Background: an optimization exercise with open tools, aiming at small area and a short achievable clock period. Do not read the settings as production practice.
At most, simulation tests tie the RTL to the original design; equivalence was not proved.
Some runs may be left out. An edit can pass the tests and still lose a function that they never use.
The RTL of runs 1 to 5 was laid out without a check of its function.
The clock port is modelled as an ideal driver; clocking choices that lean on that would not hold on a real chip.
No activity file was given, so power comes from the tool's default toggle rates.

**Run 1: wires at chosen ports, followed through buffers**

The bar under the picture is 50 um long.
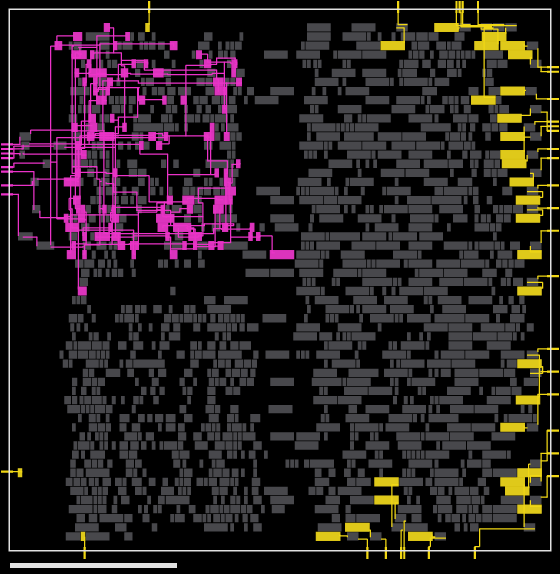
**Run 1: register map, names as in the netlist**

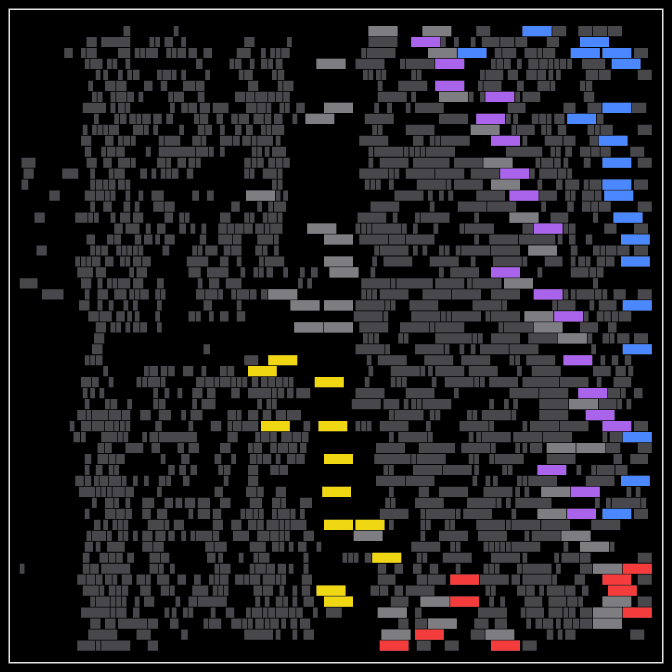
**Run 1: metal layers overlaid**

Two of the layers only.
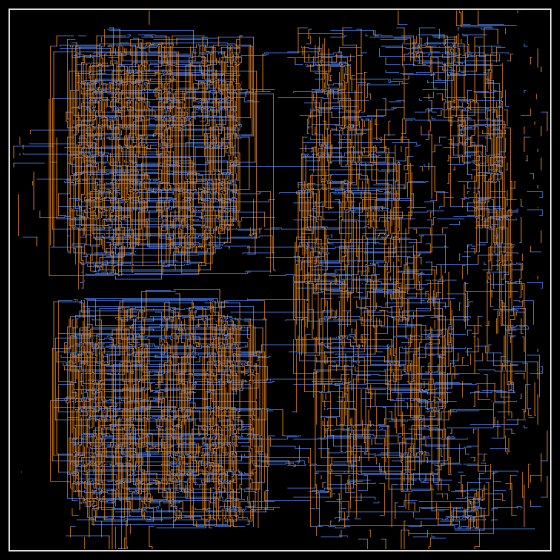
--- flow/design.v: outline only ---
// module timing: 1640 lines
// module fa_cell: 3 lines
// module ha_cell: 3 lines
// module han_cell: 4 lines
// module g_a211o: 3 lines
// module g_a21o: 3 lines
// module g_a22o: 3 lines
// module g_a311o: 3 lines
// module g_a311oi: 3 lines
// module g_a31oi: 3 lines
// module g_a32oi: 3 lines
// module g_and2: 3 lines
// module g_clkinv: 3 lines
// module g_nand2: 3 lines
// module g_nand2b: 3 lines
// module g_nand3: 3 lines
// module g_nand4: 3 lines
// module g_nor2: 3 lines
// module g_o21a: 3 lines
// module g_o21ai: 3 lines
// module g_o21bai: 3 lines
// module g_o221a: 3 lines
// module g_o22ai: 3 lines
// module g_o311a: 3 lines
// module g_o311ai: 3 lines
// module g_o41a: 3 lines
// module g_or3: 3 lines
// module g_xor2: 3 lines
module timing (
    input clk,
    input [7:0] a,
    input [7:0] b,
    output [31:0] c
  );
  // ...
==> flow/run.sh <==
#!/bin/bash
# synth_recipe.tcl (not shown) runs the flow's synth.tcl, then flattens the netlist and writes it again
# the make line also repeats each setting of config.mk as NAME=value (left out here)
make -C /OpenROAD-flow-scripts/flow DESIGN_CONFIG=/design/flow/config.mk WORK_HOME=/design/flow/orfs CLKGATE_MAP_FILE= SYNTH_SCRIPT=/design/flow/synth_recipe.tcl finish
==> flow/config.mk <==
export PLATFORM = sky130hd
export DESIGN_NAME = timing
export DESIGN_NICKNAME = timing
export VERILOG_FILES = /design/flow/design.v
export SDC_FILE = /design/flow/constraint.sdc
export NUM_CORES = 4
export LEC_CHECK = 0
export CAP_MARGIN = 20
export CORE_MARGIN = 2
export CORE_UTILIZATION = 40
export SETUP_SLACK_MARGIN = 4.5
export SLEW_MARGIN = 20
export SYNTH_HIERARCHICAL = 1
export TNS_END_PERCENT = 0
==> flow/constraint.sdc <==
create_clock -name core_clock -period 8.5 [get_ports {clk}]
set_input_delay 1.7000 -clock core_clock [delete_from_list [all_inputs] [get_ports {clk}]]
set_output_delay 1.7000 -clock core_clock [all_outputs]
set_load 0.01 [all_outputs]
==> out/qor.csv, run 1 <==
metric;value;unit
clk_latency;0.36;ns
drt_iter0_markers;1432;
p_leak;4.78;nW
grt_pass1_wl;59300;um
n_antenna_cell;0;
ys_seq_area_frac;0.208;
fin_crit_sh;0.480;
skew;0.0129;ns
clk_path_buf_depth;2;
hpwl;27700;um
worst_pin_slew;0.739;ns
drt-vias-per-instance;6.09;
routedWlPerCell;22.1;um
cts_tree;done;
grt_setup_unrepaired;true;
die_h;162;um
rows;57;
area_growth;20.3;%
ys_ff_latch;103;
reg2reg_depth;6;
timing.final.max_slew_violations;0;
syn_area;9940;sq um
cp_cell_sequence;clkdlybuf4s50_1, buf_12, clkinvlp_4, buf_4, nor2_2, inv_1, nor2_1, nor2_1, o221a_1, nand2_1, a32oi_1, o22ai_1, nand2_1, a31oi_1;
setup-violations-final;0;
grt_pass1_vias;10600;
ir_worst_vdd;0.142;mV
power.density;240;nW/um^2
synth.distinct_cells;51;
async_flop_share;0;
synthCells;1290;
outcome;no timing/DRC/antenna violations;
worstHoldPathType;reg2reg;
cp-start-kind;primary input;
largest_register_ffs;20;
multiInputGateArea;7510;sq um
slew_headroom;0.507;
cts.sinks;103;
min_delay_path_depth;0;
slowest_delay;0.53;ns
hold_buffers;0;
cp_num_buf_inv;5;
cap_violations;0;
crit_family;buffers and inverters;
hold_viol;0;
vias;10500;
cts-root-buf;clkbuf_16;
cp_num_cells;14;
cp-end-kind;flip-flop;
drive_gt1_frac;0.127;
max_freq;245;MHz
fp.coreArea;24300;sq um
cp.arrival;4.34;ns
final_nets;1575;
firstDrtPassIters;5;
cts_buffers;9;
grt.overflow.total;0;
ys_warn_count;7;
synth_edf_count;0;
drc;0;
path_class;in2reg;
setup_tns;0;ns
initial_core_util;0.409;
rrSetupSlack;4.97;ns
finalPower;2.87;mW
die_area;26100;sq um
clkSlewWorstSetupHoldPaths;0.07;ns
min_period;4.08;ns
antenna_found_initial;0;
synth_ff_type;dfxtp_1;
cts_max_level;3;
grt_max_degree;19;
path_max_fanout;16;
timing.hold.ws;0.330;ns
nFillCells;2388;
dieWidth;162;um
final_antenna_net_count;0;
critical_path_required;8.77;ns
place.gp.congestion;1.04;
avgSynthCellArea;7.70;sq um
-- 'wires at chosen ports, followed through buffers' (at the start) --
legend:
  yellow:
    port: c
    bits: 32
    direction: output
    end_cells: 32
    wire: 424 um
  magenta:
    port: a
    bits: 8
    direction: input
    end_cells: 108
    wire: 1840 um
Port Buffers: 45
io pins: 49

-- 'register map, names as in the netlist' (at the start) --
legend:
  yellow:
    name_in_the_netlist: y_q
    placed_flops: 12
  blue:
    name_in_the_netlist: hi_q
    placed_flops: 20
  red:
    name_in_the_netlist: lo2_q
    placed_flops: 9
  purple:
    name_in_the_netlist: hs_q
    placed_flops: 19
not colored: 43
Reg area: 2060 sq um
Power Sequential: 0.798 mW

-- 'metal layers overlaid' (at the start) --
legend:
  orange:
    layer: met2
    wire_length: 17200 um
  blue:
    layer: met1
    wire_length: 14900 um
DRT Wirelength: 38300 um
overall routing resource usage: 0.294

==> run 1: timing repair <==
item / in CTS / in global routing
setup buffers: 56 / 11
pin swaps: 8 / 11
endpoints found under the setup margin: 16 / 13
gates cloned: 0 / 1
gates resized for setup: 105 / 52
==> run 1: cells in the final DEF (no fill, tap or decap), types with 16 or more instances in the layout <==
| cell | count |
|---|---|
| nand2_1 | 291 |
| nand4_1 | 36 |
| a31oi_1 | 30 |
| dfxtp_1 | 103 |
| nor2_1 | 134 |
| clkdlybuf4s50_1 | 32 |
| inv_1 | 119 |
| o21ai_1 | 84 |
| o311ai_1 | 16 |
| a21oi_1 | 19 |
| and2_1 | 19 |
| o22ai_1 | 17 |
| fa_1 | 129 |
| nand3_1 | 50 |
| buf_4 | 63 |
| ha_1 | 26 |
| nor2_2 | 20 |
==> run 1: cell families after synthesis <==
family	after synthesis	share of synthesized area
and+or+nand+nor	584	0.246
AOI/OAI and AO/OA	251	0.166
buffers and inverters	172	0.0662
adders and majority gates	155	0.293
DFF	103	0.208
xor gates and xnor gates	22	0.0194
other	2	0.000756
muxes	1	0.00101
==> run 1: power breakdown <==
part | internal [mW] | switching (mW)
Combinational | 0.735 | 0.935
Clock | 0.202 | 0.197
Sequential | 0.682 | 0.117
==> run 1: cell type report <==
class / count / area share
clock inverter: 6 / 0.00450
timing repair buffer: 120 / 0.0941
inverter: 141 / 0.0482
tap: 324 / 0.0339
multi-input combinational: 1028 / 0.628
clock buffer: 9 / 0.0188
sequential: 103 / 0.172
==> run 1: worst reg2reg max path: cells and delay by family, from the launching register on <==
family,cells,cell delay (ns)
AND/OR/NAND/NOR,1,0.17
flip-flops,1,0.80
adder cells (fa/ha/maj),5,2.43
==> run 1: cell usage after synthesis (all sizes together) (9+ instances only) <==
master | n | share of area
o22ai | 18 | 0.011
o311ai | 16 | 0.014
nand3 | 55 | 0.028
nand4 | 36 | 0.023
a21o | 11 | 0.0083
inv | 141 | 0.053
xnor2 | 11 | 0.0097
nor2 | 166 | 0.063
a311oi | 9 | 0.0079
dfxtp | 103 | 0.21
o21ai | 96 | 0.048
fa | 129 | 0.26
clkbuf | 27 | 0.010
and2 | 19 | 0.012
a31oi | 30 | 0.019
nand2 | 291 | 0.11
xor2 | 11 | 0.0097
a21oi | 22 | 0.012
ha | 26 | 0.033
==> run 1: through the flow <==
| step | setup slack, ns | instance area [sq um] | cells | util |
|---|---|---|---|---|
| after floorplan | 4.70 | 9990 | 1303 | - |
| after global placement | 2.91 | 10800 | 1648 | 0.443 |
| after detailed placement | 3.07 | 10800 | 1648 | 0.443 |
| after CTS | 4.50 | 11700 | 1719 | 0.483 |
| after global routing | 4.40 | 12000 | 1731 | 0.492 |
| final | 4.42 | 12000 | 1731 | 0.492 |
==> run 1: layer usage <==
layer / GRT usage / vias to the layer above / wire, um
met2: 0.476 / 769 / 17200
met1: 0.370 / 5027 / 14900
met5: 0 / - / 0
li1: - / 4537 / -
met4: 0.154 / 0 / 2470
met3: 0.0606 / 210 / 3840
==> inputs of run 2 (changes only) <==
--- a/flow/design.v
+++ b/flow/design.v
@@ -1319,9 +1319,9 @@
   assign tb_n_ys__n251 = y[7];
   reg [11:0] x_q, y_q;
   reg a0_q, b0_q;
-  reg [11:0] lo_q, lo2_q;
+  reg [15:0] lo_q, lo2_q;
   reg cy_q;
-  reg [19:0] hs_q, hc_q, hi_q;
+  reg [15:0] hs_q, hc_q, hi_q;
   wire p1, p2, p3, p4, p5, p6, p7, p8, p9, p10, p11, p12, p13, p14, p15, p16, p17, p18, p19, p20, p21, p22, p23, p24, p25, p26, p27, p28, p29, p30, p31, p32, p33, p34, p35, p36, p37, p38, p39, p40, p41, p42, p43, p44, p45, p46, p47, p48, p49, p50, p51, p52, p53, p54, p55, p56, p57, p58, p59, p60, p61, p62, p63, p64, p65, p66, p67, p68, p69, p70, p71, p72, p73, p74, p75, p76, p77, p78, p79, p80, p81, p82, p83, p84, p85, p86, p87, p88, p89, p90, p91, p92, p93, p94, p95, p96, p97, p98, p99, p100, p101, p102, p103, p104, p105, p106, p107, p108, p109, p110, p111, p112, p113, p114, p115, p116, p117, p118, p119, p120, p121, p122, p123, p124, p125, p126, p127, p128, p129, p130, p131, p132, p133, p134, p135, p136, p137, p138, p139, p140, p141, p142, p143, p144, p145, p146, p147, p148, p149, p150, p151, p152, p153, p154, p155, p156, p157, p158, p159, p160, p161, p162, p163, p164, p165, p166, p167, p168, p169, s170, k171, s172, k173, s174, k175, s176, k177, s178, k179, s180, k181, s182, k183, s184, k185, s186, k187, s188, k189, s190, k191, s192, k193, s194, k195, s196, k197, s198, k199, s200, k201, s202, k203, s204, k205, s206, k207, s208, k209, s210, k211, s212, k213, s214, k215, s216, k217, s218, k219, s220, k221, s222, k223, s224, k225, s226, k227, s228, k229, s230, k231, s232, k233, s234, k235, s236, k237, s238, k239, s240, k241, s242, k243, s244, k245, s246, k247, s248, k249, s250, k251, s252, k253, s254, k255, s256, k257, s258, k259, s260, k261, s262, k263, s264, k265, s266, k267, s268, k269, s270, k271, s272, k273, s274, k275, s276, k277, s278, k279, s280, k281, s282, k283, s284, k285, s286, k287, s288, k289, s290, k291, s292, k293, s294, k295, s296, k297, s298, k299, s300, k301, s302, k303, s304, k305, s306, k307, s308, k309, s310, k311, s312, k313, s314, k315, s316, k317, s318, k319, s320, k321, s322, k323, s324, k325, s326, k327, s328, k329, s330, k331, s332, k333, s334, k335, s336, k337, s338, k339, s340, k341, s342, k343, s344, k345, s346, k347, s348, k349, s350, k351, s352, k353, s354, k355, s356, k357, s358, k359, s360, k361, s362, k363, s364, k365, s366, k367, s368, k369, s370, k371, s372, k373, s374, k375, s376, k377, s378, k379, s380, k381, s382, k383, s384, k385, s386, k387, s388, k389, s390, k391, s392, k393, s394, k395, s396, k397, s398, k399, s400, k401, s402, k403, s404, k405, s406, k407, s408, k409, s410, k411, s412, k413, s414, k415, s416, k417, s418, k419, s420, k421;
   assign p1 = ~(x_q[0] & y_q[0]);
   assign p2 = ~(x_q[0] & y_q[1]);
@@ -1618,20 +1618,20 @@
   fa_cell us416 (.a(k335), .b(s374), .c(k373), .s(s416), .co(k417));
   fa_cell us418 (.a(k337), .b(s376), .c(k375), .s(s418), .co(k419));
   fa_cell us420 (.a(p132), .b(p143), .c(k377), .s(s420), .co(k421));
-  wire [11:0] s_lo = {s384, s382, s380, p154, p151, p149, p147, p145, 1'b0, 1'b0, 1'b0, p169};
-  wire [11:0] c_lo = {k383, k381, k379, s378, p152, p150, p148, p146, 1'b0, 1'b0, 1'b0, 1'b0};
-  wire [19:0] s_hi = {1'b0, p144, s420, s418, s416, s414, s412, s410, s408, s406, s404, s402, s400, s398, s396, s394, s392, s390, s388, s386};
-  wire [19:0] c_hi = {1'b0, k421, k419, k417, k415, k413, k411, k409, k407, k405, k403, k401, k399, k397, k395, k393, k391, k389, k387, k385};
-  wire [12:0] lo_sum = (s_lo ^ 12'hff1) + (c_lo ^ 12'hff0);
-  wire [19:0] hi_sum = (hs_q ^ 20'h7ffff) + (hc_q ^ 20'h7ffff) + cy_q;
+  wire [15:0] s_lo = {s392, s390, s388, s386, s384, s382, s380, p154, p151, p149, p147, p145, 1'b0, 1'b0, 1'b0, p169};
+  wire [15:0] c_lo = {k391, k389, k387, k385, k383, k381, k379, s378, p152, p150, p148, p146, 1'b0, 1'b0, 1'b0, 1'b0};
+  wire [15:0] s_hi = {1'b0, p144, s420, s418, s416, s414, s412, s410, s408, s406, s404, s402, s400, s398, s396, s394};
+  wire [15:0] c_hi = {1'b0, k421, k419, k417, k415, k413, k411, k409, k407, k405, k403, k401, k399, k397, k395, k393};
+  wire [16:0] lo_sum = (s_lo ^ 16'hfff1) + (c_lo ^ 16'hfff0);
+  wire [15:0] hi_sum = (hs_q ^ 16'h7fff) + (hc_q ^ 16'h7fff) + cy_q;
   assign c = {hi_q, lo2_q};
   always @(posedge clk) begin
     x_q <= x;
     y_q <= y;
     a0_q <= a[0];
     b0_q <= b[0];
-    lo_q <= lo_sum[11:0];
-    cy_q <= lo_sum[12];
+    lo_q <= lo_sum[15:0];
+    cy_q <= lo_sum[16];
     hs_q <= s_hi;
     hc_q <= c_hi;
     lo2_q <= lo_q;
--- a/flow/config.mk
+++ b/flow/config.mk
@@ -8,7 +8,7 @@
 export CAP_MARGIN = 20
 export CORE_MARGIN = 2
 export CORE_UTILIZATION = 40
-export SETUP_SLACK_MARGIN = 4.5
+export SETUP_SLACK_MARGIN = 5
 export SLEW_MARGIN = 20
 export SYNTH_HIERARCHICAL = 1
 export TNS_END_PERCENT = 0
==> run 2 against run 1 <==
  * Sequential cell count is 4 lower
  * Routed wire length is 4.9% higher
  * Still clean
  * Non-clock buffer count is 88 higher
  * Die area is 0.11% lower
  * Fmax is 11% higher
  * Cell count is 5.2% higher
  * Largest cell class unchanged
  * Critical path type unchanged
  * Clock-buffer cell count is 1 higher
==> out/qor.csv, run 2 <==
metric;value;unit;change
critical_path_required;8.77;ns;about the same
synth_edf_count;0;;unchanged
final_common_cell;nand2_1;;
slowest_delay;0.28;ns;-0.25 ns
drc;0;;unchanged
yosys.area.top_type;fa_1;;
yosys-top-cells-count;282 x nand2_1, 166 x nor2_1, 140 x inv_1, 129 x fa_1, 99 x dfxtp_1;;
worstHoldPathType;reg2reg;;
avgSynthCellArea;7.68;sq um;-0.27%
final_nets;1664;;+5.7%
antenna_found_initial;0;;unchanged
outcome;no timing/DRC/antenna violations;;
grt_pass1_wl;61900;um;+4.5%
intPower;1.76;mW;+8.9%
slew_headroom;0.462;;-0.0447
hold_viol;0;;unchanged
timing.hold.ws;0.326;ns;-0.00398 ns
cp.arrival;3.94;ns;-0.40 ns
synth.distinct_cells;56;;+9.8%
switching_share;0.428;;-0.00780
hold_buffers;0;;unchanged
crit_family;compound AO/OA/AOI/OAI gates;;
setup_ws;4.84;ns;+0.414 ns
path_class;in2reg;;
grt_max_degree;19;;unchanged
pre_cts_ws;3.06;ns;-0.00802 ns
rrSetupSlack;4.98;ns;about the same
cts.sinks;99;;-3.9%
synth_top_area_share;0.260;;+0.000295
regArea;2040;sq um;-1.0%
ys_seq_area_frac;0.200;;-0.00783
final_cell_mix;279 x nand2_1, 139 x buf_4, 129 x fa_1;;
reg2reg_depth;6;;unchanged
firstDrtPassIters;8;;+3
power.density;235;nW/um^2;-2.0%
rows;57;;unchanged
largest_register_ffs;16;;-20%
clkSlewWorstSetupHoldPaths;0.06;ns;about the same
area_growth;32.1;%;
multiInputGateArea;7890;sq um;+5.1%
n_antenna_cell;0;;unchanged
==> run 2: cell count changes after synthesis, moves of 4 or more <==
| cell | previous run | this run |
|---|---|---|
| a21o_1 | 11 | 15 |
| dfxtp_1 | 103 | 99 |
| nand2_1 | 291 | 282 |
| nor3_1 | 3 | 7 |
| xor2_1 | 11 | 6 |
==> run 2: power by group through the flow <==
stage	combinational [mW]	clock [mW]	sequential [mW]
final	1.92	0.410	0.751
after global routing	2.16	0.446	0.769
after CTS	1.89	0.423	0.753
after detailed placement	1.75	0	0.780
after global placement	1.74	0	0.774
after floorplan	1.25	0	0.740
==> run 2: per-stage QoR <==
step / util / total power, mW
after detailed placement: 0.444 / 2.53
after floorplan: - / 1.99
after CTS: 0.525 / 3.07
after global placement: 0.444 / 2.51
final: 0.539 / 3.08
after global routing: 0.539 / 3.38
==> run 2: cell type report <==
class / count / share of cell area
timing repair buffer: 208 / 0.145
inverter: 140 / 0.0447
clock inverter: 6 / 0.00496
clock buffer: 10 / 0.0175
multi-input combinational: 1034 / 0.602
sequential: 99 / 0.156
tap: 324 / 0.0309
==> run 2: metal layers <==
| layer | share of wire | track usage | vias up | wire (um) |
|---|---|---|---|---|
| met2 | 0.44 | 0.485 | 845 | 17700 |
| met3 | 0.11 | 0.0786 | 269 | 4270 |
| li1 | - | - | 4743 | - |
| met1 | 0.38 | 0.385 | 5252 | 15400 |
| met4 | 0.071 | 0.180 | 0 | 2880 |
| met5 | 0 | 0 | - | 0 |
==> run 2: timing repair <==
item	in CTS	in global routing
pin swaps	43	17
gates cloned	2	0
setup buffers	136	15
endpoints found under the setup margin	27	23
resized for setup	263	60
==> run 2: cell families (layout without fill, tap and decap cells) <==
| kind of cell | count (synthesis) | after routing | synth area share |
|---|---|---|---|
| other | 2 | 15 | 0.000757 |
| and+or+nand+nor | 588 | 588 | 0.252 |
| adders and majority gates | 155 | 155 | 0.293 |
| DFF | 99 | 99 | 0.200 |
| buffers and inverters | 172 | 364 | 0.0662 |
| AOI/OAI and AO/OA | 256 | 256 | 0.171 |
| xor gates and xnor gates | 20 | 20 | 0.0176 |
**Run 2: M1 wires**

The bar under the picture is 50 um long. Supply wires on this layer in gray.
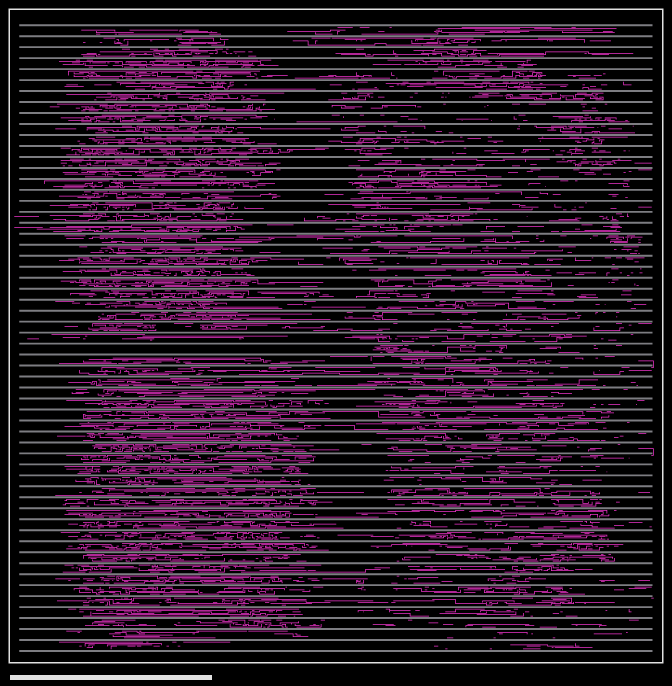
main direction: horizontal
share of all routed wire: 38%
wire length on this layer: 15400 um
DRT Wirelength: 40200 um
routed vias: 11100

**Run 2: metal layers overlaid**

Two of the layers only.
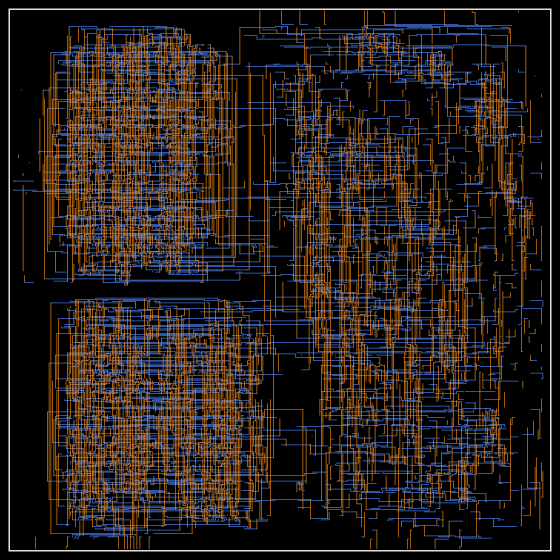
legend:
  blue:
    layer: met1
    wire_length: 15400 um
  orange:
    layer: met2
    wire_length: 17700 um
overall routing resource usage: 0.309
routed wire length per instance: 22.1 um

**Run 2: wires at chosen ports, followed through buffers**

The bar under the picture is 50 um long.
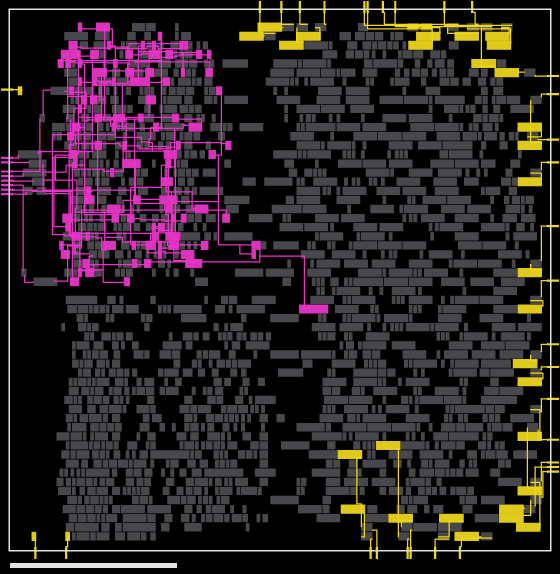
legend:
  yellow:
    port: c
    bits: 32
    direction: output
    end_cells: 32
    wire: 571 um
  magenta:
    port: a
    bits: 8
    direction: input
    end_cells: 108
    wire: 2000 um

**Run 2: clock routing**

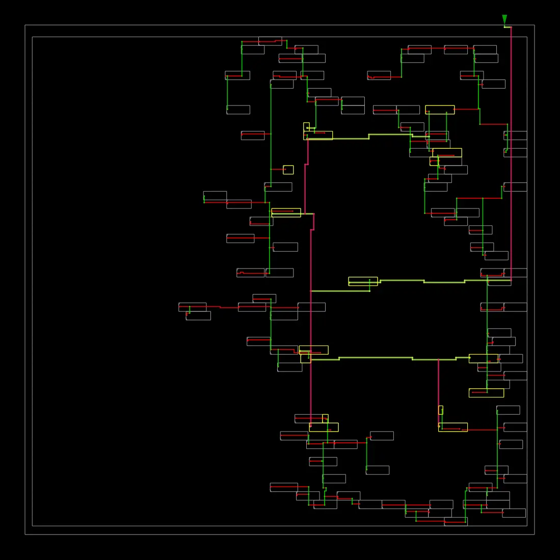
Clk power: 0.410 mW
clkbuf count: 10
cts bufs inserted: 9

## Run 3: large edit since run 2, in outline
flow/design.v: 1722 -> 1767 lines; modules unchanged: 25
  timing: edited, 1640 -> 1676 lines
  g_a221o: new, 3 lines
  g_a32o: new, 3 lines
  g_and3: new, 3 lines
  g_nand3b: new, 3 lines
  g_o22a: new, 3 lines
  removed: g_o221a, g_xor2
==> module g_a32o as of run 3 <==
module g_a32o (input A1, input A2, input A3, input B1, input B2, output X);
  assign X = (A1&A2&A3) | (B1&B2);
endmodule
==> module g_a221o as of run 3 <==
module g_a221o (input A1, input A2, input B1, input B2, input C1, output X);
  assign X = (B1&B2) | (A1&A2) | (C1);
endmodule
==> module g_nand3b as of run 3 <==
module g_nand3b (input A_N, input B, input C, output Y);
  assign Y = (A_N) | (~B) | (~C);
endmodule
==> module g_and3 as of run 3 <==
module g_and3 (input A, input B, input C, output X);
  assign X = (A&B&C);
endmodule
==> module g_o22a as of run 3 <==
module g_o22a (input A1, input A2, input B1, input B2, output X);
  assign X = (A1&B1) | (A2&B1) | (A1&B2) | (A2&B2);
endmodule
==> flow/flow/run.sh (new file) <==
#!/bin/bash
# The standard layout (standard.sh, unchanged), with the port buffers that
# ORFS's buffer_ports inserts made plain buf_2 cells instead of its default pick.
export BUFFER_PORTS_ARGS="-buffer_cell sky130_fd_sc_hd__buf_2"

bash standard.sh > standard.log 2>&1
==> flow/standard.sh (new file) <==
#!/bin/bash
# synth_recipe.tcl (not shown) runs the flow's synth.tcl, then flattens the netlist and writes it again
# the make line also repeats each setting of config.mk as NAME=value (left out here)
make -C /OpenROAD-flow-scripts/flow DESIGN_CONFIG=/design/flow/config.mk WORK_HOME=/design/flow/orfs CLKGATE_MAP_FILE= SYNTH_SCRIPT=/design/flow/synth_recipe.tcl "${@:-finish}"
removed: flow/run.sh
==> run 3 against run 2 <==
  * Sequential power is 5.6% higher
  * Cell count is 4.6% lower
  * Highest routed layer is now met5
  * Core utilization is 5.0 points lower
  * Fmax is 3.4% higher
  * Sequential cell count is 4 higher
  * Die area is 0.58% higher
  * Via count is 5.4% lower
==> out/qor.csv, run 3 <==
metric;value;unit;change
outcome;no timing/DRC/antenna violations;;
finalPower;2.80;mW;-9.2%
timing.final.max_slew_violations;0;;
reg2reg_depth;6;;unchanged
clkSlewWorstSetupHoldPaths;0.08;ns;+0.02 ns
rrSetupSlack;5.07;ns;+0.09 ns
rows;57;;unchanged
antenna_found_initial;2;;+2
grt_max_degree;21;;+2
drc;0;;unchanged
ys_seq_area_frac;0.207;;+0.00684
max_freq;282;MHz;
firstDrtPassIters;8;;unchanged
cap_violations;0;;
gr-usage-met3;0.0666;;-0.0119
hold_viol;0;;unchanged
synth_top_area_share;0.259;;-0.00153
async_flop_share;0;;
synthCells;1303;;
synth.distinct_cells;54;;-3.6%
grt_pass1_wl;58300;um;-5.8%
largest_register_ffs;20;;+4
hold_buffers;0;;unchanged
yosys-top-cells-count;341 x nand2_1, 152 x nor2_1, 129 x fa_1, 126 x inv_1, 103 x dfxtp_1;;
yosys.area.top_type;fa_1;;
setup_tns;0;ns;
power.density;234;nW/um^2;-0.19%
grtUsageMet1;0.376;;-0.00917
cts.sinks;103;;+4.0%
routed_wirelength;38100;um;-5.1%
fin_area;11900;sq um;
timing.hold.ws;0.330;ns;+0.00403 ns
final_cell_mix;325 x nand2_1, 129 x fa_1, 125 x nor2_1;;
avgSynthCellArea;7.66;sq um;-0.26%
area_growth;19.5;%;
synth_edf_count;0;;unchanged
min_delay_path_depth;0;;
critical_path_required;8.74;ns;-0.03 ns
gr-usage-met2;0.452;;-0.0330
path_class;in2reg;;
slew_headroom;0.574;;+0.113
grt_busiest_layer;met2;;
final_antenna_net_count;0;;
fin_util;0.489;;-0.0501
cts_buffers;9;;unchanged
n_antenna_cell;0;;unchanged
worstHoldPathType;reg2reg;;
cp.arrival;3.78;ns;-0.16 ns
final_nets;1580;;-5.0%
synth_ff_type;dfxtp_1;;
final_common_cell;nand2_1;;
-- run 3: critical path: stages --
cell        delay, ns
buf_6            0.18
clkinvlp_4       0.21
buf_4            0.25
nand2_1          0.16
inv_1            0.14
a22o_1           0.22
nand2_1          0.07
nand4_1          0.24
o21a_1           0.28
nand2_1          0.08
and3_1           0.15
o22ai_1          0.08
-- run 3: what timing repair did --
action,CTS,global route
pin swaps,4,13
cloned,1,1
gates resized for setup,63,84
endpoints found under the setup margin,16,20
buffers inserted,35,27
-- run 3: stage by stage --
step,std cells,setup WS [ns]
after global placement,1657,3.51
after detailed placement,1657,3.61
final,1737,4.96
after global routing,1737,4.94
after floorplan,1316,5.01
after CTS,1709,4.88
-- run 3: cell families (layout without fill, tap and decap cells) --
logic type,after synthesis,after routing,synth area share
muxes,1,1,0.00113
buffers and inverters,156,253,0.0599
xor gates and xnor gates,18,18,0.0158
other,2,15,0.000752
adders and majority gates,155,155,0.291
DFF,103,103,0.207
and+or+nand+nor,623,623,0.262
AOI/OAI and AO/OA,245,245,0.163
-- run 3: metal layers --
layer	wire length (um)	share of wire	up-vias
met4	2180	0.057	2
met3	3960	0.10	180
li1	-	-	4598
met2	16700	0.44	753
met5	7	0.00018	-
met1	15300	0.40	4979
-- run 3: layout make-up --
type / count / area (sq um) / area share
multi-input combinational: 1057 / 7790 / 0.653
sequential: 103 / 2070 / 0.173
timing repair buffer: 109 / 835 / 0.0699
inverter: 126 / 522 / 0.0437
tap: 324 / 405 / 0.0340
clock buffer: 10 / 239 / 0.0200
clock inverter: 6 / 57.6 / 0.00482
timing repair inverter: 2 / 12.5 / 0.00105
-- run 3: power breakdown --
part / internal [mW] / switching (mW) / total, mW / leakage [nW]
Combinational: 0.675 / 0.912 / 1.59 / 3.91
Clock: 0.214 / 0.203 / 0.417 / 0.147
Sequential: 0.681 / 0.112 / 0.793 / 0.865
**Run 3: metal layers overlaid**

Two of the layers only.
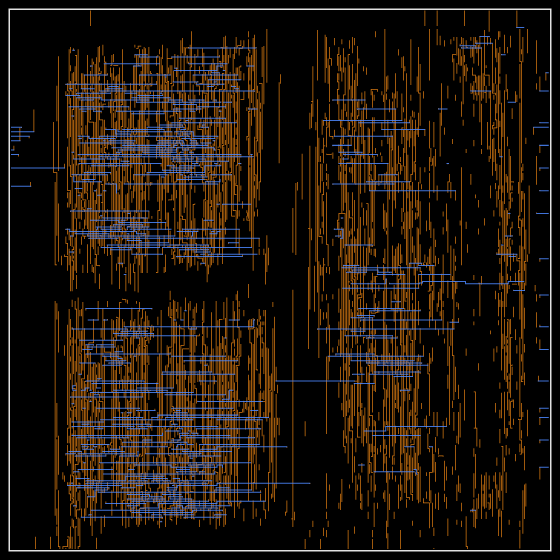
legend:
  blue:
    layer: met3
    wire_length: 3960 um
  orange:
    layer: met2
    wire_length: 16700 um
routed wire length per instance: 22.0 um
routed vias: 10500
overall routing resource usage: 0.289

**Run 3: clock routing**

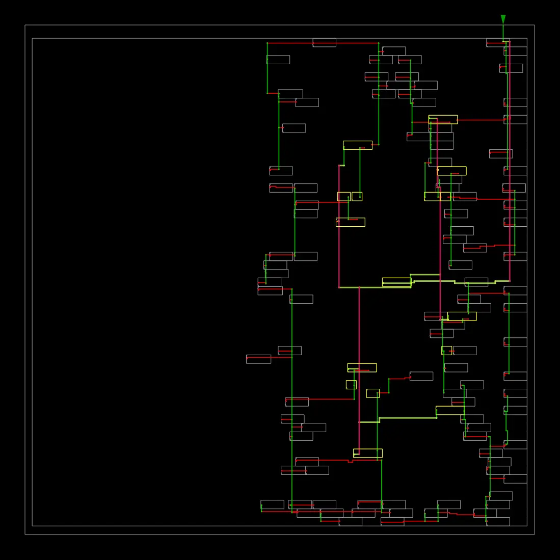
clock skew: 0.00827 ns
clk latency of the worst-skew pair: 0.36 ns

**Run 3: register map, names as in the netlist**

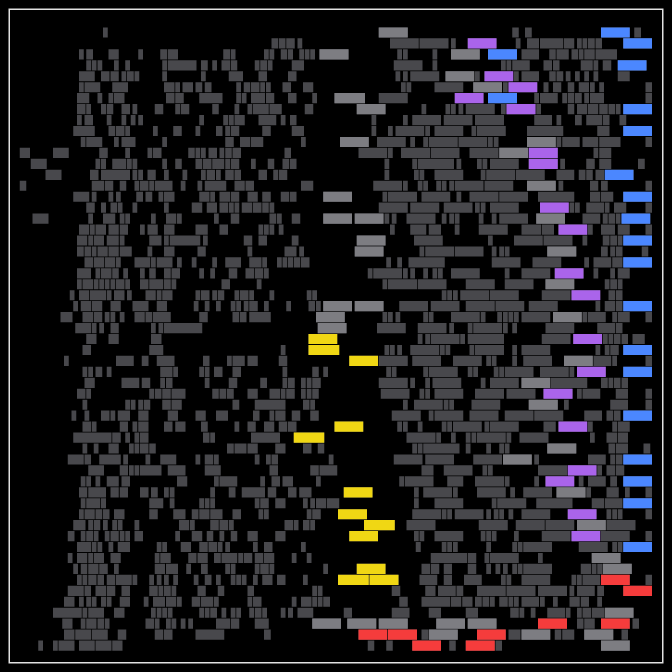
legend:
  blue:
    name_in_the_netlist: hi_q
    placed_flops: 20
  red:
    name_in_the_netlist: lo2_q
    placed_flops: 9
  yellow:
    name_in_the_netlist: y_q
    placed_flops: 12
  purple:
    name_in_the_netlist: hs_q
    placed_flops: 19
not colored: 43
Reg area: 2070 sq um
fraction of area in registers: 0.173

**Run 3: wires at chosen ports, followed through buffers**

The bar under the picture is 50 um long.
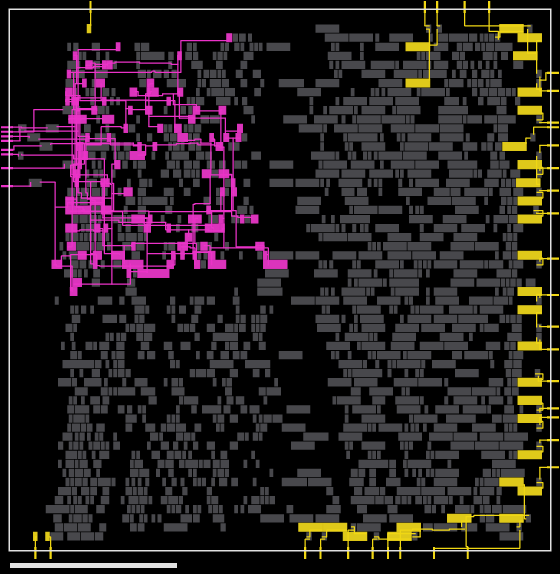
legend:
  yellow:
    port: c
    bits: 32
    direction: output
    end_cells: 32
    wire: 435 um
  magenta:
    port: a
    bits: 8
    direction: input
    end_cells: 109
    wire: 1650 um

==> run 4: too many edits to list; what changed since run 3 <==
flow/design.v: 1767 -> 2179 lines; modules unchanged: 29
  timing: edited, 1676 -> 2085 lines
  g_buf: new, 3 lines
  g_inv: new, 3 lines
  removed: g_clkinv
==> module g_buf as of run 4 <==
module g_buf (input A, output X);
  assign X = (A);
endmodule
==> module g_inv as of run 4 <==
module g_inv (input A, output Y);
  assign Y = (~A);
endmodule
--- a/flow/config.mk
+++ b/flow/config.mk
@@ -9,4 +9,5 @@
 export CORE_MARGIN = 2
 export CORE_UTILIZATION = 40
+export CTS_BUF_LIST = sky130_fd_sc_hd__clkbuf_4 sky130_fd_sc_hd__clkbuf_8
 export SETUP_SLACK_MARGIN = 5
 export SLEW_MARGIN = 20
==> run 4 against run 3 <==
  * Cell count up 6.0%
  * Die area up 20%
  * Fmax up 0.73%
  * Still clean on timing, DRC and antenna
  * Global-route usage down 3.7 points
  * Routed wire length up 2.6%
  * Sequential power up 22%
  * Critical path depth down 1
  * Largest cell class unchanged
  * Worst hold slack worse by 0.0056 ns
  * Clock power up 22%
  * Area after synthesis up 21%
==> out/qor.csv, run 4 <==
metric;value;unit;change
outcome;no timing/DRC/antenna violations;;
largest_register_ffs;67;;+240%
setup_ws;4.98;ns;+0.0256 ns
path_class;in2reg;;
p_seq_frac;0.272;;-0.011
slew_headroom;0.551;;-0.0239
antenna_found_initial;0;;-2
yosys-top-cells-count;342 x nand2_1, 209 x buf_4, 155 x nor2_1, 129 x inv_1;;
final_nets;1611;;+2.0%
synth_edf_count;0;;unchanged
async_flop_share;0;;unchanged
clk_latency;0.43;ns;+0.07 ns
cp.arrival;3.82;ns;+0.04 ns
switching_share;0.455;;+0.0169
cp_slowest_cell;o21a_1;;
rrSetupSlack;5.43;ns;+0.36 ns
timing.final.max_slew_violations;0;;unchanged
netSwitchingPower;1.61;mW;+32%
synth.distinct_cells;52;;-3.7%
critical_path_required;8.80;ns;+0.06 ns
grt_pass1_wl;61000;um;+4.6%
min_delay_path_depth;0;;unchanged
power.density;284;nW/um^2;+21%
pwr-share-clk;0.144;;-0.005
hold_viol;0;;unchanged
finalPower;3.55;mW;+27%
cp_cell_sequence;buf_6, clkinvlp_4, buf_4, nor2_2, nor2_1, a31oi_1, nand4_1, o21a_1, nand2_1, and3_1, o22ai_1;;
fin_area;12500;sq um;+4.7%
yosys.area.top_type;dfxtp_1;;
synth_top_area_share;0.212;;-0.0466
cap_violations;0;;unchanged
intPower;1.93;mW;+23%
final_cell_mix;330 x nand2_1, 128 x nor2_1, 128 x fa_1, 128 x dfxtp_1, 114 x inv_1;;
reg2reg_depth;10;;+4
p_comb_frac;0.584;;+0.017
fin_cells;1842;;+6.0%
avgSynthCellArea;7.83;sq um;+2.1%
final_antenna_net_count;0;;unchanged
ys_seq_area_frac;0.212;;+0.00551
synthCells;1544;;+18%
grt_max_degree;21;;unchanged
## run 4: cell types whose count changed in the layout (fill, tap and decap cells not counted), moves of 5 or more
cell        before  now
a21o_1           5   10
dfxtp_2          5    0
nand2_1        325  330
dfxtp_1         98  128
xnor2_1         10   15
clkinvlp_4      14   19
clkbuf_16        9    0
o21ai_0         16    7
clkbuf_8         1   19
## run 4: repair_timing
| item | 4_1_cts | 5_1_grt |
|---|---|---|
| setup buffers | 41 | 15 |
| gates resized for setup | 74 | 51 |
| hold buffers | 0 | 0 |
| gates cloned | 2 | 0 |
| endpoints found under the setup margin | 16 | 10 |
| pin swaps | 5 | 8 |
## run 4: cells by family after synthesis
family | synth area share
adder cells (fa/ha/maj) | 0.240
buffers and inverters | 0.180
AO/OA/AOI/OAI | 0.137
flip-flops | 0.212
XOR/XNOR | 0.0167
other | 0.000621
AND/OR/NAND/NOR | 0.214
## run 4: metal layers
| metal | vias to the layer above | GRT usage | share of wire |
|---|---|---|---|
| li1 | 4680 | - | - |
| met1 | 5128 | 0.335 | 0.42 |
| met2 | 642 | 0.401 | 0.45 |
| met3 | 122 | 0.0392 | 0.085 |
| met4 | 0 | 0.120 | 0.049 |
| met5 | - | 0 | 0 |
## run 4: final cells by class
| type | count | area, sq um |
|---|---|---|
| clock buffer | 19 | 262 |
| inverter | 129 | 537 |
| multi-input combinational | 1058 | 7780 |
| tap | 390 | 488 |
| timing repair buffer | 103 | 728 |
| fill | 3051 | 17200 |
| clock inverter | 13 | 129 |
| timing repair inverter | 2 | 12.5 |
| sequential | 128 | 2560 |
## run 4: critical path: cells and delay by family
kind	cells	cell delay (ns)
buffers and inverters	3	0.60
AO/OA/AOI/OAI	3	0.56
AND/OR/NAND/NOR	5	0.95
## run 4: power groups by stage
| stage | Clock, mW | Sequential (mW) | Combinational, mW |
|---|---|---|---|
| floorplan | 0 | 0.943 | 1.61 |
| global placement | 0 | 0.978 | 2.00 |
| detailed placement | 0 | 0.981 | 2.01 |
| CTS | 0.530 | 0.966 | 2.05 |
| global route | 0.553 | 0.992 | 2.36 |
| finish | 0.509 | 0.964 | 2.07 |
**Run 4: wires at chosen ports, followed through buffers**

The bar under the picture is 50 um long.
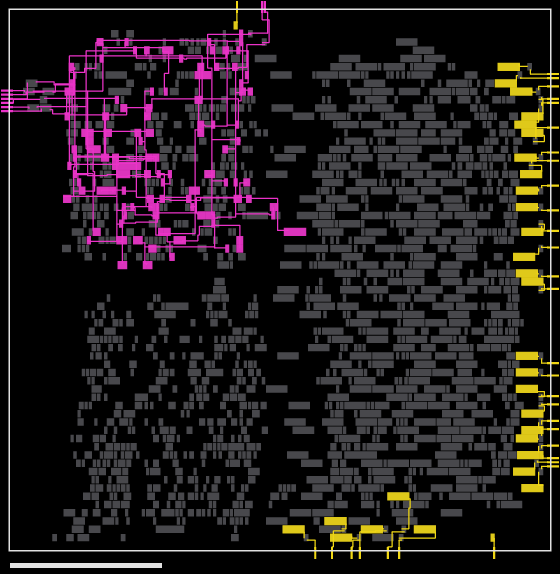
legend:
  magenta:
    port: a
    bits: 8
    direction: input
    end_cells: 108
    wire: 1690 um
  yellow:
    port: c
    bits: 32
    direction: output
    end_cells: 32
    wire: 258 um

**Run 4: M1 wires**

The bar under the picture is 50 um long. Supply wires on this layer in gray.
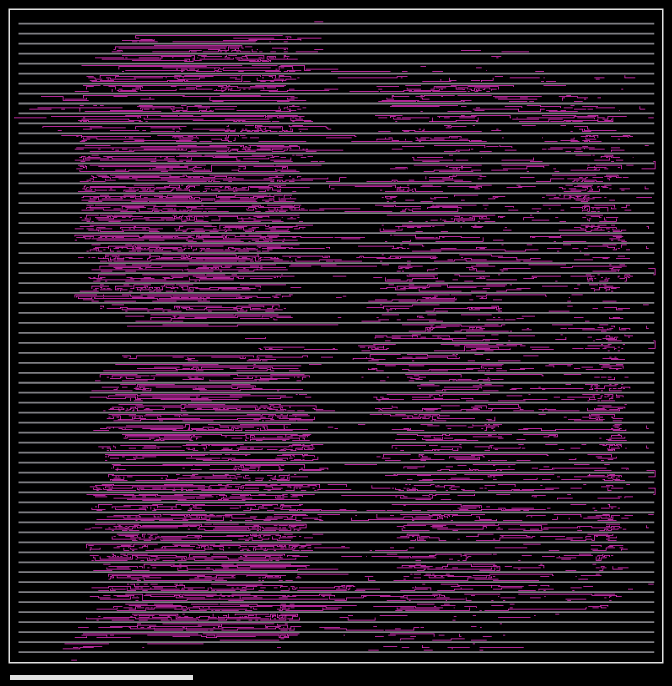
wire length on this layer: 16400 um
nets with wire on the layer: 1449
share of all routed wire: 42%
main direction: horizontal
longest straight run: 45.1 um
DRT Wirelength: 39100 um
routed vias: 10600
met1 Resource Use GR: 0.335

**Run 4: metal layers overlaid**

Two of the layers only.
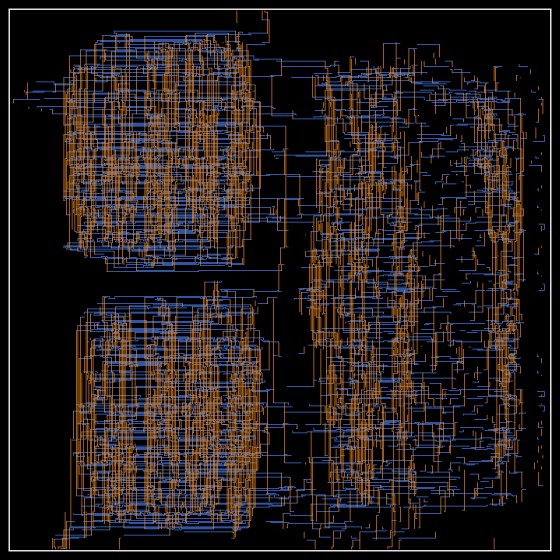
legend:
  blue:
    layer: met1
    wire_length: 16400 um
  orange:
    layer: met2
    wire_length: 17500 um
overall routing resource usage: 0.252
routed wire length per instance: 21.2 um

**Run 4: clock routing**

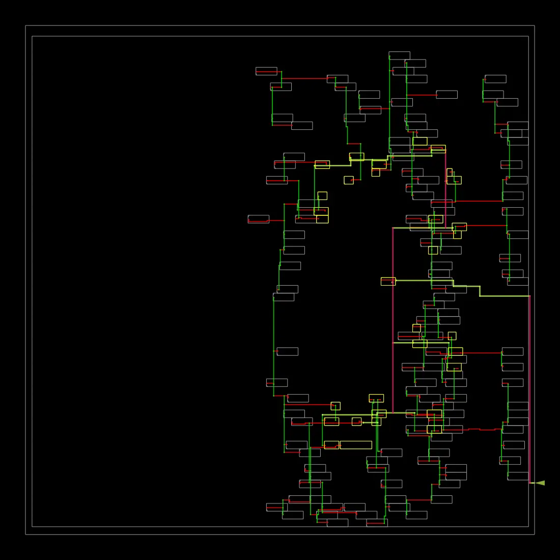
Clk power: 0.509 mW
clock skew: 0.0121 ns
CTS Sinks: 128
clkbuf count: 19
seq_cells: 128

## Run 5: large edit since run 4, in outline
flow/design.v: 2179 -> 2195 lines; modules unchanged: 27
  timing: edited, 2085 -> 2101 lines
  g_a31o: new, 3 lines
  g_and4: new, 3 lines
  g_o211a: new, 3 lines
  g_or2: new, 3 lines
  removed: g_a311o, g_a32o, g_nand3b, g_o41a
==> module g_a31o as of run 5 <==
module g_a31o (input A1, input A2, input A3, input B1, output X);
  assign X = (A1&A2&A3) | (B1);
endmodule
==> module g_or2 as of run 5 <==
module g_or2 (input A, input B, output X);
  assign X = (A) | (B);
endmodule
==> module g_and4 as of run 5 <==
module g_and4 (input A, input B, input C, input D, output X);
  assign X = (A&B&C&D);
endmodule
==> module g_o211a as of run 5 <==
module g_o211a (input A1, input A2, input B1, input C1, output X);
  assign X = (A1&B1&C1) | (A2&B1&C1);
endmodule
--- a/flow/config.mk
+++ b/flow/config.mk
@@ -8,5 +8,5 @@
 export CAP_MARGIN = 20
 export CORE_MARGIN = 2
-export CORE_UTILIZATION = 40
+export CORE_UTILIZATION = 55
 export CTS_BUF_LIST = sky130_fd_sc_hd__clkbuf_4 sky130_fd_sc_hd__clkbuf_8
 export SETUP_SLACK_MARGIN = 5
==> run 5 against run 4 <==
  * Sequential power shrank 16%
  * Register-to-register slack got worse by 0.43 ns
  * Non-clock buffer count rose by 10
  * Die area down 36%
  * Via count fell by 0.94%
  * Critical path type unchanged
  * Critical endpoint unchanged
  * Largest cell class unchanged
  * Highest routed layer unchanged
==> out/qor.csv, run 5 <==
metric;value;unit;change
clk_path_buf_depth;2;;
cts_buffers;9;;
grt_pass1_vias;10600;;
synth_fa_ha_area_frac;0.297;;+0.0567
ys_seq_area_frac;0.197;;-0.0153
largest_register_ffs;20;;-70%
slowest_delay;0.22;ns;
die_area;20200;sq um;
worstHoldPathType;reg2reg;;
synth_top_area_share;0.269;;+0.0572
dpl.cell_count;1513;;
setup-violations-final;0;;
io_pins;49;;
min_period;3.55;ns;
cp.arrival;3.81;ns;about the same
synthTopCellsByArea;fa_1 27%, dfxtp_1 20%, nand2_1 12%, buf_4 7.2%, inv_1 5.0%;;
hold_viol;0;;unchanged
setup_tns;0;ns;
grt_max_degree;21;;unchanged
power.density;231;nW/um^2;-19%
hold_buffers;0;;unchanged
rrSetupSlack;5.00;ns;-0.43 ns
slew_headroom;0.559;;+0.00850
drt_iter0_markers;2142;;
yosys-top-cells-count;343 x nand2_1, 141 x fa_1, 140 x inv_1, 130 x nor2_1, 103 x dfxtp_1;;
synth_xor_area_frac;0.00919;;-0.00748
cts.sinks;103;;-20%
min_delay_path_depth;0;;unchanged
dieWidth;142;um;
n_antenna_cell;0;;
firstDrtPassIters;9;;
antenna_found_initial;0;;unchanged
synth_top_family_by_area;adder cells;;
area_growth;8.08;%;
critical_path_required;8.76;ns;-0.04 ns
final_cell_mix;330 x nand2_1, 141 x fa_1, 124 x inv_1;;
final_nets;1539;;-4.5%
drc;0;;
synth_simple_gate_area_frac;0.234;;+0.0198
avgSynthCellArea;7.80;sq um;-0.34%
synth.distinct_cells;48;;-7.7%
fp.coreArea;18700;sq um;
cp_cell_sequence;buf_6, clkinvlp_4, nand2_4, clkinvlp_4, buf_4, nor2_2, or3_1, o311a_1, nand2_1, o22ai_1, o311ai_1, o21ai_1, o22ai_1;;
hpwl;26900;um;
path_max_fanout;18;;
cp-end-kind;flip-flop;;
path_class;in2reg;;
reg2reg_depth;6;;-4
post-synth-top-count-cell;nand2_1;;
nFillCells;1677;;-45%
cp-start-kind;primary input;;
grt.overflow.total;0;;
skew;0.0172;ns;+0.00512 ns
fin_cells;1597;;-13%
max_freq;281;MHz;
place.gp.congestion;1.09;;
final_antenna_net_count;0;;unchanged
initial_core_util;0.560;;
ys_ff_latch;103;;
synth_compound_area_frac;0.130;;-0.00642
drive_gt1_frac;0.151;;
synthCells;1344;;-13%
cap_violations;0;;unchanged
portBuffers;45;;
syn_area;10500;sq um;
synth_ff_type;dfxtp_1;;
cts_tree;done;;
final_common_cell;nand2_1;;
rows;50;;
timing.final.max_slew_violations;0;;unchanged
fin_crit_sh;0.418;;
async_flop_share;0;;unchanged
outcome;no timing/DRC/antenna violations;;
grt_pass1_wl;56400;um;-7.6%
worst_pin_slew;0.660;ns;
clkSlewWorstSetupHoldPaths;0.10;ns;
clk_latency;0.38;ns;-0.05 ns
drt-vias-per-instance;6.56;;
cts-root-buf;clkbuf_8;;
die_h;142;um;
cts_max_level;3;;
p_leak;4.84;nW;
synthMuxAreaShare;0;;unchanged
ys_warn_count;7;;
ir_worst_vdd;0.149;mV;
yosys.area.top_type;fa_1;;
cp_slowest_cell;nor2_2;;
synth_edf_count;0;;unchanged
grt_setup_unrepaired;true;;
run 5: cell types whose count changed in the layout (fill, tap and decap cells not counted), sizes merged, moves of 10 or more:
| cell | before | now |
|---|---|---|
| nor2 | 155 | 130 |
| a21oi | 24 | 7 |
| fa | 128 | 141 |
| dfxtp | 128 | 103 |
| inv | 119 | 129 |
| xnor2 | 15 | 4 |
run 5: repair_timing:
item,CTS,global route
pin swaps,4,10
gates resized for setup,42,61
setup buffers,33,31
endpoints found under the setup margin,16,22
gates cloned,4,0
run 5: area by class of cell:
| type | instances | area [sq um] | share of cell area |
|---|---|---|---|
| Sequential cell | 103 | 2070 | 0.183 |
| Clock buffer | 9 | 124 | 0.0109 |
| Tap cell | 234 | 293 | 0.0258 |
| Inverter | 142 | 591 | 0.0521 |
| Timing Repair inverter | 4 | 22.5 | 0.00199 |
| Timing Repair Buffer | 113 | 817 | 0.0721 |
| Multi-Input combinational cell | 985 | 7320 | 0.646 |
| Clock inverter | 7 | 100 | 0.00883 |
run 5: power breakdown:
part           internal (mW)  switching (mW)  total (mW)
Sequential             0.683           0.125       0.808
Combinational          0.627           0.849        1.48
Clock                  0.146           0.187       0.333
Total                   1.46            1.16        2.62
run 5: through the flow:
step                power [mW]  hold slack [ns]  setup slack (ns)  cell area [sq um]
global route              2.84            0.347              4.91              11300
detailed placement        2.22            0.314              3.95              10200
CTS                       2.59            0.341              4.97              10900
global placement          2.09            0.310              3.82              10200
finish                    2.62            0.337              4.95              11300
floorplan                 1.78            0.310              5.28              10500
run 5: kinds of logic after synthesis:
| kind of cell | after synthesis |
|---|---|
| xor gates and xnor gates | 11 |
| AOI/OAI and AO/OA | 204 |
| buffers and inverters | 269 |
| adders and majority gates | 164 |
| and+or+nand+nor | 591 |
| other | 2 |
| DFF | 103 |
run 5: critical path, delay by kind of cell:
kind | cells | cell delay [ns]
compound gates | 5 | 0.78
buf+inv | 4 | 0.72
simple gates | 4 | 0.60
run 5: metal layers:
metal	GRT usage	routed length [um]	part of all wire	vias up
met5	0	0	0	-
met4	0.178	2250	0.061	0
met3	0.105	5330	0.15	253
met2	0.571	16100	0.44	967
met1	0.456	13000	0.36	4913
li1	-	-	-	4340
**Run 5: metal layers overlaid**

Two of the layers only.
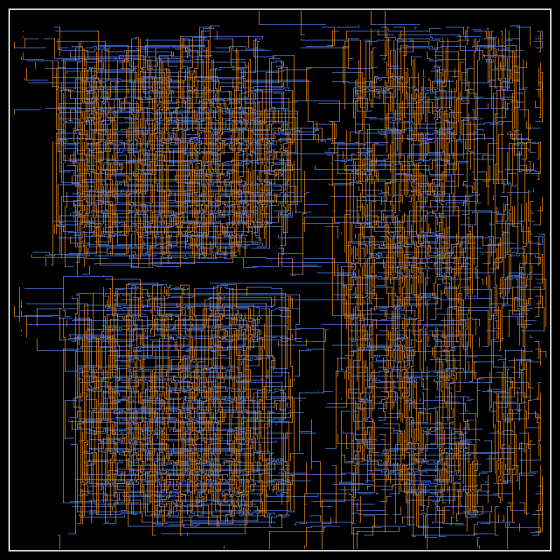
legend:
  orange:
    layer: met2
    wire_length: 16100 um
  blue:
    layer: met1
    wire_length: 13000 um
DRT Wirelength: 36700 um
routed wire length per instance: 23.0 um
routed vias: 10500
overall routing resource usage: 0.362

**Run 5: register map, names as in the netlist**

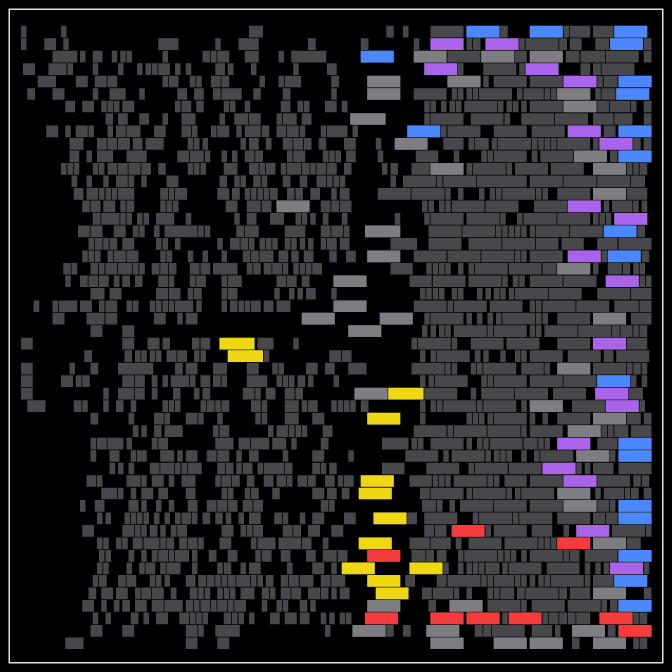
legend:
  red:
    name_in_the_netlist: lo2_q
    placed_flops: 9
  blue:
    name_in_the_netlist: hi_q
    placed_flops: 20
  yellow:
    name_in_the_netlist: y_q
    placed_flops: 12
  purple:
    name_in_the_netlist: hs_q
    placed_flops: 19
Post-Route Utilization: 0.606
fraction of area in registers: 0.183

**Run 5: M1 wires**

The bar under the picture is 50 um long. Supply wires on this layer in gray.
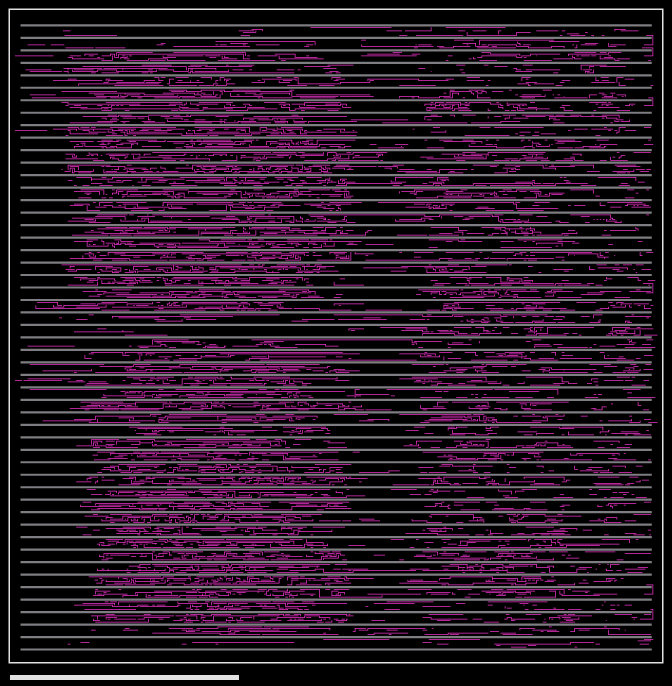
longest straight run: 47.4 um
wire length on this layer: 13000 um
main direction: horizontal
share of all routed wire: 36%
met1 Resource Use GR: 0.456

**Run 5: wires at chosen ports, followed through buffers**

The bar under the picture is 50 um long.
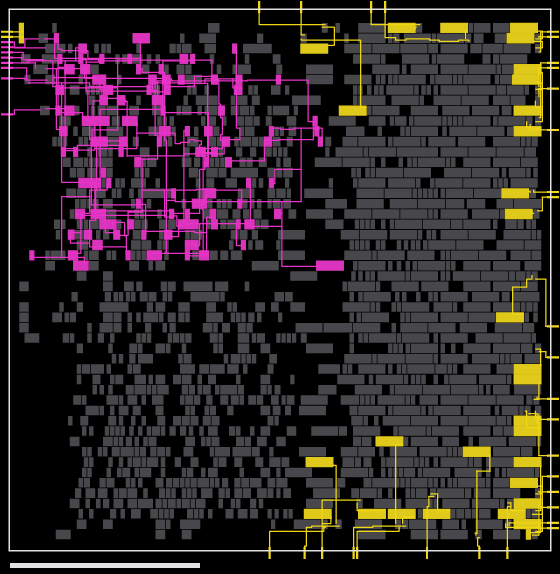
legend:
  magenta:
    port: a
    bits: 8
    direction: input
    end_cells: 106
    wire: 1640 um
  yellow:
    port: c
    bits: 32
    direction: output
    end_cells: 32
    wire: 622 um

==> run 6: too many edits to list; what changed since run 5 <==
flow/design.v: 2195 -> 1990 lines; modules unchanged: 27
  timing: edited, 2101 -> 1896 lines
  g_a311o: new, 3 lines
  g_a32o: new, 3 lines
  g_nand3b: new, 3 lines
  g_o41a: new, 3 lines
  removed: g_a31o, g_and4, g_o211a, g_or2
==> module g_a311o as of run 6 <==
module g_a311o (input A1, input A2, input A3, input B1, input C1, output X);
  assign X = (A1&A2&A3) | (B1) | (C1);
endmodule
==> module g_o41a as of run 6 <==
module g_o41a (input A1, input A2, input A3, input A4, input B1, output X);
  assign X = (A1&B1) | (A2&B1) | (A3&B1) | (A4&B1);
endmodule
==> module g_nand3b as of run 6 <==
module g_nand3b (input A_N, input B, input C, output Y);
  assign Y = (A_N) | (~B) | (~C);
endmodule
==> module g_a32o as of run 6 <==
module g_a32o (input A1, input A2, input A3, input B1, input B2, output X);
  assign X = (A1&A2&A3) | (B1&B2);
endmodule
==> run 6 against run 5 <==
  * Still clean
  * Cell count grew 4.4%
  * Worst setup slack about the same
  * First-iteration DRC count is 5.0% lower
  * Non-clock buffer count shrank 13
==> out/qor.csv, run 6 <==
metric;value;unit;change
outcome;no timing/DRC/antenna violations;;
cts.sinks;103;;unchanged
die_area;20800;sq um;+3.0%
synthTopCellsByArea;fa_1 24%, dfxtp_1 19%, nand2_1 12%, buf_4 7.8%, nor2_1 5.3%;;
worst_pin_slew;0.652;ns;-0.00807 ns
p_leak;4.80;nW;-0.86%
ys_warn_count;7;;unchanged
vias;10700;;+2.4%
hpwl;26400;um;-1.7%
gr-usage-met3;0.0964;;-0.00896
synth_top_area_share;0.239;;-0.0304
hold_buffers;0;;unchanged
avgSynthCellArea;7.65;sq um;-1.9%
cts_buffers;9;;unchanged
n_antenna_cell;0;;unchanged
antenna_found_initial;0;;unchanged
min_delay_path_depth;0;;unchanged
intPower;1.48;mW;+1.4%
yosys-top-cells-count;341 x nand2_1, 152 x nor2_1, 129 x fa_1, 126 x inv_1, 113 x buf_4;;
synth_ff_type;dfxtp_1;;
skew;0.0113;ns;-0.00592 ns
p_seq_frac;0.295;;-0.014
cp-end-kind;flip-flop;;
drt-vias-per-instance;6.43;;-1.9%
fin_crit_sh;0.418;;about the same
power.density;232;nW/um^2;+0.59%
cp_num_buf_inv;4;;unchanged
grt_pass1_vias;10300;;-2.3%
cp.arrival;3.85;ns;+0.04 ns
drt_iter0_markers;2035;;-5.0%
synthCells;1413;;+5.1%
drc;0;;unchanged
initial_core_util;0.557;;-0.00319
synth.distinct_cells;54;;+13%
finalPower;2.70;mW;+3.0%
slew_headroom;0.565;;+0.00539
setup-violations-final;0;;unchanged
rrSetupSlack;5.06;ns;+0.06 ns
critical_path_required;8.80;ns;+0.04 ns
grt_busiest_layer;met2;;
clkSlewWorstSetupHoldPaths;0.11;ns;about the same
cp_slowest_cell;a311oi_2;;
ir_worst_vdd;0.135;mV;-9.4%
gr-usage-met2;0.558;;-0.0132
cp_num_cells;12;;-1
firstDrtPassIters;8;;-1
post-synth-top-count-cell;nand2_1;;
switching_share;0.452;;+0.00870
path_class;in2reg;;
yosys.area.top_type;fa_1;;
cp-start-kind;primary input;;
final_antenna_net_count;0;;unchanged
timing.final.max_slew_violations;0;;unchanged
crit_family;compound AO/OA/AOI/OAI gates;;
pwr-share-clk;0.114;;-0.013
drive_gt1_frac;0.147;;-0.00431
max_freq;281;MHz;about the same
cap_violations;0;;unchanged
fp.coreArea;19400;sq um;+3.7%
dieWidth;144;um;+1.5%
async_flop_share;0;;unchanged
area_growth;7.33;%;
largest_register_ffs;20;;unchanged
worstHoldPathType;reg2reg;;
rows;51;;+2.0%
crit_top_cell;buf_4;;
min_period;3.55;ns;+0.000240 ns
grt_max_degree;21;;unchanged
path_max_fanout;20;;+2
cp_cell_sequence;buf_4, clkinvlp_4, buf_4, buf_4, nor2_1, nand2_1, a32o_1, a311oi_2, o22ai_1, nand3_1, o22ai_1, a31oi_1;;
cts-root-buf;clkbuf_8;;
setup_tns;0;ns;unchanged
grt.overflow.total;0;;unchanged
slowest_delay;0.37;ns;+0.15 ns
synth_edf_count;0;;unchanged
grt_pass1_wl;55700;um;-1.1%
final_nets;1570;;+2.0%
io_pins;49;;unchanged
ys_seq_area_frac;0.191;;-0.00594
ys_ff_latch;103;;unchanged
portBuffers;45;;unchanged
netSwitchingPower;1.22;mW;+5.0%
syn_area;10800;sq um;+3.1%
nFillCells;1674;;-0.18%
final_common_cell;nand2_1;;
p_comb_frac;0.591;;+0.027
cts_max_level;3;;unchanged
hold_viol;0;;unchanged
clk_path_buf_depth;2;;unchanged
cts_tree;done;;
final_cell_mix;330 x nand2_1, 129 x fa_1, 127 x nor2_1;;
grtUsageMet1;0.443;;-0.0128
reg2reg_depth;6;;unchanged
grt_setup_unrepaired;true;;
die_h;144;um;+1.5%
place.gp.congestion;1.06;;-3.1%
==> run 6: power groups by stage <==
stage | logic, mW | clock network [mW] | registers, mW
3_3_place_gp | 1.45 | 0 | 0.794
6_report | 1.59 | 0.308 | 0.795
4_1_cts | 1.55 | 0.317 | 0.793
2_1_floorplan | 1.17 | 0 | 0.768
3_5_place_dp | 1.51 | 0 | 0.803
5_1_grt | 1.80 | 0.332 | 0.813
==> run 6: timing repair <==
action / in CTS / in global routing
buffers inserted: 33 / 19
resized for setup: 66 / 68
setup endpoints to repair: 16 / 17
pin swaps: 2 / 14
cloned: 1 / 0
==> run 6: layout make-up <==
class                   count  area [sq um]  share of cell area
clock buffers              10           138              0.0119
clock inverters             6          60.1             0.00518
inverters                 126           522              0.0450
repair inverters            1          5.00            0.000431
flip-flops and latches    103          2070               0.178
repair buffers            100           721              0.0621
well taps                 265           332              0.0286
multi-input cells        1057          7760               0.669
==> run 6: cells by family (layout without fill, tap and decap cells) <==
family | after synthesis | count (layout) | share of synthesized area
AO/OA/AOI/OAI | 245 | 245 | 0.150
XOR/XNOR | 18 | 18 | 0.0146
adder cells (fa/ha/maj) | 155 | 155 | 0.269
buffers and inverters | 266 | 243 | 0.132
flip-flops | 103 | 103 | 0.191
multiplexers | 1 | 1 | 0.00104
other | 2 | 15 | 0.000695
AND/OR/NAND/NOR | 623 | 623 | 0.242
==> run 6: per-layer routing <==
layer | wire length, um | up-vias | part of all wire
li1 | - | 4558 | -
met1 | 13500 | 4955 | 0.37
met2 | 16200 | 970 | 0.44
met3 | 4630 | 244 | 0.13
met4 | 2270 | 0 | 0.062
met5 | 0 | - | 0
==> run 6: metrics by stage <==
stage | hold WS, ns | setup slack [ns] | cell area (sq um) | cells | util
2_1_floorplan | 0.310 | 5.27 | 10900 | 1426 | -
3_3_place_gp | 0.310 | 3.83 | 10500 | 1599 | 0.541
3_5_place_dp | 0.313 | 3.87 | 10500 | 1599 | 0.541
4_1_cts | 0.341 | 4.95 | 11200 | 1649 | 0.577
5_1_grt | 0.344 | 4.92 | 11600 | 1668 | 0.598
6_report | 0.340 | 4.95 | 11600 | 1668 | 0.598
**Run 6: metal layers overlaid**

Two of the layers only.
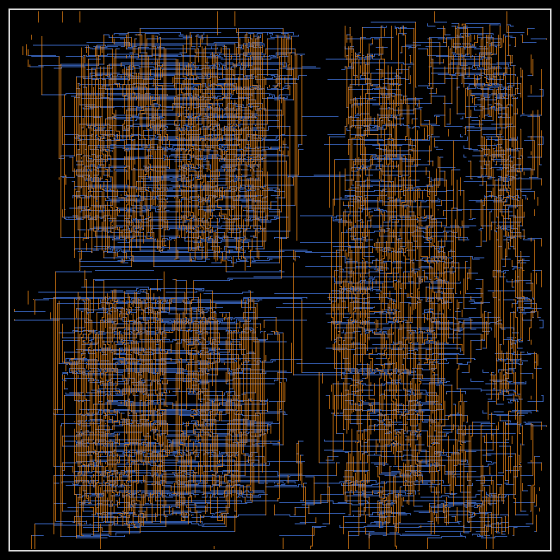
legend:
  orange:
    layer: met2
    wire_length: 16200 um
  blue:
    layer: met1
    wire_length: 13500 um
routed wire length per instance: 21.9 um
DRT Wirelength: 36600 um
overall routing resource usage: 0.351

**Run 6: clock routing**

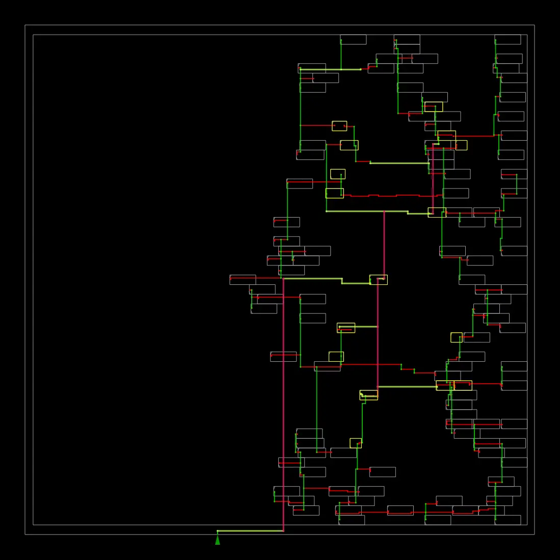
seq_cells: 103
clk latency of the worst-skew pair: 0.37 ns

**Run 6: wires at chosen ports, followed through buffers**

The bar under the picture is 50 um long.
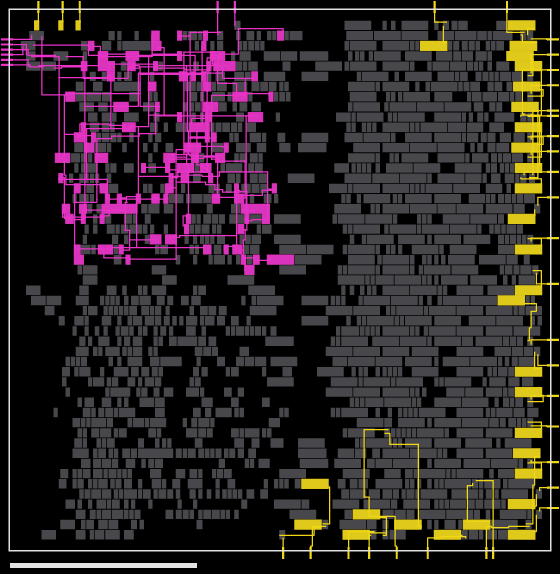
legend:
  yellow:
    port: c
    bits: 32
    direction: output
    end_cells: 32
    wire: 578 um
  magenta:
    port: a
    bits: 8
    direction: input
    end_cells: 108
    wire: 1580 um

**Run 6: register map, names as in the netlist**

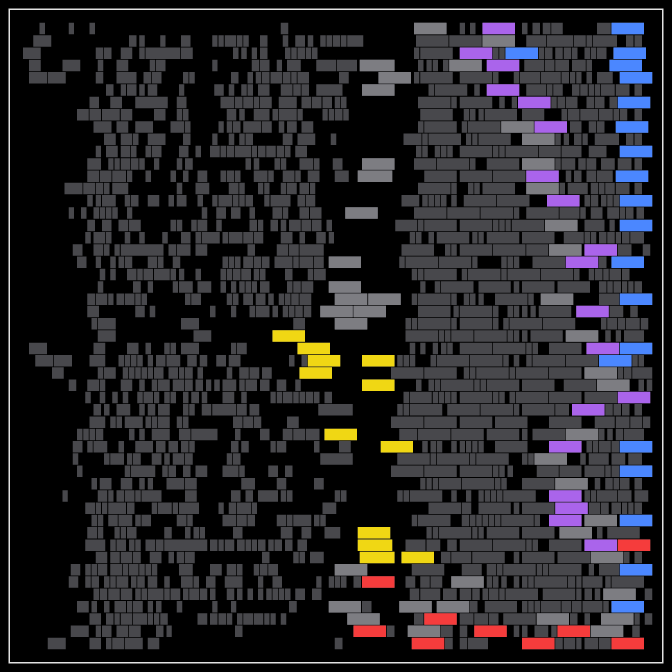
legend:
  red:
    name_in_the_netlist: lo2_q
    placed_flops: 9
  purple:
    name_in_the_netlist: hs_q
    placed_flops: 19
  blue:
    name_in_the_netlist: hi_q
    placed_flops: 20
  yellow:
    name_in_the_netlist: y_q
    placed_flops: 12
not colored: 43
Power Sequential: 0.795 mW
fraction of area in registers: 0.178

==> inputs of run 7 (changes only) <==
--- a/flow/config.mk
+++ b/flow/config.mk
@@ -9,6 +9,7 @@
 export CORE_MARGIN = 2
 export CORE_UTILIZATION = 55
 export CTS_BUF_LIST = sky130_fd_sc_hd__clkbuf_4 sky130_fd_sc_hd__clkbuf_8
+export GPL_ROUTABILITY_DRIVEN = 0
 export SETUP_SLACK_MARGIN = 5
 export SLEW_MARGIN = 20
 export SYNTH_HIERARCHICAL = 1
==> run 7 against run 6 <==
  * Total power decreased by 1.3%
  * Cell count increased by 0.12%
  * Critical path depth decreased by 1
  * Clock power decreased by 5%
  * Sequential power decreased by 0.5%
  * Clock skew about the same
  * Synthesized cell count unchanged
  * Combinational power about the same
  * Register-to-register slack about the same
==> out/qor.csv, run 7 <==
metric;value;unit;change
grt.overflow.total;0;;unchanged
worst_pin_slew;0.690;ns;+0.0374 ns
critical_path_required;8.81;ns;about the same
synthTopCellsByArea;fa_1 24%, dfxtp_1 19%, nand2_1 12%, buf_4 7.8%, nor2_1 5.3%;;
firstDrtPassIters;28;;+20
initial_core_util;0.557;;unchanged
worstHoldPathType;reg2reg;;
rrSetupSlack;5.06;ns;about the same
final_nets;1572;;+0.13%
grt_setup_unrepaired;true;;
final_cell_mix;328 x nand2_1, 129 x fa_1, 127 x nor2_1;;
hold_buffers;0;;unchanged
clk_path_buf_depth;2;;unchanged
outcome;no timing/DRC/antenna violations;;
post-synth-top-count-cell;nand2_1;;
drt-vias-per-instance;6.40;;-0.43%
cp.arrival;3.97;ns;+0.12 ns
setup-violations-final;0;;unchanged
final_common_cell;nand2_1;;
portBuffers;45;;unchanged
nFillCells;1777;;+6.2%
cts_max_level;3;;unchanged
ys_seq_area_frac;0.191;;unchanged
ir_worst_vdd;0.112;mV;-16%
cap_violations;0;;unchanged
grt_pass1_wl;52400;um;-6.0%
p_leak;4.75;nW;-1.1%
drt_iter0_markers;1993;;-2.1%
antenna_found_initial;0;;unchanged
fin_crit_sh;0.430;;+0.0123
place_area;10500;sq um;-0.22%
setup_tns;0;ns;unchanged
pre_cts_ws;4.01;ns;+0.134 ns
fin_area;11600;sq um;-0.44%
path_class;in2reg;;
drc;0;;unchanged
cts_buffers;9;;unchanged
rows;51;;unchanged
max_freq;273;MHz;-2.8%
fp.coreArea;19400;sq um;unchanged
cp-start-kind;primary input;;
die_area;20800;sq um;unchanged
drive_gt1_frac;0.143;;-0.00377
cts-root-buf;clkbuf_8;;
slew_headroom;0.540;;-0.0250
p_seq_frac;0.297;;+0.002
synth_edf_count;0;;unchanged
yosys.area.top_type;fa_1;;
syn_area;10800;sq um;unchanged
dieWidth;144;um;unchanged
ys_warn_count;7;;unchanged
synth_top_area_share;0.239;;unchanged
path_max_fanout;17;;-15%
synthCells;1413;;unchanged
cts_tree;done;;
hpwl;23300;um;-12%
fin_cells;1670;;+0.12%
io_pins;49;;unchanged
cp-end-kind;flip-flop;;
netSwitchingPower;1.19;mW;-2.3%
switching_share;0.448;;-0.00449
min_period;3.66;ns;+0.104 ns
avgSynthCellArea;7.65;sq um;unchanged
intPower;1.47;mW;-0.51%
reg2reg_depth;6;;unchanged
async_flop_share;0;;unchanged
-- run 7: cell count changes in the layout (fill, tap and decap cells not counted), moves of 3 or more --
cell / before / now
nand2_2: 8 / 12
buf_6: 14 / 5
buf_4: 52 / 57
clkinvlp_4: 13 / 17
clkinvlp_2: 1 / 4
nand2_4: 3 / 0
inv_2: 3 / 0
-- run 7: kinds of logic (layout without fill, tap and decap cells) --
| group | Yosys count | count (layout) | synth area share |
|---|---|---|---|
| AND/OR/NAND/NOR | 623 | 623 | 0.242 |
| AO/OA/AOI/OAI | 245 | 245 | 0.150 |
| flip-flops | 103 | 103 | 0.191 |
| other | 2 | 15 | 0.000695 |
| XOR/XNOR | 18 | 18 | 0.0146 |
| buffers and inverters | 266 | 245 | 0.132 |
| adder cells (fa/ha/maj) | 155 | 155 | 0.269 |
| multiplexers | 1 | 1 | 0.00104 |
-- run 7: area by class of cell --
cell class	count	area (sq um)	area share
clock inverters	6	55.1	0.00477
repair buffers	98	699	0.0606
multi-input cells	1057	7710	0.668
repair inverters	5	27.5	0.00238
flip-flops and latches	103	2070	0.179
inverters	126	526	0.0455
well taps	265	332	0.0287
clock buffers	10	131	0.0114
-- run 7: metal layers --
metal / track usage / routed length [um]
met1: 0.432 / 12700
met4: 0.145 / 2830
met2: 0.501 / 14300
met5: 0 / 0
met3: 0.0762 / 4260
-- run 7: what timing repair did --
action,in CTS,in global routing
setup endpoints to repair,14,19
buffers inserted,27,26
cloned,2,3
resized for setup,47,69
pin swaps,0,11
-- run 7: critical path, stage by stage --
cell,delay [ns]
buf_4,0.20
nand2b_1,0.26
nand2_1,0.27
nand4_1,0.30
a31oi_2,0.31
o22ai_4,0.14
o21ai_2,0.23
nand3b_1,0.15
nand2_1,0.09
and3_1,0.17
o22ai_1,0.15
-- run 7: power groups by stage --
stage	registers, mW	logic (mW)	clock network (mW)
floorplan	0.768	1.17	0
global placement	0.802	1.49	0
detailed placement	0.803	1.51	0
CTS	0.791	1.53	0.308
global route	0.815	1.78	0.327
finish	0.791	1.58	0.293
-- run 7: per-stage QoR --
step | total power [mW] | hold WS, ns | util
2_1_floorplan | 1.94 | 0.310 | -
3_3_place_gp | 2.29 | 0.310 | 0.539
3_5_place_dp | 2.31 | 0.312 | 0.539
4_1_cts | 2.63 | 0.336 | 0.569
5_1_grt | 2.92 | 0.342 | 0.595
6_report | 2.66 | 0.331 | 0.595
**Run 7: register map, names as in the netlist**

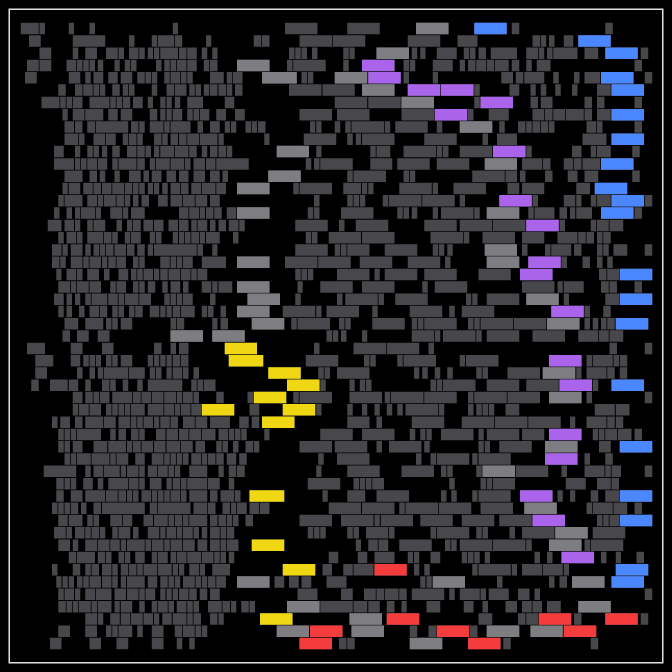
legend:
  yellow:
    name_in_the_netlist: y_q
    placed_flops: 12
  purple:
    name_in_the_netlist: hs_q
    placed_flops: 19
  red:
    name_in_the_netlist: lo2_q
    placed_flops: 9
  blue:
    name_in_the_netlist: hi_q
    placed_flops: 20
Reg area: 2070 sq um
fraction of area in registers: 0.179
Power Sequential: 0.791 mW

**Run 7: wires at chosen ports, followed through buffers**

The bar under the picture is 50 um long.
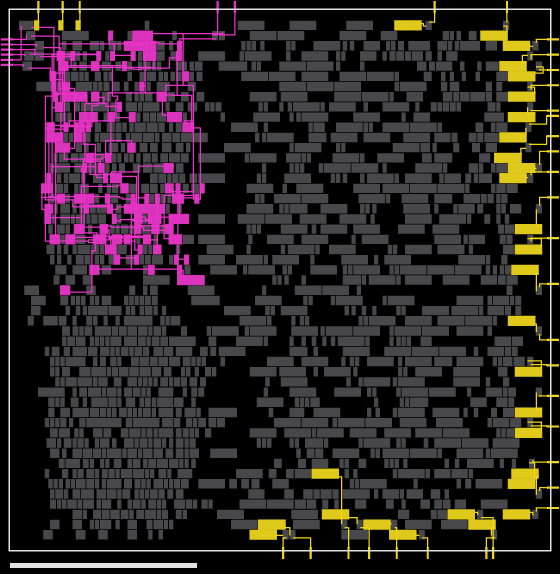
legend:
  magenta:
    port: a
    bits: 8
    direction: input
    end_cells: 109
    wire: 1380 um
  yellow:
    port: c
    bits: 32
    direction: output
    end_cells: 32
    wire: 273 um

**Run 7: metal layers overlaid**

Two of the layers only.
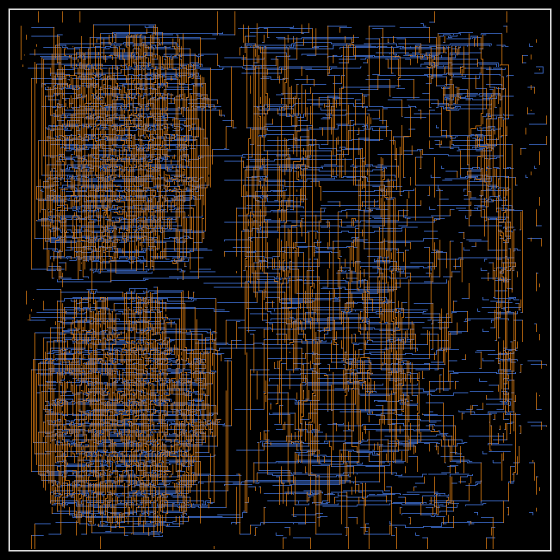
legend:
  blue:
    layer: met1
    wire_length: 12700 um
  orange:
    layer: met2
    wire_length: 14300 um
overall routing resource usage: 0.323
routed vias: 10700
routed wire length per instance: 20.4 um
DRT Wirelength: 34100 um

**Run 7: clock routing**

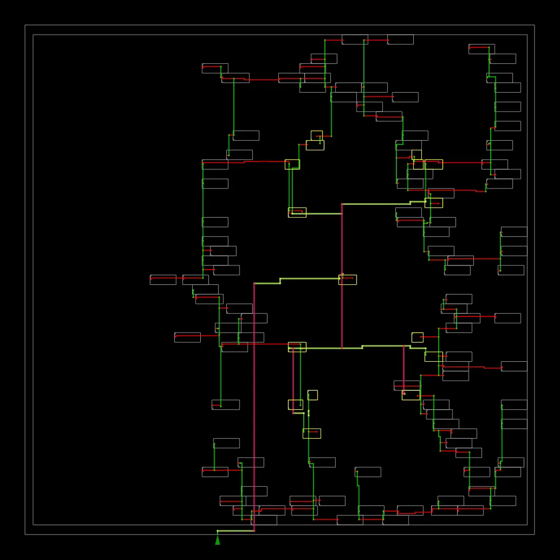
clk latency of the worst-skew pair: 0.38 ns
CTS Sinks: 103
clkbuf count: 10

==> inputs of run 8 (changes only) <==
--- a/flow/config.mk
+++ b/flow/config.mk
@@ -9,7 +9,7 @@
 export CORE_MARGIN = 2
 export CORE_UTILIZATION = 55
 export CTS_BUF_LIST = sky130_fd_sc_hd__clkbuf_4 sky130_fd_sc_hd__clkbuf_8
-export GPL_ROUTABILITY_DRIVEN = 0
+export PLACE_DENSITY = 0.7
 export SETUP_SLACK_MARGIN = 5
 export SLEW_MARGIN = 20
 export SYNTH_HIERARCHICAL = 1
==> run 8 against run 7 <==
  * Largest cell class unchanged
  * Highest routed layer unchanged
  * Register-to-register slack better by 0.02 ns
  * Critical path depth unchanged
  * Largest power group unchanged
  * Critical endpoint is now y_q[9]$_DFF_P_
  * Fmax up 3.6%
  * Global-route usage up 2.2 points
==> out/qor.csv, run 8 <==
metric;value;unit;change
min_delay_path_depth;0;;
grt_setup_unrepaired;true;;
hold_buffers;0;;unchanged
synthCells;1413;;unchanged
cp_slowest_cell;nor2_1;;
io_pins;49;;unchanged
cap_violations;0;;unchanged
timing.final.max_slew_violations;0;;
avgSynthCellArea;7.65;sq um;unchanged
fin_crit_sh;0.415;;-0.0151
multiInputGateArea;7820;sq um;+1.4%
dpl.cell_count;1597;;
cp_cell_sequence;buf_4, nor2_1, nor2_1, o21a_1, a31oi_4, o22ai_4, o21ai_2, nand3b_1, nand2_1, and3_1, o22ai_1;;
rrSetupSlack;5.08;ns;+0.02 ns
grt.overflow.total;0;;unchanged
fin_area;11800;sq um;+1.8%
reg2reg_depth;6;;unchanged
path_max_fanout;16;;-1
cts_tree;done;;
setup-violations-final;0;;unchanged
firstDrtPassIters;10;;-64%
final_nets;1573;;+0.064%
cts.sinks;103;;unchanged
grt_max_degree;21;;
critical_path_required;8.79;ns;-0.02 ns
ys_warn_count;7;;unchanged
cts_max_level;3;;unchanged
hpwl;26300;um;+13%
grt_pass1_wl;55000;um;+5.0%
n_antenna_cell;0;;
cp.arrival;3.82;ns;-0.15 ns
clk_path_buf_depth;2;;unchanged
yosys-top-cells-count;341 x nand2_1, 152 x nor2_1, 129 x fa_1, 126 x inv_1, 113 x buf_4;;
fin_cells;1671;;+0.060%
final_antenna_net_count;0;;
p_leak;4.84;nW;+1.9%
drt_iter0_markers;2014;;+1.1%
synth_top_area_share;0.239;;unchanged
async_flop_share;0;;unchanged
largest_register_ffs;20;;
grt_pass1_vias;10400;;
syn_area;10800;sq um;unchanged
ir_worst_vdd;0.111;mV;-1.2%
fp.coreArea;19400;sq um;unchanged
cts-root-buf;clkbuf_8;;
place.gp.congestion;1.10;;
cp-end-kind;flip-flop;;
drive_gt1_frac;0.159;;+0.0155
max_freq;283;MHz;+3.6%
outcome;no timing/DRC/antenna violations;;
min_period;3.53;ns;-0.128 ns
place_area;10500;sq um;about the same
portBuffers;45;;unchanged
worst_pin_slew;0.645;ns;-0.0451 ns
synthTopCellsByArea;fa_1 24%, dfxtp_1 19%, nand2_1 12%, buf_4 7.8%, nor2_1 5.3%;;
ys_seq_area_frac;0.191;;unchanged
antenna_found_initial;0;;unchanged
clkSlewWorstSetupHoldPaths;0.11;ns;
path_class;in2reg;;
initial_core_util;0.557;;unchanged
setup_tns;0;ns;unchanged
drc;0;;unchanged
routed_wirelength;36000;um;+5.6%
worstHoldPathType;reg2reg;;
hold_viol;0;;
power.density;232;nW/um^2;
clk_latency;0.38;ns;about the same
yosys.area.top_type;fa_1;;
rows;51;;unchanged
synth_ff_type;dfxtp_1;;
post-synth-top-count-cell;nand2_1;;
die_h;144;um;
nFillCells;1708;;-3.9%
dieWidth;144;um;unchanged
synth.distinct_cells;54;;
crit_top_cell;nor2_1;;
slowest_delay;0.45;ns;+0.14 ns
die_area;20800;sq um;unchanged
final_cell_mix;325 x nand2_1, 129 x fa_1, 121 x nor2_1;;
final_common_cell;nand2_1;;
drt-vias-per-instance;6.41;;+0.13%
synth_edf_count;0;;unchanged
slew_headroom;0.570;;+0.0301
area_growth;8.80;%;
ys_ff_latch;103;;
cp-start-kind;primary input;;
cts_buffers;9;;unchanged
==> run 8: cell counts after synthesis <==
No cell type changed its count.
==> run 8: per-layer routing <==
| layer | share of wire | vias up | global-route usage |
|---|---|---|---|
| met5 | 0 | - | 0 |
| met4 | 0.057 | 0 | 0.173 |
| met3 | 0.12 | 227 | 0.0801 |
| met2 | 0.45 | 861 | 0.554 |
| met1 | 0.38 | 5055 | 0.438 |
| li1 | - | 4571 | - |
==> run 8: final cells by class <==
type / count / share of cell area
clock buffers: 10 / 0.0112
clock inverters: 6 / 0.00649
inverters: 126 / 0.0447
multi-input cells: 1058 / 0.665
flip-flops and latches: 103 / 0.176
well taps: 265 / 0.0282
repair buffers: 102 / 0.0683
repair inverters: 1 / 0.000426
==> run 8: cells by family (layout without fill, tap and decap cells) <==
logic type               Yosys count  in the layout  share of synthesized area
multiplexers                       1              1                    0.00104
other                              2             15                   0.000695
flip-flops                       103            103                      0.191
buffers and inverters            266            245                      0.132
AND/OR/NAND/NOR                  623            624                      0.242
adder cells (fa/ha/maj)          155            155                      0.269
AO/OA/AOI/OAI                    245            245                      0.150
XOR/XNOR                          18             18                     0.0146
==> run 8: report_power, final <==
| group | total, mW | switching [mW] | internal [mW] |
|---|---|---|---|
| logic | 1.61 | 0.930 | 0.685 |
| clock network | 0.321 | 0.176 | 0.145 |
| registers | 0.791 | 0.111 | 0.680 |
| total | 2.73 | 1.22 | 1.51 |
==> run 8: timing repair <==
action | in CTS | in global routing
cloned | 1 | 1
pin swaps | 4 | 24
setup buffers | 34 | 22
resized for setup | 74 | 88
setup endpoints to repair | 16 | 16
endpoints found under the hold margin | 0 | 0
==> run 8: metrics by stage <==
| step | total power [mW] | worst slack, ns | hold slack, ns | util |
|---|---|---|---|---|
| after detailed placement | 2.34 | 3.83 | 0.314 | 0.540 |
| after CTS | 2.69 | 4.97 | 0.329 | 0.579 |
| final | 2.73 | 4.97 | 0.322 | 0.606 |
| after global placement | 2.24 | 3.69 | 0.310 | 0.540 |
| after global routing | 2.97 | 4.93 | 0.331 | 0.606 |
| after floorplan | 1.94 | 5.27 | 0.310 | - |
==> run 8: critical path, delay by kind of cell <==
kind | cells | cell delay, ns
AND/OR/NAND/NOR | 5 | 0.99
AO/OA/AOI/OAI | 5 | 0.93
buffers and inverters | 1 | 0.19
**Run 8: wires at chosen ports, followed through buffers**

The bar under the picture is 50 um long.
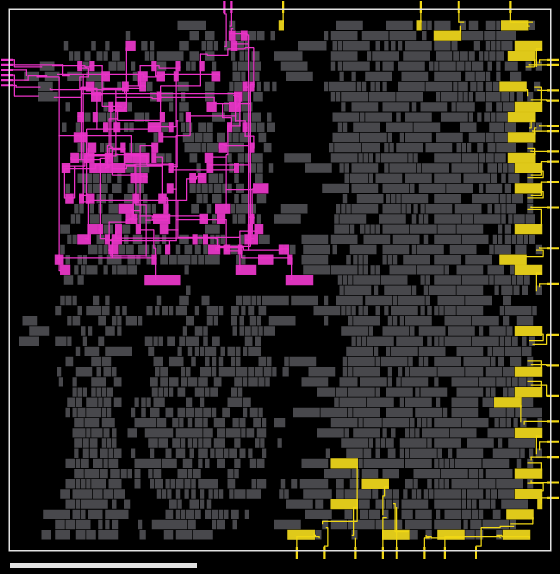
legend:
  magenta:
    port: a
    bits: 8
    direction: input
    end_cells: 108
    wire: 1560 um
  yellow:
    port: c
    bits: 32
    direction: output
    end_cells: 32
    wire: 390 um

**Run 8: metal layers overlaid**

Two of the layers only.
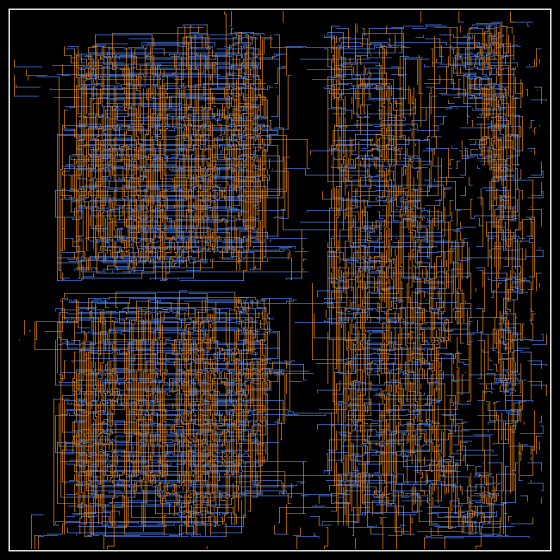
legend:
  blue:
    layer: met1
    wire_length: 13800 um
  orange:
    layer: met2
    wire_length: 16100 um
overall routing resource usage: 0.345
routed wire length per instance: 21.6 um
routed vias: 10700

**Run 8: clock routing**

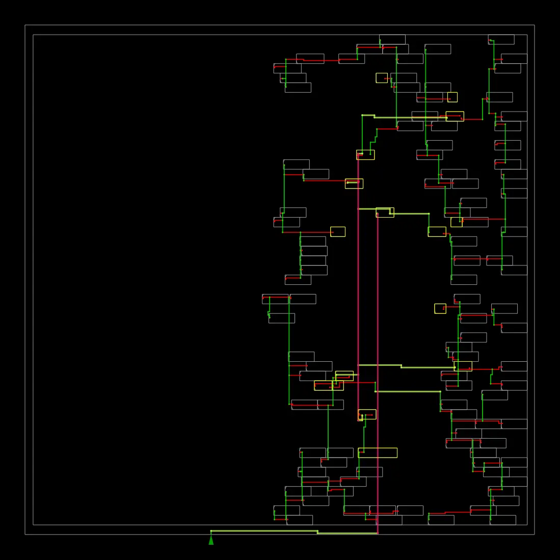
Clk power: 0.321 mW
clock skew: 0.0203 ns

**Run 8: register map, names as in the netlist**

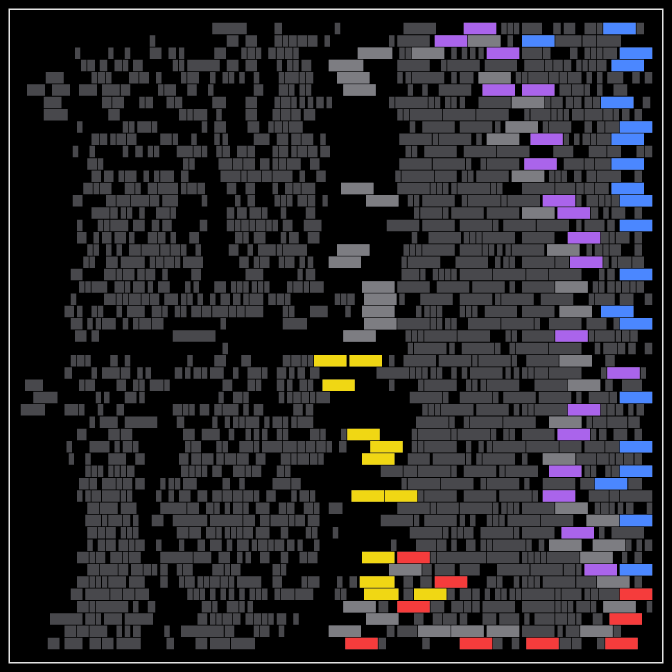
legend:
  purple:
    name_in_the_netlist: hs_q
    placed_flops: 19
  red:
    name_in_the_netlist: lo2_q
    placed_flops: 9
  blue:
    name_in_the_netlist: hi_q
    placed_flops: 20
  yellow:
    name_in_the_netlist: y_q
    placed_flops: 12
not colored: 43
Reg area: 2070 sq um
fraction of area in registers: 0.176
Post-Route Utilization: 0.606

==> inputs of run 9 (changes only) <==
--- a/flow/config.mk
+++ b/flow/config.mk
@@ -9,7 +9,7 @@
 export CORE_MARGIN = 2
 export CORE_UTILIZATION = 55
 export CTS_BUF_LIST = sky130_fd_sc_hd__clkbuf_4 sky130_fd_sc_hd__clkbuf_8
-export PLACE_DENSITY = 0.7
+export GPL_TIMING_DRIVEN = 0
 export SETUP_SLACK_MARGIN = 5
 export SLEW_MARGIN = 20
 export SYNTH_HIERARCHICAL = 1
==> run 9 against run 8 <==
  * First-iteration DRC count shrank 14%
  * Worst hold slack improved by 0.017 ns
  * Via count up 5.1%
  * Sequential power down 4.4%
  * Largest cell class unchanged
==> out/qor.csv, run 9 <==
metric;value;unit;change
fin_area;11900;sq um;+1.5%
cts-root-buf;clkbuf_8;;
synth_top_area_share;0.239;;unchanged
cp-start-kind;flip-flop;;
worst_pin_slew;0.733;ns;+0.0886 ns
drc;0;;unchanged
syn_area;10800;sq um;unchanged
ys_ff_latch;103;;unchanged
cts_buffers;9;;unchanged
ys_seq_area_frac;0.191;;unchanged
drt_iter0_markers;1734;;-14%
setup_ws;4.95;ns;-0.0187 ns
yosys-top-cells-count;341 x nand2_1, 152 x nor2_1, 129 x fa_1, 126 x inv_1, 113 x buf_4;;
largest_register_ffs;20;;unchanged
grt_pass1_vias;11000;;+6.3%
power.density;240;nW/um^2;+3.7%
worstHoldPathType;reg2reg;;
fin_cells;1758;;+5.2%
outcome;no timing/DRC/antenna violations;;
fin_crit_sh;0.417;;+0.00219
clk_path_buf_depth;2;;unchanged
firstDrtPassIters;6;;-4
post-synth-top-count-cell;nand2_1;;
nFillCells;1632;;-4.4%
yosys.area.top_type;fa_1;;
p_leak;5.21;nW;+7.6%
hold_buffers;0;;unchanged
place_area;11400;sq um;+9.0%
synth.distinct_cells;54;;unchanged
die_h;144;um;unchanged
setup-violations-final;0;;unchanged
reg2reg_depth;7;;+1
final_antenna_net_count;0;;unchanged
die_area;20800;sq um;unchanged
cts_tree;done;;
avgSynthCellArea;7.65;sq um;unchanged
final_cell_mix;340 x nand2_1, 140 x nor2_1, 129 x fa_1;;
cp-end-kind;flip-flop;;
min_delay_path_depth;0;;unchanged
clkSlewWorstSetupHoldPaths;0.11;ns;about the same
clk_latency;0.38;ns;about the same
synth_edf_count;0;;unchanged
portBuffers;45;;unchanged
setup_tns;0;ns;unchanged
grt_usage;0.393;;+0.0483
initial_core_util;0.557;;unchanged
timing.final.max_slew_violations;0;;unchanged
cts_max_level;3;;unchanged
place.gp.congestion;1.07;;-3.1%
fp.coreArea;19400;sq um;unchanged
slew_headroom;0.506;;-0.0636
timing.hold.ws;0.339;ns;+0.0170 ns
drt-vias-per-instance;6.41;;about the same
hpwl;31900;um;+21%
dpl.cell_count;1736;;+8.7%
path_max_fanout;10;;-6
finalPower;2.87;mW;+5.2%
synth_ff_type;dfxtp_1;;
synthCells;1413;;unchanged
critical_path_required;8.75;ns;-0.04 ns
drive_gt1_frac;0.163;;+0.00426
synthTopCellsByArea;fa_1 24%, dfxtp_1 19%, nand2_1 12%, buf_4 7.8%, nor2_1 5.3%;;
cap_violations;0;;unchanged
routedWlPerCell;23.4;um;+8.5%
-- run 9: report_power, final --
part / leakage [nW] / total (mW) / switching (mW) / internal, mW
Combinational: 4.25 / 1.82 / 1.09 / 0.725
Sequential: 0.864 / 0.756 / 0.0748 / 0.681
Clock: 0.0949 / 0.295 / 0.182 / 0.113
-- run 9: cell families after synthesis --
logic type	after synthesis	share of synthesized area
muxes	1	0.00104
other	2	0.000695
DFF	103	0.191
xor gates and xnor gates	18	0.0146
and+or+nand+nor	623	0.242
adders and majority gates	155	0.269
buffers and inverters	266	0.132
AOI/OAI and AO/OA	245	0.150
-- run 9: metal layers --
metal  global-route usage  part of all wire  routed length, um
met5                    0                 0                  0
met4                0.227             0.073               3010
met3                0.103              0.13               5430
met2                0.620              0.43              17900
met1                0.489              0.36              14800
-- run 9: worst max-delay path: stages, from the launching register on --
cell and delay [ns]:
dfxtp_1 0.51, buf_2 0.33, nand2_1 0.15, fa_1 0.54, fa_1 0.44, fa_1 0.43, fa_1 0.57, fa_1 0.45
-- run 9: area by class of cell --
class / count / share of cell area
diodes: 1 / 0.000210
plain buffers: 140 / 0.0817
clock buffers: 9 / 0.0104
clock inverters: 7 / 0.00556
inverters: 126 / 0.0396
multi-input cells: 1057 / 0.635
flip-flops and latches: 103 / 0.173
well taps: 265 / 0.0278
repair buffers: 50 / 0.0267
-- run 9: repair_timing --
item                       in CTS  in global routing
gates resized for setup        25                 68
setup endpoints to repair      23                 28
gates cloned                    0                  0
pin swaps                       4                 12
buffers inserted                4                  1
**Run 9: register map, names as in the netlist**

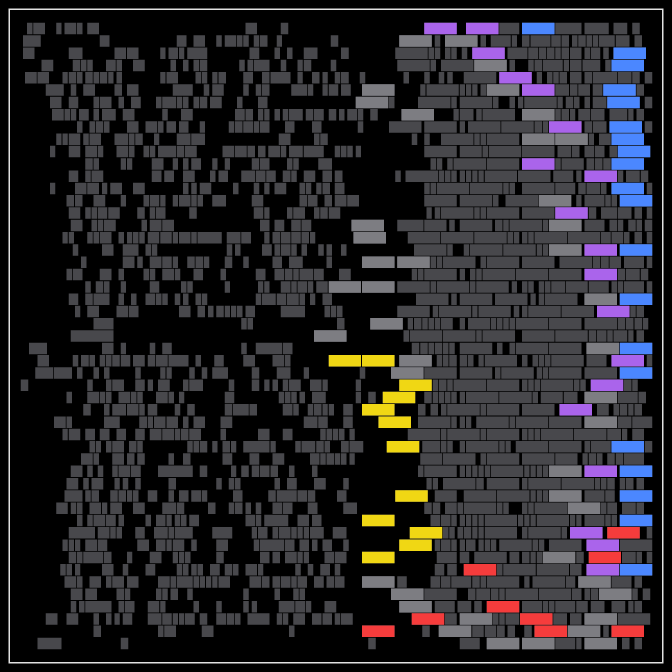
legend:
  yellow:
    name_in_the_netlist: y_q
    placed_flops: 12
  blue:
    name_in_the_netlist: hi_q
    placed_flops: 20
  red:
    name_in_the_netlist: lo2_q
    placed_flops: 9
    where: south-east
  purple:
    name_in_the_netlist: hs_q
    placed_flops: 19
not colored: 43
Power Sequential: 0.756 mW
Reg area: 2060 sq um
fraction of area in registers: 0.173
Post-Route Utilization: 0.615

**Run 9: wires at chosen ports, followed through buffers**

The bar under the picture is 50 um long.
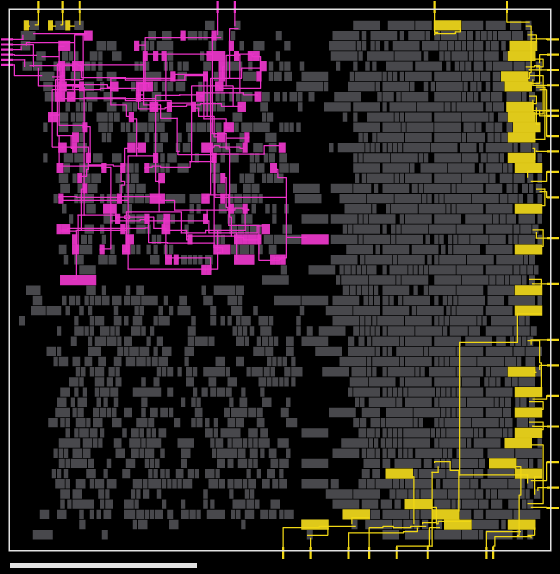
legend:
  magenta:
    port: a
    bits: 8
    direction: input
    end_cells: 107
    wire: 1730 um
  yellow:
    port: c
    bits: 32
    direction: output
    end_cells: 32
    wire: 642 um

**Run 9: M1 wires**

The bar under the picture is 50 um long. Supply wires on this layer in gray.
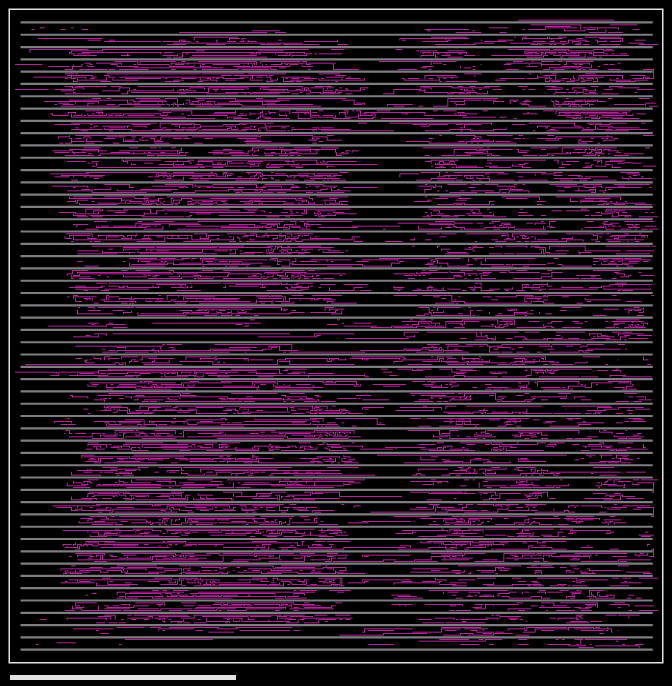
wire length on this layer: 14800 um
longest straight run: 45.5 um
met1 Resource Use GR: 0.489
routed vias: 11300
DRT Wirelength: 41100 um

**Run 9: clock routing**

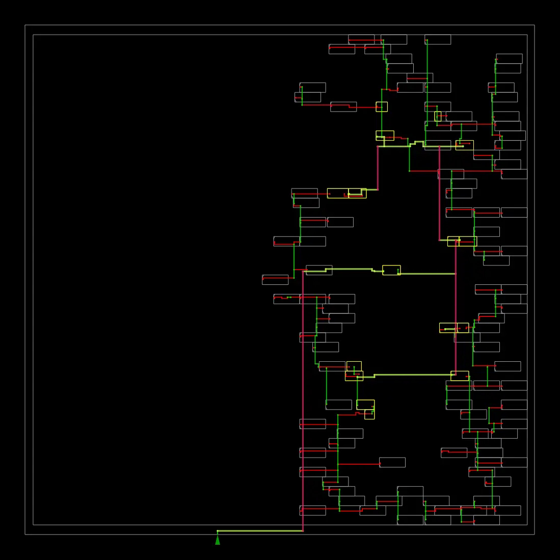
clkbuf count: 9
clock skew: 0.0127 ns

==> inputs of run 10 (changes only) <==
--- a/flow/config.mk
+++ b/flow/config.mk
@@ -7,9 +7,7 @@
 export LEC_CHECK = 0
 export CAP_MARGIN = 20
 export CORE_MARGIN = 2
-export CORE_UTILIZATION = 55
-export CTS_BUF_LIST = sky130_fd_sc_hd__clkbuf_4 sky130_fd_sc_hd__clkbuf_8
-export GPL_TIMING_DRIVEN = 0
+export CORE_UTILIZATION = 40
 export SETUP_SLACK_MARGIN = 5
 export SLEW_MARGIN = 20
 export SYNTH_HIERARCHICAL = 1
==> run 10 against run 9 <==
  * Synthesized cell count stayed put
  * Clock power is 46% higher
  * Global-route usage is 14 points lower
  * Critical path depth is 4 higher
  * Area after synthesis stayed put
  * Non-clock buffer count is 75 lower
  * Routed wire length is 13% lower
  * Sequential share of layout area hardly changed
  * Cell count is 0.17% higher
  * Die area is 36% higher
  * Critical path type is now in2reg
==> out/qor.csv, run 10 <==
metric;value;unit;change
outcome;no timing/DRC/antenna violations;;
setup-violations-final;0;;unchanged
worst_pin_slew;0.653;ns;-0.0806 ns
synth.distinct_cells;54;;unchanged
grt_max_degree;21;;
finalPower;2.80;mW;-2.5%
cts_max_level;3;;unchanged
cts-root-buf;clkbuf_16;;
place.gp.congestion;1.04;;-2.4%
ys_ff_latch;103;;unchanged
synth_edf_count;0;;unchanged
timing.final.max_slew_violations;0;;unchanged
final_common_cell;nand2_1;;
drc;0;;unchanged
largest_register_ffs;20;;unchanged
synth_ff_type;dfxtp_1;;
setup_tns;0;ns;unchanged
io_pins;49;;
firstDrtPassIters;8;;+2
yosys-top-cells-count;341 x nand2_1, 152 x nor2_1, 129 x fa_1, 126 x inv_1, 113 x buf_4;;
min_delay_path_depth;0;;unchanged
syn_area;10800;sq um;unchanged
yosys.area.top_type;fa_1;;
slew_headroom;0.564;;+0.0583
hold_viol;0;;
reg2reg_depth;6;;-1
final_nets;1586;;
ys_seq_area_frac;0.191;;unchanged
cp-start-kind;primary input;;
power.density;234;nW/um^2;-2.8%
synthTopCellsByArea;fa_1 24%, dfxtp_1 19%, nand2_1 12%, buf_4 7.8%, nor2_1 5.3%;;
rows;60;;
area_growth;10.8;%;
cts_buffers;9;;unchanged
drt-vias-per-instance;5.90;;-7.9%
dieWidth;168;um;
drive_gt1_frac;0.160;;-0.00290
cts_tree;done;;
hold_buffers;0;;unchanged
grt.overflow.total;0;;
critical_path_required;8.77;ns;+0.02 ns
async_flop_share;0;;
path_max_fanout;16;;+6
die_area;28400;sq um;+36%
skew;0.00995;ns;-0.00279 ns
portBuffers;45;;unchanged
worstHoldPathType;reg2reg;;
path_class;in2reg;;
grt_pass1_vias;10100;;-8.6%
min_period;3.55;ns;
die_h;168;um;+17%
cp-end-kind;flip-flop;;
fp.coreArea;26700;sq um;+38%
final_cell_mix;329 x nand2_1, 129 x fa_1, 127 x nor2_1;;
nFillCells;2672;;+64%
cts.sinks;103;;
clkSlewWorstSetupHoldPaths;0.07;ns;-0.04 ns
ir_worst_vdd;0.0915;mV;
rrSetupSlack;5.08;ns;
cap_violations;0;;unchanged
ys_warn_count;7;;
fin_cells;1761;;+0.17%
initial_core_util;0.404;;-0.153
final_antenna_net_count;0;;unchanged
fin_crit_sh;0.418;;about the same
avgSynthCellArea;7.65;sq um;unchanged
dpl.cell_count;1674;;-3.6%
antenna_found_initial;1;;
synth_top_area_share;0.239;;unchanged
cp.arrival;3.82;ns;
p_leak;4.94;nW;-5.2%
hpwl;26100;um;-18%
grt_setup_unrepaired;true;;
post-synth-top-count-cell;nand2_1;;
drt_iter0_markers;1428;;-18%
max_freq;282;MHz;
synthCells;1413;;unchanged
grt_pass1_wl;55600;um;
clk_path_buf_depth;2;;unchanged
-- run 10: cell count changes in the layout (fill, tap and decap cells not counted), sizes merged --
cell,delta
buf,-49
clkbuf,-25
clkinvlp,+14
inv,-14
bufinv,+1
-- run 10: per-layer routing --
layer / up-vias / track usage / part of all wire
met5: - / 0 / 0
met4: 0 / 0.149 / 0.074
met3: 221 / 0.0489 / 0.10
met2: 745 / 0.393 / 0.43
met1: 4839 / 0.320 / 0.39
li1: 4588 / - / -
-- run 10: final cells by class --
class | count | area (sq um) | area share
inverters | 126 | 522 | 0.0436
well taps | 341 | 427 | 0.0356
clock buffers | 10 | 239 | 0.0200
clock inverters | 6 | 76.3 | 0.00637
diodes | 1 | 2.50 | 0.000209
multi-input cells | 1057 | 7770 | 0.649
flip-flops and latches | 103 | 2070 | 0.173
repair buffers | 115 | 855 | 0.0714
repair inverters | 2 | 10.0 | 0.000836
-- run 10: kinds of logic (layout without fill, tap and decap cells) --
| logic type | Yosys count | count (layout) | share of synthesized area |
|---|---|---|---|
| AO/OA/AOI/OAI | 245 | 245 | 0.150 |
| other | 2 | 16 | 0.000695 |
| flip-flops | 103 | 103 | 0.191 |
| multiplexers | 1 | 1 | 0.00104 |
| XOR/XNOR | 18 | 18 | 0.0146 |
| buffers and inverters | 266 | 259 | 0.132 |
| adder cells (fa/ha/maj) | 155 | 155 | 0.269 |
| AND/OR/NAND/NOR | 623 | 623 | 0.242 |
-- run 10: per-stage QoR --
step / hold slack, ns / worst slack, ns / area (sq um)
6_report: 0.329 / 4.95 / 12000
5_1_grt: 0.334 / 4.91 / 12000
4_1_cts: 0.329 / 4.93 / 11400
3_5_place_dp: 0.312 / 3.84 / 10600
3_3_place_gp: 0.313 / 3.71 / 10600
2_1_floorplan: 0.310 / 5.27 / 10900
-- run 10: repair_timing --
item                       CTS  global route
setup buffers               32            36
pin swaps                    0            14
gates resized for setup     65            78
gates cloned                 1             1
setup endpoints to repair   18            19
-- run 10: report_power, final --
group,switching [mW],internal (mW),total [mW]
clock network,0.191,0.241,0.432
logic,0.899,0.677,1.58
registers,0.108,0.681,0.789
-- run 10: worst max-delay path: stages --
cell	delay (ns)
buf_6	0.18
clkinvlp_4	0.19
nand2_2	0.25
nand4_1	0.26
a31oi_4	0.31
o22ai_4	0.13
o21ai_2	0.25
nand3b_1	0.14
nand2_1	0.07
and3_1	0.16
o22ai_1	0.16
**Run 10: wires at chosen ports, followed through buffers**

The bar under the picture is 50 um long.
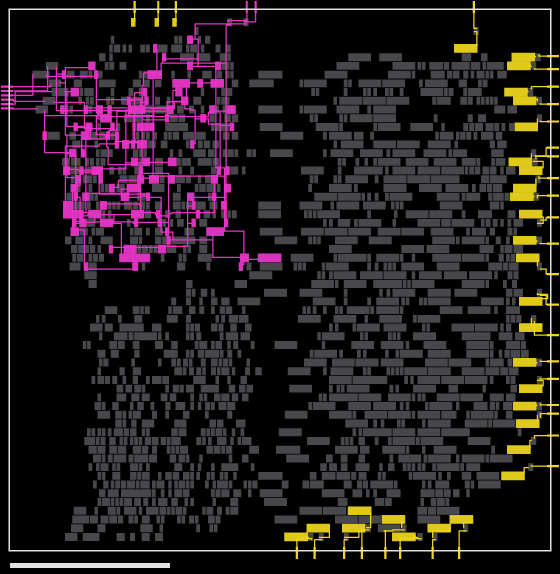
legend:
  magenta:
    port: a
    bits: 8
    direction: input
    end_cells: 107
    wire: 1550 um
  yellow:
    port: c
    bits: 32
    direction: output
    end_cells: 32
    wire: 256 um

**Run 10: register map, names as in the netlist**

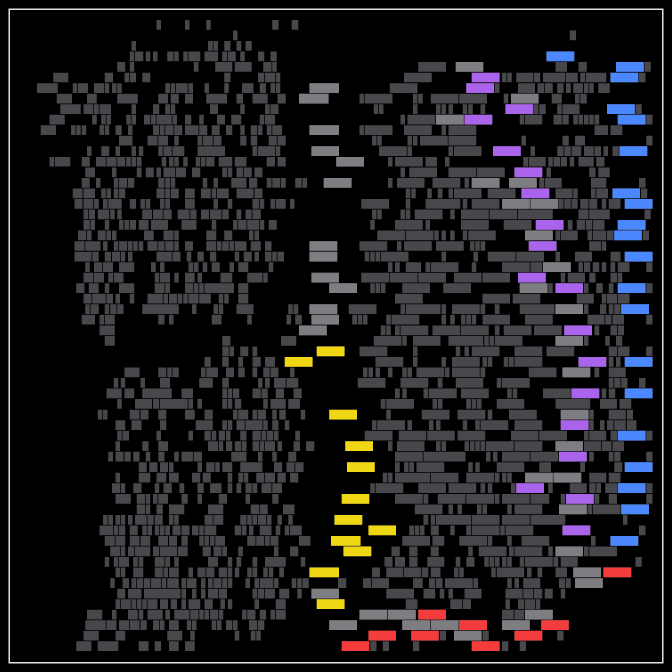
legend:
  purple:
    name_in_the_netlist: hs_q
    placed_flops: 19
  yellow:
    name_in_the_netlist: y_q
    placed_flops: 12
    where: south
  red:
    name_in_the_netlist: lo2_q
    placed_flops: 9
  blue:
    name_in_the_netlist: hi_q
    placed_flops: 20
not colored: 43
Post-Route Utilization: 0.448
Reg area: 2070 sq um
fraction of area in registers: 0.173
Power Sequential: 0.789 mW

**Run 10: metal layers overlaid**

Two of the layers only.
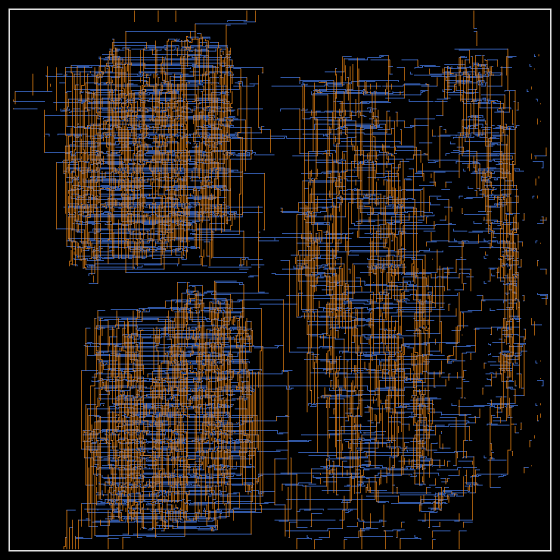
legend:
  blue:
    layer: met1
    wire_length: 14100 um
  orange:
    layer: met2
    wire_length: 15500 um
routed wire length per instance: 20.4 um
routed vias: 10400
overall routing resource usage: 0.250
DRT Wirelength: 35900 um

**Run 10: clock routing**

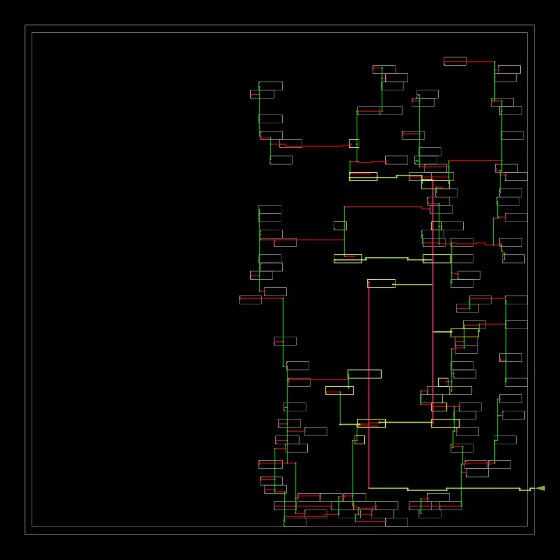
Clk power: 0.432 mW
clk latency of the worst-skew pair: 0.35 ns
clkbuf count: 10

==> inputs of run 11 (changes only) <==
==> flow/flow/run.sh (replaced) <==
#!/bin/bash
# The standard layout (standard.sh, unchanged) with two additions:
#  - the port buffers that ORFS's buffer_ports inserts are plain buf_2 cells;
#  - after clock-tree synthesis, a second setup repair pass (flow/post_cts.tcl).
export BUFFER_PORTS_ARGS="-buffer_cell sky130_fd_sc_hd__buf_2"
export POST_CTS_TCL="$PWD/flow/post_cts.tcl"
bash standard.sh > standard.log 2>&1
==> flow/flow/post_cts.tcl (new file) <==
# Second setup-repair pass after CTS (same margin as the first), then re-legalize.
estimate_parasitics -placement
repair_timing -setup -setup_margin $::env(SETUP_SLACK_MARGIN) -repair_tns 0 -max_passes 200 -verbose
detailed_placement
check_placement -verbose
--- a/flow/config.mk
+++ b/flow/config.mk
@@ -7,7 +7,8 @@
 export LEC_CHECK = 0
 export CAP_MARGIN = 20
 export CORE_MARGIN = 2
-export CORE_UTILIZATION = 40
+export CORE_UTILIZATION = 55
+export CTS_BUF_LIST = sky130_fd_sc_hd__clkbuf_4 sky130_fd_sc_hd__clkbuf_8
 export SETUP_SLACK_MARGIN = 5
 export SLEW_MARGIN = 20
 export SYNTH_HIERARCHICAL = 1
==> run 11 against run 10 <==
  * Still clean
  * Clock-buffer cell count unchanged
  * Sequential share of layout area up 0.40 points
  * Sequential cell count unchanged
  * Area after synthesis stayed put
  * Combinational power about the same
  * Core utilization is 16 points higher
  * Register-to-register slack better by 0.03 ns
==> out/qor.csv, run 11 <==
metric;value;unit;change
synth_ff_type;dfxtp_1;;
grt.overflow.total;0;;unchanged
die_area;20800;sq um;-27%
hold_viol;0;;unchanged
final_cell_mix;330 x nand2_1, 129 x fa_1, 128 x nor2_1;;
ys_seq_area_frac;0.191;;unchanged
power.density;230;nW/um^2;-1.4%
final_antenna_net_count;0;;unchanged
dpl.cell_count;1599;;-4.5%
ys_warn_count;7;;unchanged
synthTopCellsByArea;fa_1 24%, dfxtp_1 19%, nand2_1 12%, buf_4 7.8%, nor2_1 5.3%;;
synth.distinct_cells;54;;unchanged
firstDrtPassIters;9;;+1
cp-end-kind;flip-flop;;
drt-vias-per-instance;6.42;;+8.8%
final_nets;1584;;-0.13%
cap_violations;0;;unchanged
synth_top_area_share;0.239;;unchanged
cp_slowest_cell;o311ai_4;;
routedWlPerCell;21.8;um;+7.2%
setup_tns;0;ns;unchanged
slew_headroom;0.575;;+0.0109
initial_core_util;0.557;;+0.153
largest_register_ffs;20;;unchanged
max_freq;283;MHz;+0.53%
synthCells;1413;;unchanged
fp.coreArea;19400;sq um;-27%
p_leak;4.87;nW;-1.3%
rows;51;;-15%
slowest_delay;0.41;ns;+0.10 ns
place.gp.congestion;1.06;;+1.4%
worst_pin_slew;0.633;ns;-0.0197 ns
rrSetupSlack;5.11;ns;+0.03 ns
path_max_fanout;8;;-8
grt_setup_unrepaired;true;;
worstHoldPathType;reg2reg;;
synth_edf_count;0;;unchanged
syn_area;10800;sq um;unchanged
cp_num_cells;11;;unchanged
ys_ff_latch;103;;unchanged
drc;0;;unchanged
pre_cts_ws;3.87;ns;+0.0316 ns
grt_pass1_wl;55800;um;+0.31%
hpwl;26400;um;+1.1%
timing.final.max_slew_violations;0;;unchanged
fin_crit_sh;0.416;;-0.00221
cp-start-kind;primary input;;
outcome;no timing/DRC/antenna violations;;
io_pins;49;;unchanged
setup_ws;4.97;ns;+0.0188 ns
setup-violations-final;0;;unchanged
die_h;144;um;-14%
drive_gt1_frac;0.152;;-0.00824
crit_family;compound AO/OA/AOI/OAI gates;;
grt_usage;0.352;;+0.101
min_delay_path_depth;0;;unchanged
final_common_cell;nand2_1;;
portBuffers;45;;unchanged
path_class;in2reg;;
cp.arrival;3.77;ns;-0.05 ns
cp_num_buf_inv;4;;+2
reg2reg_depth;6;;unchanged
clkSlewWorstSetupHoldPaths;0.11;ns;+0.04 ns
cts_tree;done;;
run 11: report_power, final:
group | internal, mW | switching [mW]
logic | 0.677 | 0.918
clock network | 0.123 | 0.185
registers | 0.681 | 0.115
total | 1.48 | 1.22
run 11: cell families after synthesis:
group	after synthesis	share of synthesized area
AND/OR/NAND/NOR	623	0.242
buffers and inverters	266	0.132
AO/OA/AOI/OAI	245	0.150
adder cells (fa/ha/maj)	155	0.269
flip-flops	103	0.191
XOR/XNOR	18	0.0146
other	2	0.000695
multiplexers	1	0.00104
run 11: routing by layer:
metal  share of wire  GRT usage
met5               0          0
met4           0.064      0.172
met3            0.13     0.0974
met2            0.44      0.559
met1            0.37      0.443
run 11: area by class of cell:
cell class | count | area [sq um]
Multi-Input combinational cell | 1057 | 7730
Sequential cell | 103 | 2070
Clock inverter | 6 | 60.1
Clock buffer | 10 | 138
Tap cell | 265 | 332
Timing Repair inverter | 1 | 5.00
Timing Repair Buffer | 114 | 853
Inverter | 126 | 526
Fill cell | 1664 | 7690
run 11: per-stage QoR:
stage | hold slack, ns | area (sq um)
2_1_floorplan | 0.310 | 10900
3_3_place_gp | 0.310 | 10500
3_5_place_dp | 0.313 | 10500
5_1_grt | 0.344 | 11700
6_report | 0.339 | 11700
**Run 11: wires at chosen ports, followed through buffers**

The bar under the picture is 50 um long.
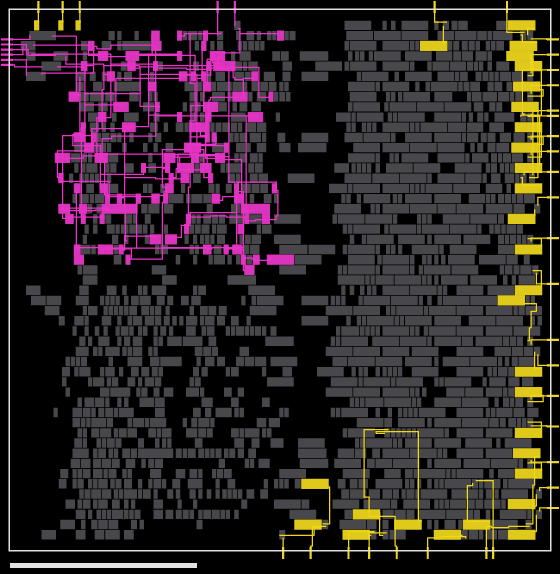
legend:
  yellow:
    port: c
    bits: 32
    direction: output
    end_cells: 32
    wire: 582 um
  magenta:
    port: a
    bits: 8
    direction: input
    end_cells: 108
    wire: 1600 um

**Run 11: clock routing**

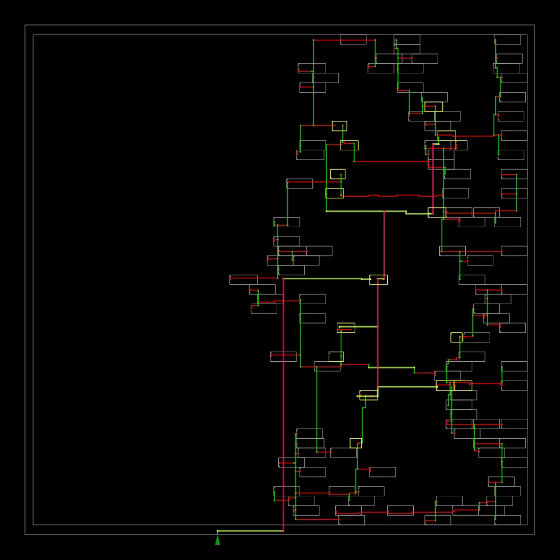
Clk power: 0.308 mW
clk latency of the worst-skew pair: 0.37 ns
clock skew: 0.0106 ns

**Run 11: register map, names as in the netlist**

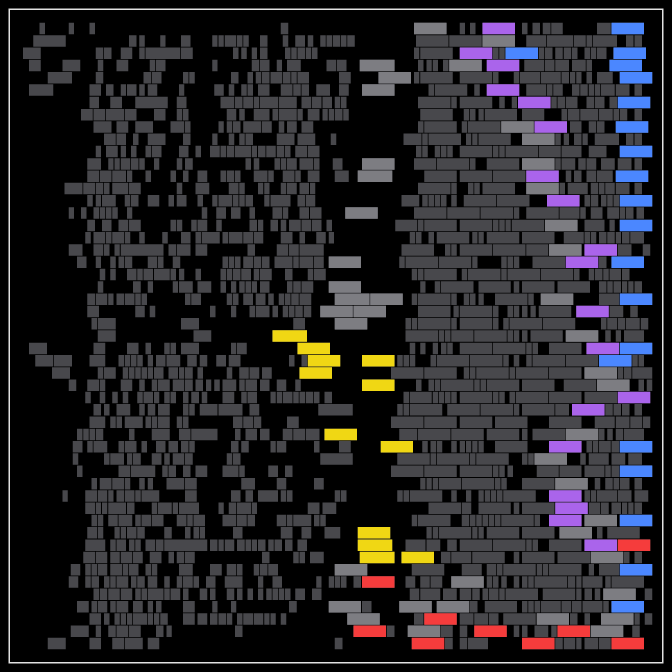
legend:
  blue:
    name_in_the_netlist: hi_q
    placed_flops: 20
  purple:
    name_in_the_netlist: hs_q
    placed_flops: 19
  yellow:
    name_in_the_netlist: y_q
    placed_flops: 12
  red:
    name_in_the_netlist: lo2_q
    placed_flops: 9
Reg area: 2070 sq um
fraction of area in registers: 0.177
Power Sequential: 0.796 mW
Post-Route Utilization: 0.604

**Run 11: M1 wires**

The bar under the picture is 50 um long. Supply wires on this layer in gray.
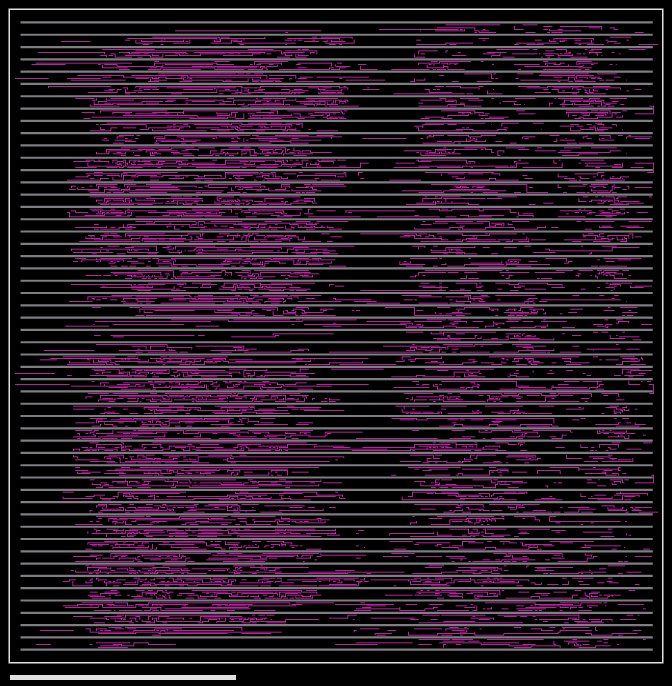
longest straight run: 39.6 um
main direction: horizontal
share of all routed wire: 37%
wire length on this layer: 13600 um
routed vias: 10800
met1 Resource Use GR: 0.443
DRT Wirelength: 36700 um


## Gallery

M1 wires.
The bar under the picture is 50 um long. Supply wires on this layer in gray.
(a)
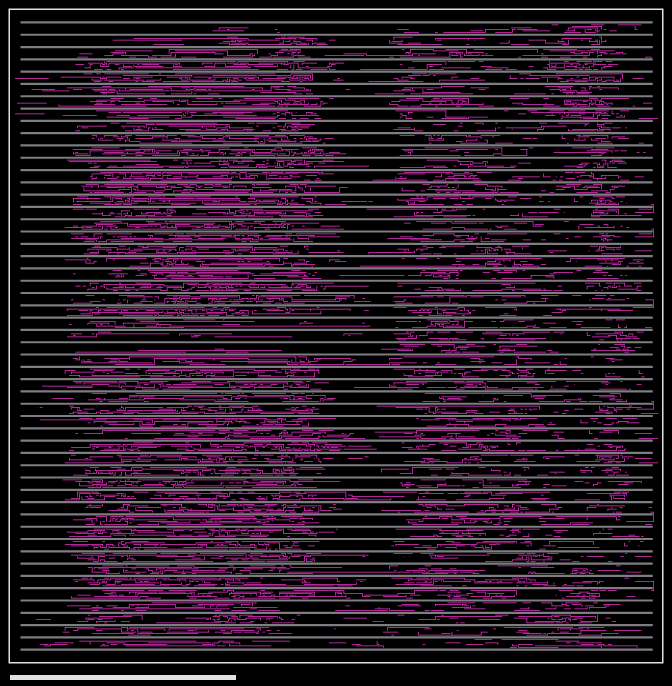
(b)
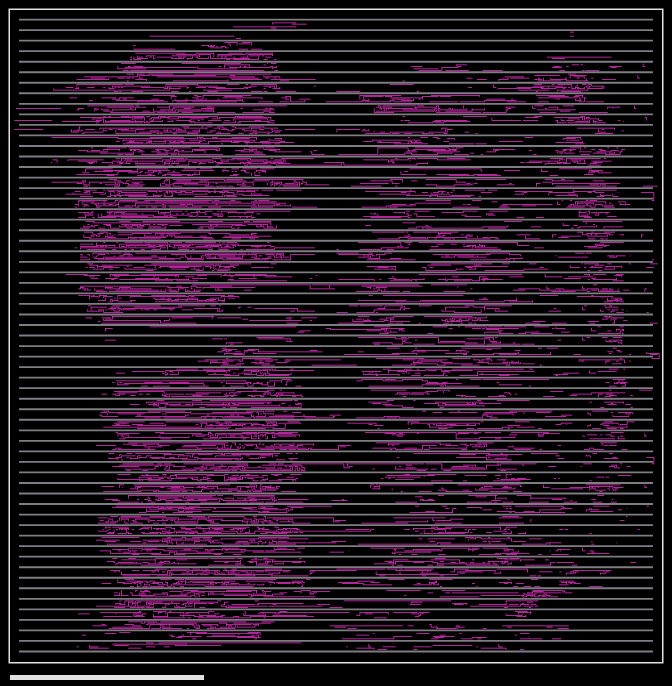
Of these, largest die: (b)
(b) comes from run 10.
(a) comes from run 8.

re-timing with driven ports:
How much do the figures lean on ideal ports? The routed layouts below were timed once more, with nothing changed but the port constraints.
Step 1 assumes that a clkbuf_16 drives the clock port and a buf_2 every other input.
Step 2 moves the port delays by t, midway between the first and last clock arrival at a register: inputs arrive t later, outputs are due t later. That takes back most of the time a late clock gives input paths.
a / b / c = ideal ports / drivers / drivers and shift; a / b = the first two.
run	t, ns	setup slack, ns	worst hold slack (ns)	slew at the worst register clock pin (ns)	cell pins on the clock port's net
run 1	0.393	4.423 / 4.413 / 4.021	0.330 / 0.330 / 0.330	0.08 / 0.08	1
run 2	0.399	4.837 / 4.864 / 4.465	0.326 / 0.326 / 0.326	0.07 / 0.07	1
run 3	0.401	4.957 / 4.957 / 4.557	0.330 / 0.330 / 0.330	0.08 / 0.08	1
run 4	0.460	4.983 / 4.972 / 4.512	0.324 / 0.324 / 0.324	0.08 / 0.08	1
run 5	0.409	4.947 / 4.940 / 4.531	0.337 / 0.337 / 0.337	0.12 / 0.12	1
run 6	0.404	4.946 / 4.956 / 4.552	0.340 / 0.340 / 0.340	0.11 / 0.11	1
run 7	0.405	4.842 / 4.846 / 4.441	0.331 / 0.331 / 0.331	0.10 / 0.10	1
run 8	0.415	4.970 / 4.979 / 4.564	0.322 / 0.322 / 0.322	0.11 / 0.11	1
run 9	0.413	4.952 / 4.952 / 4.569	0.339 / 0.339 / 0.339	0.11 / 0.11	1
run 10	0.388	4.949 / 4.947 / 4.559	0.329 / 0.329 / 0.329	0.07 / 0.07	1
run 11	0.404	4.967 / 4.941 / 4.537	0.339 / 0.339 / 0.339	0.11 / 0.11	1
After both steps setup and hold are still met in every run listed. The setup slack of run 4, which loses most, moves by -0.011 ns with the drivers and by -0.471 ns with both steps.
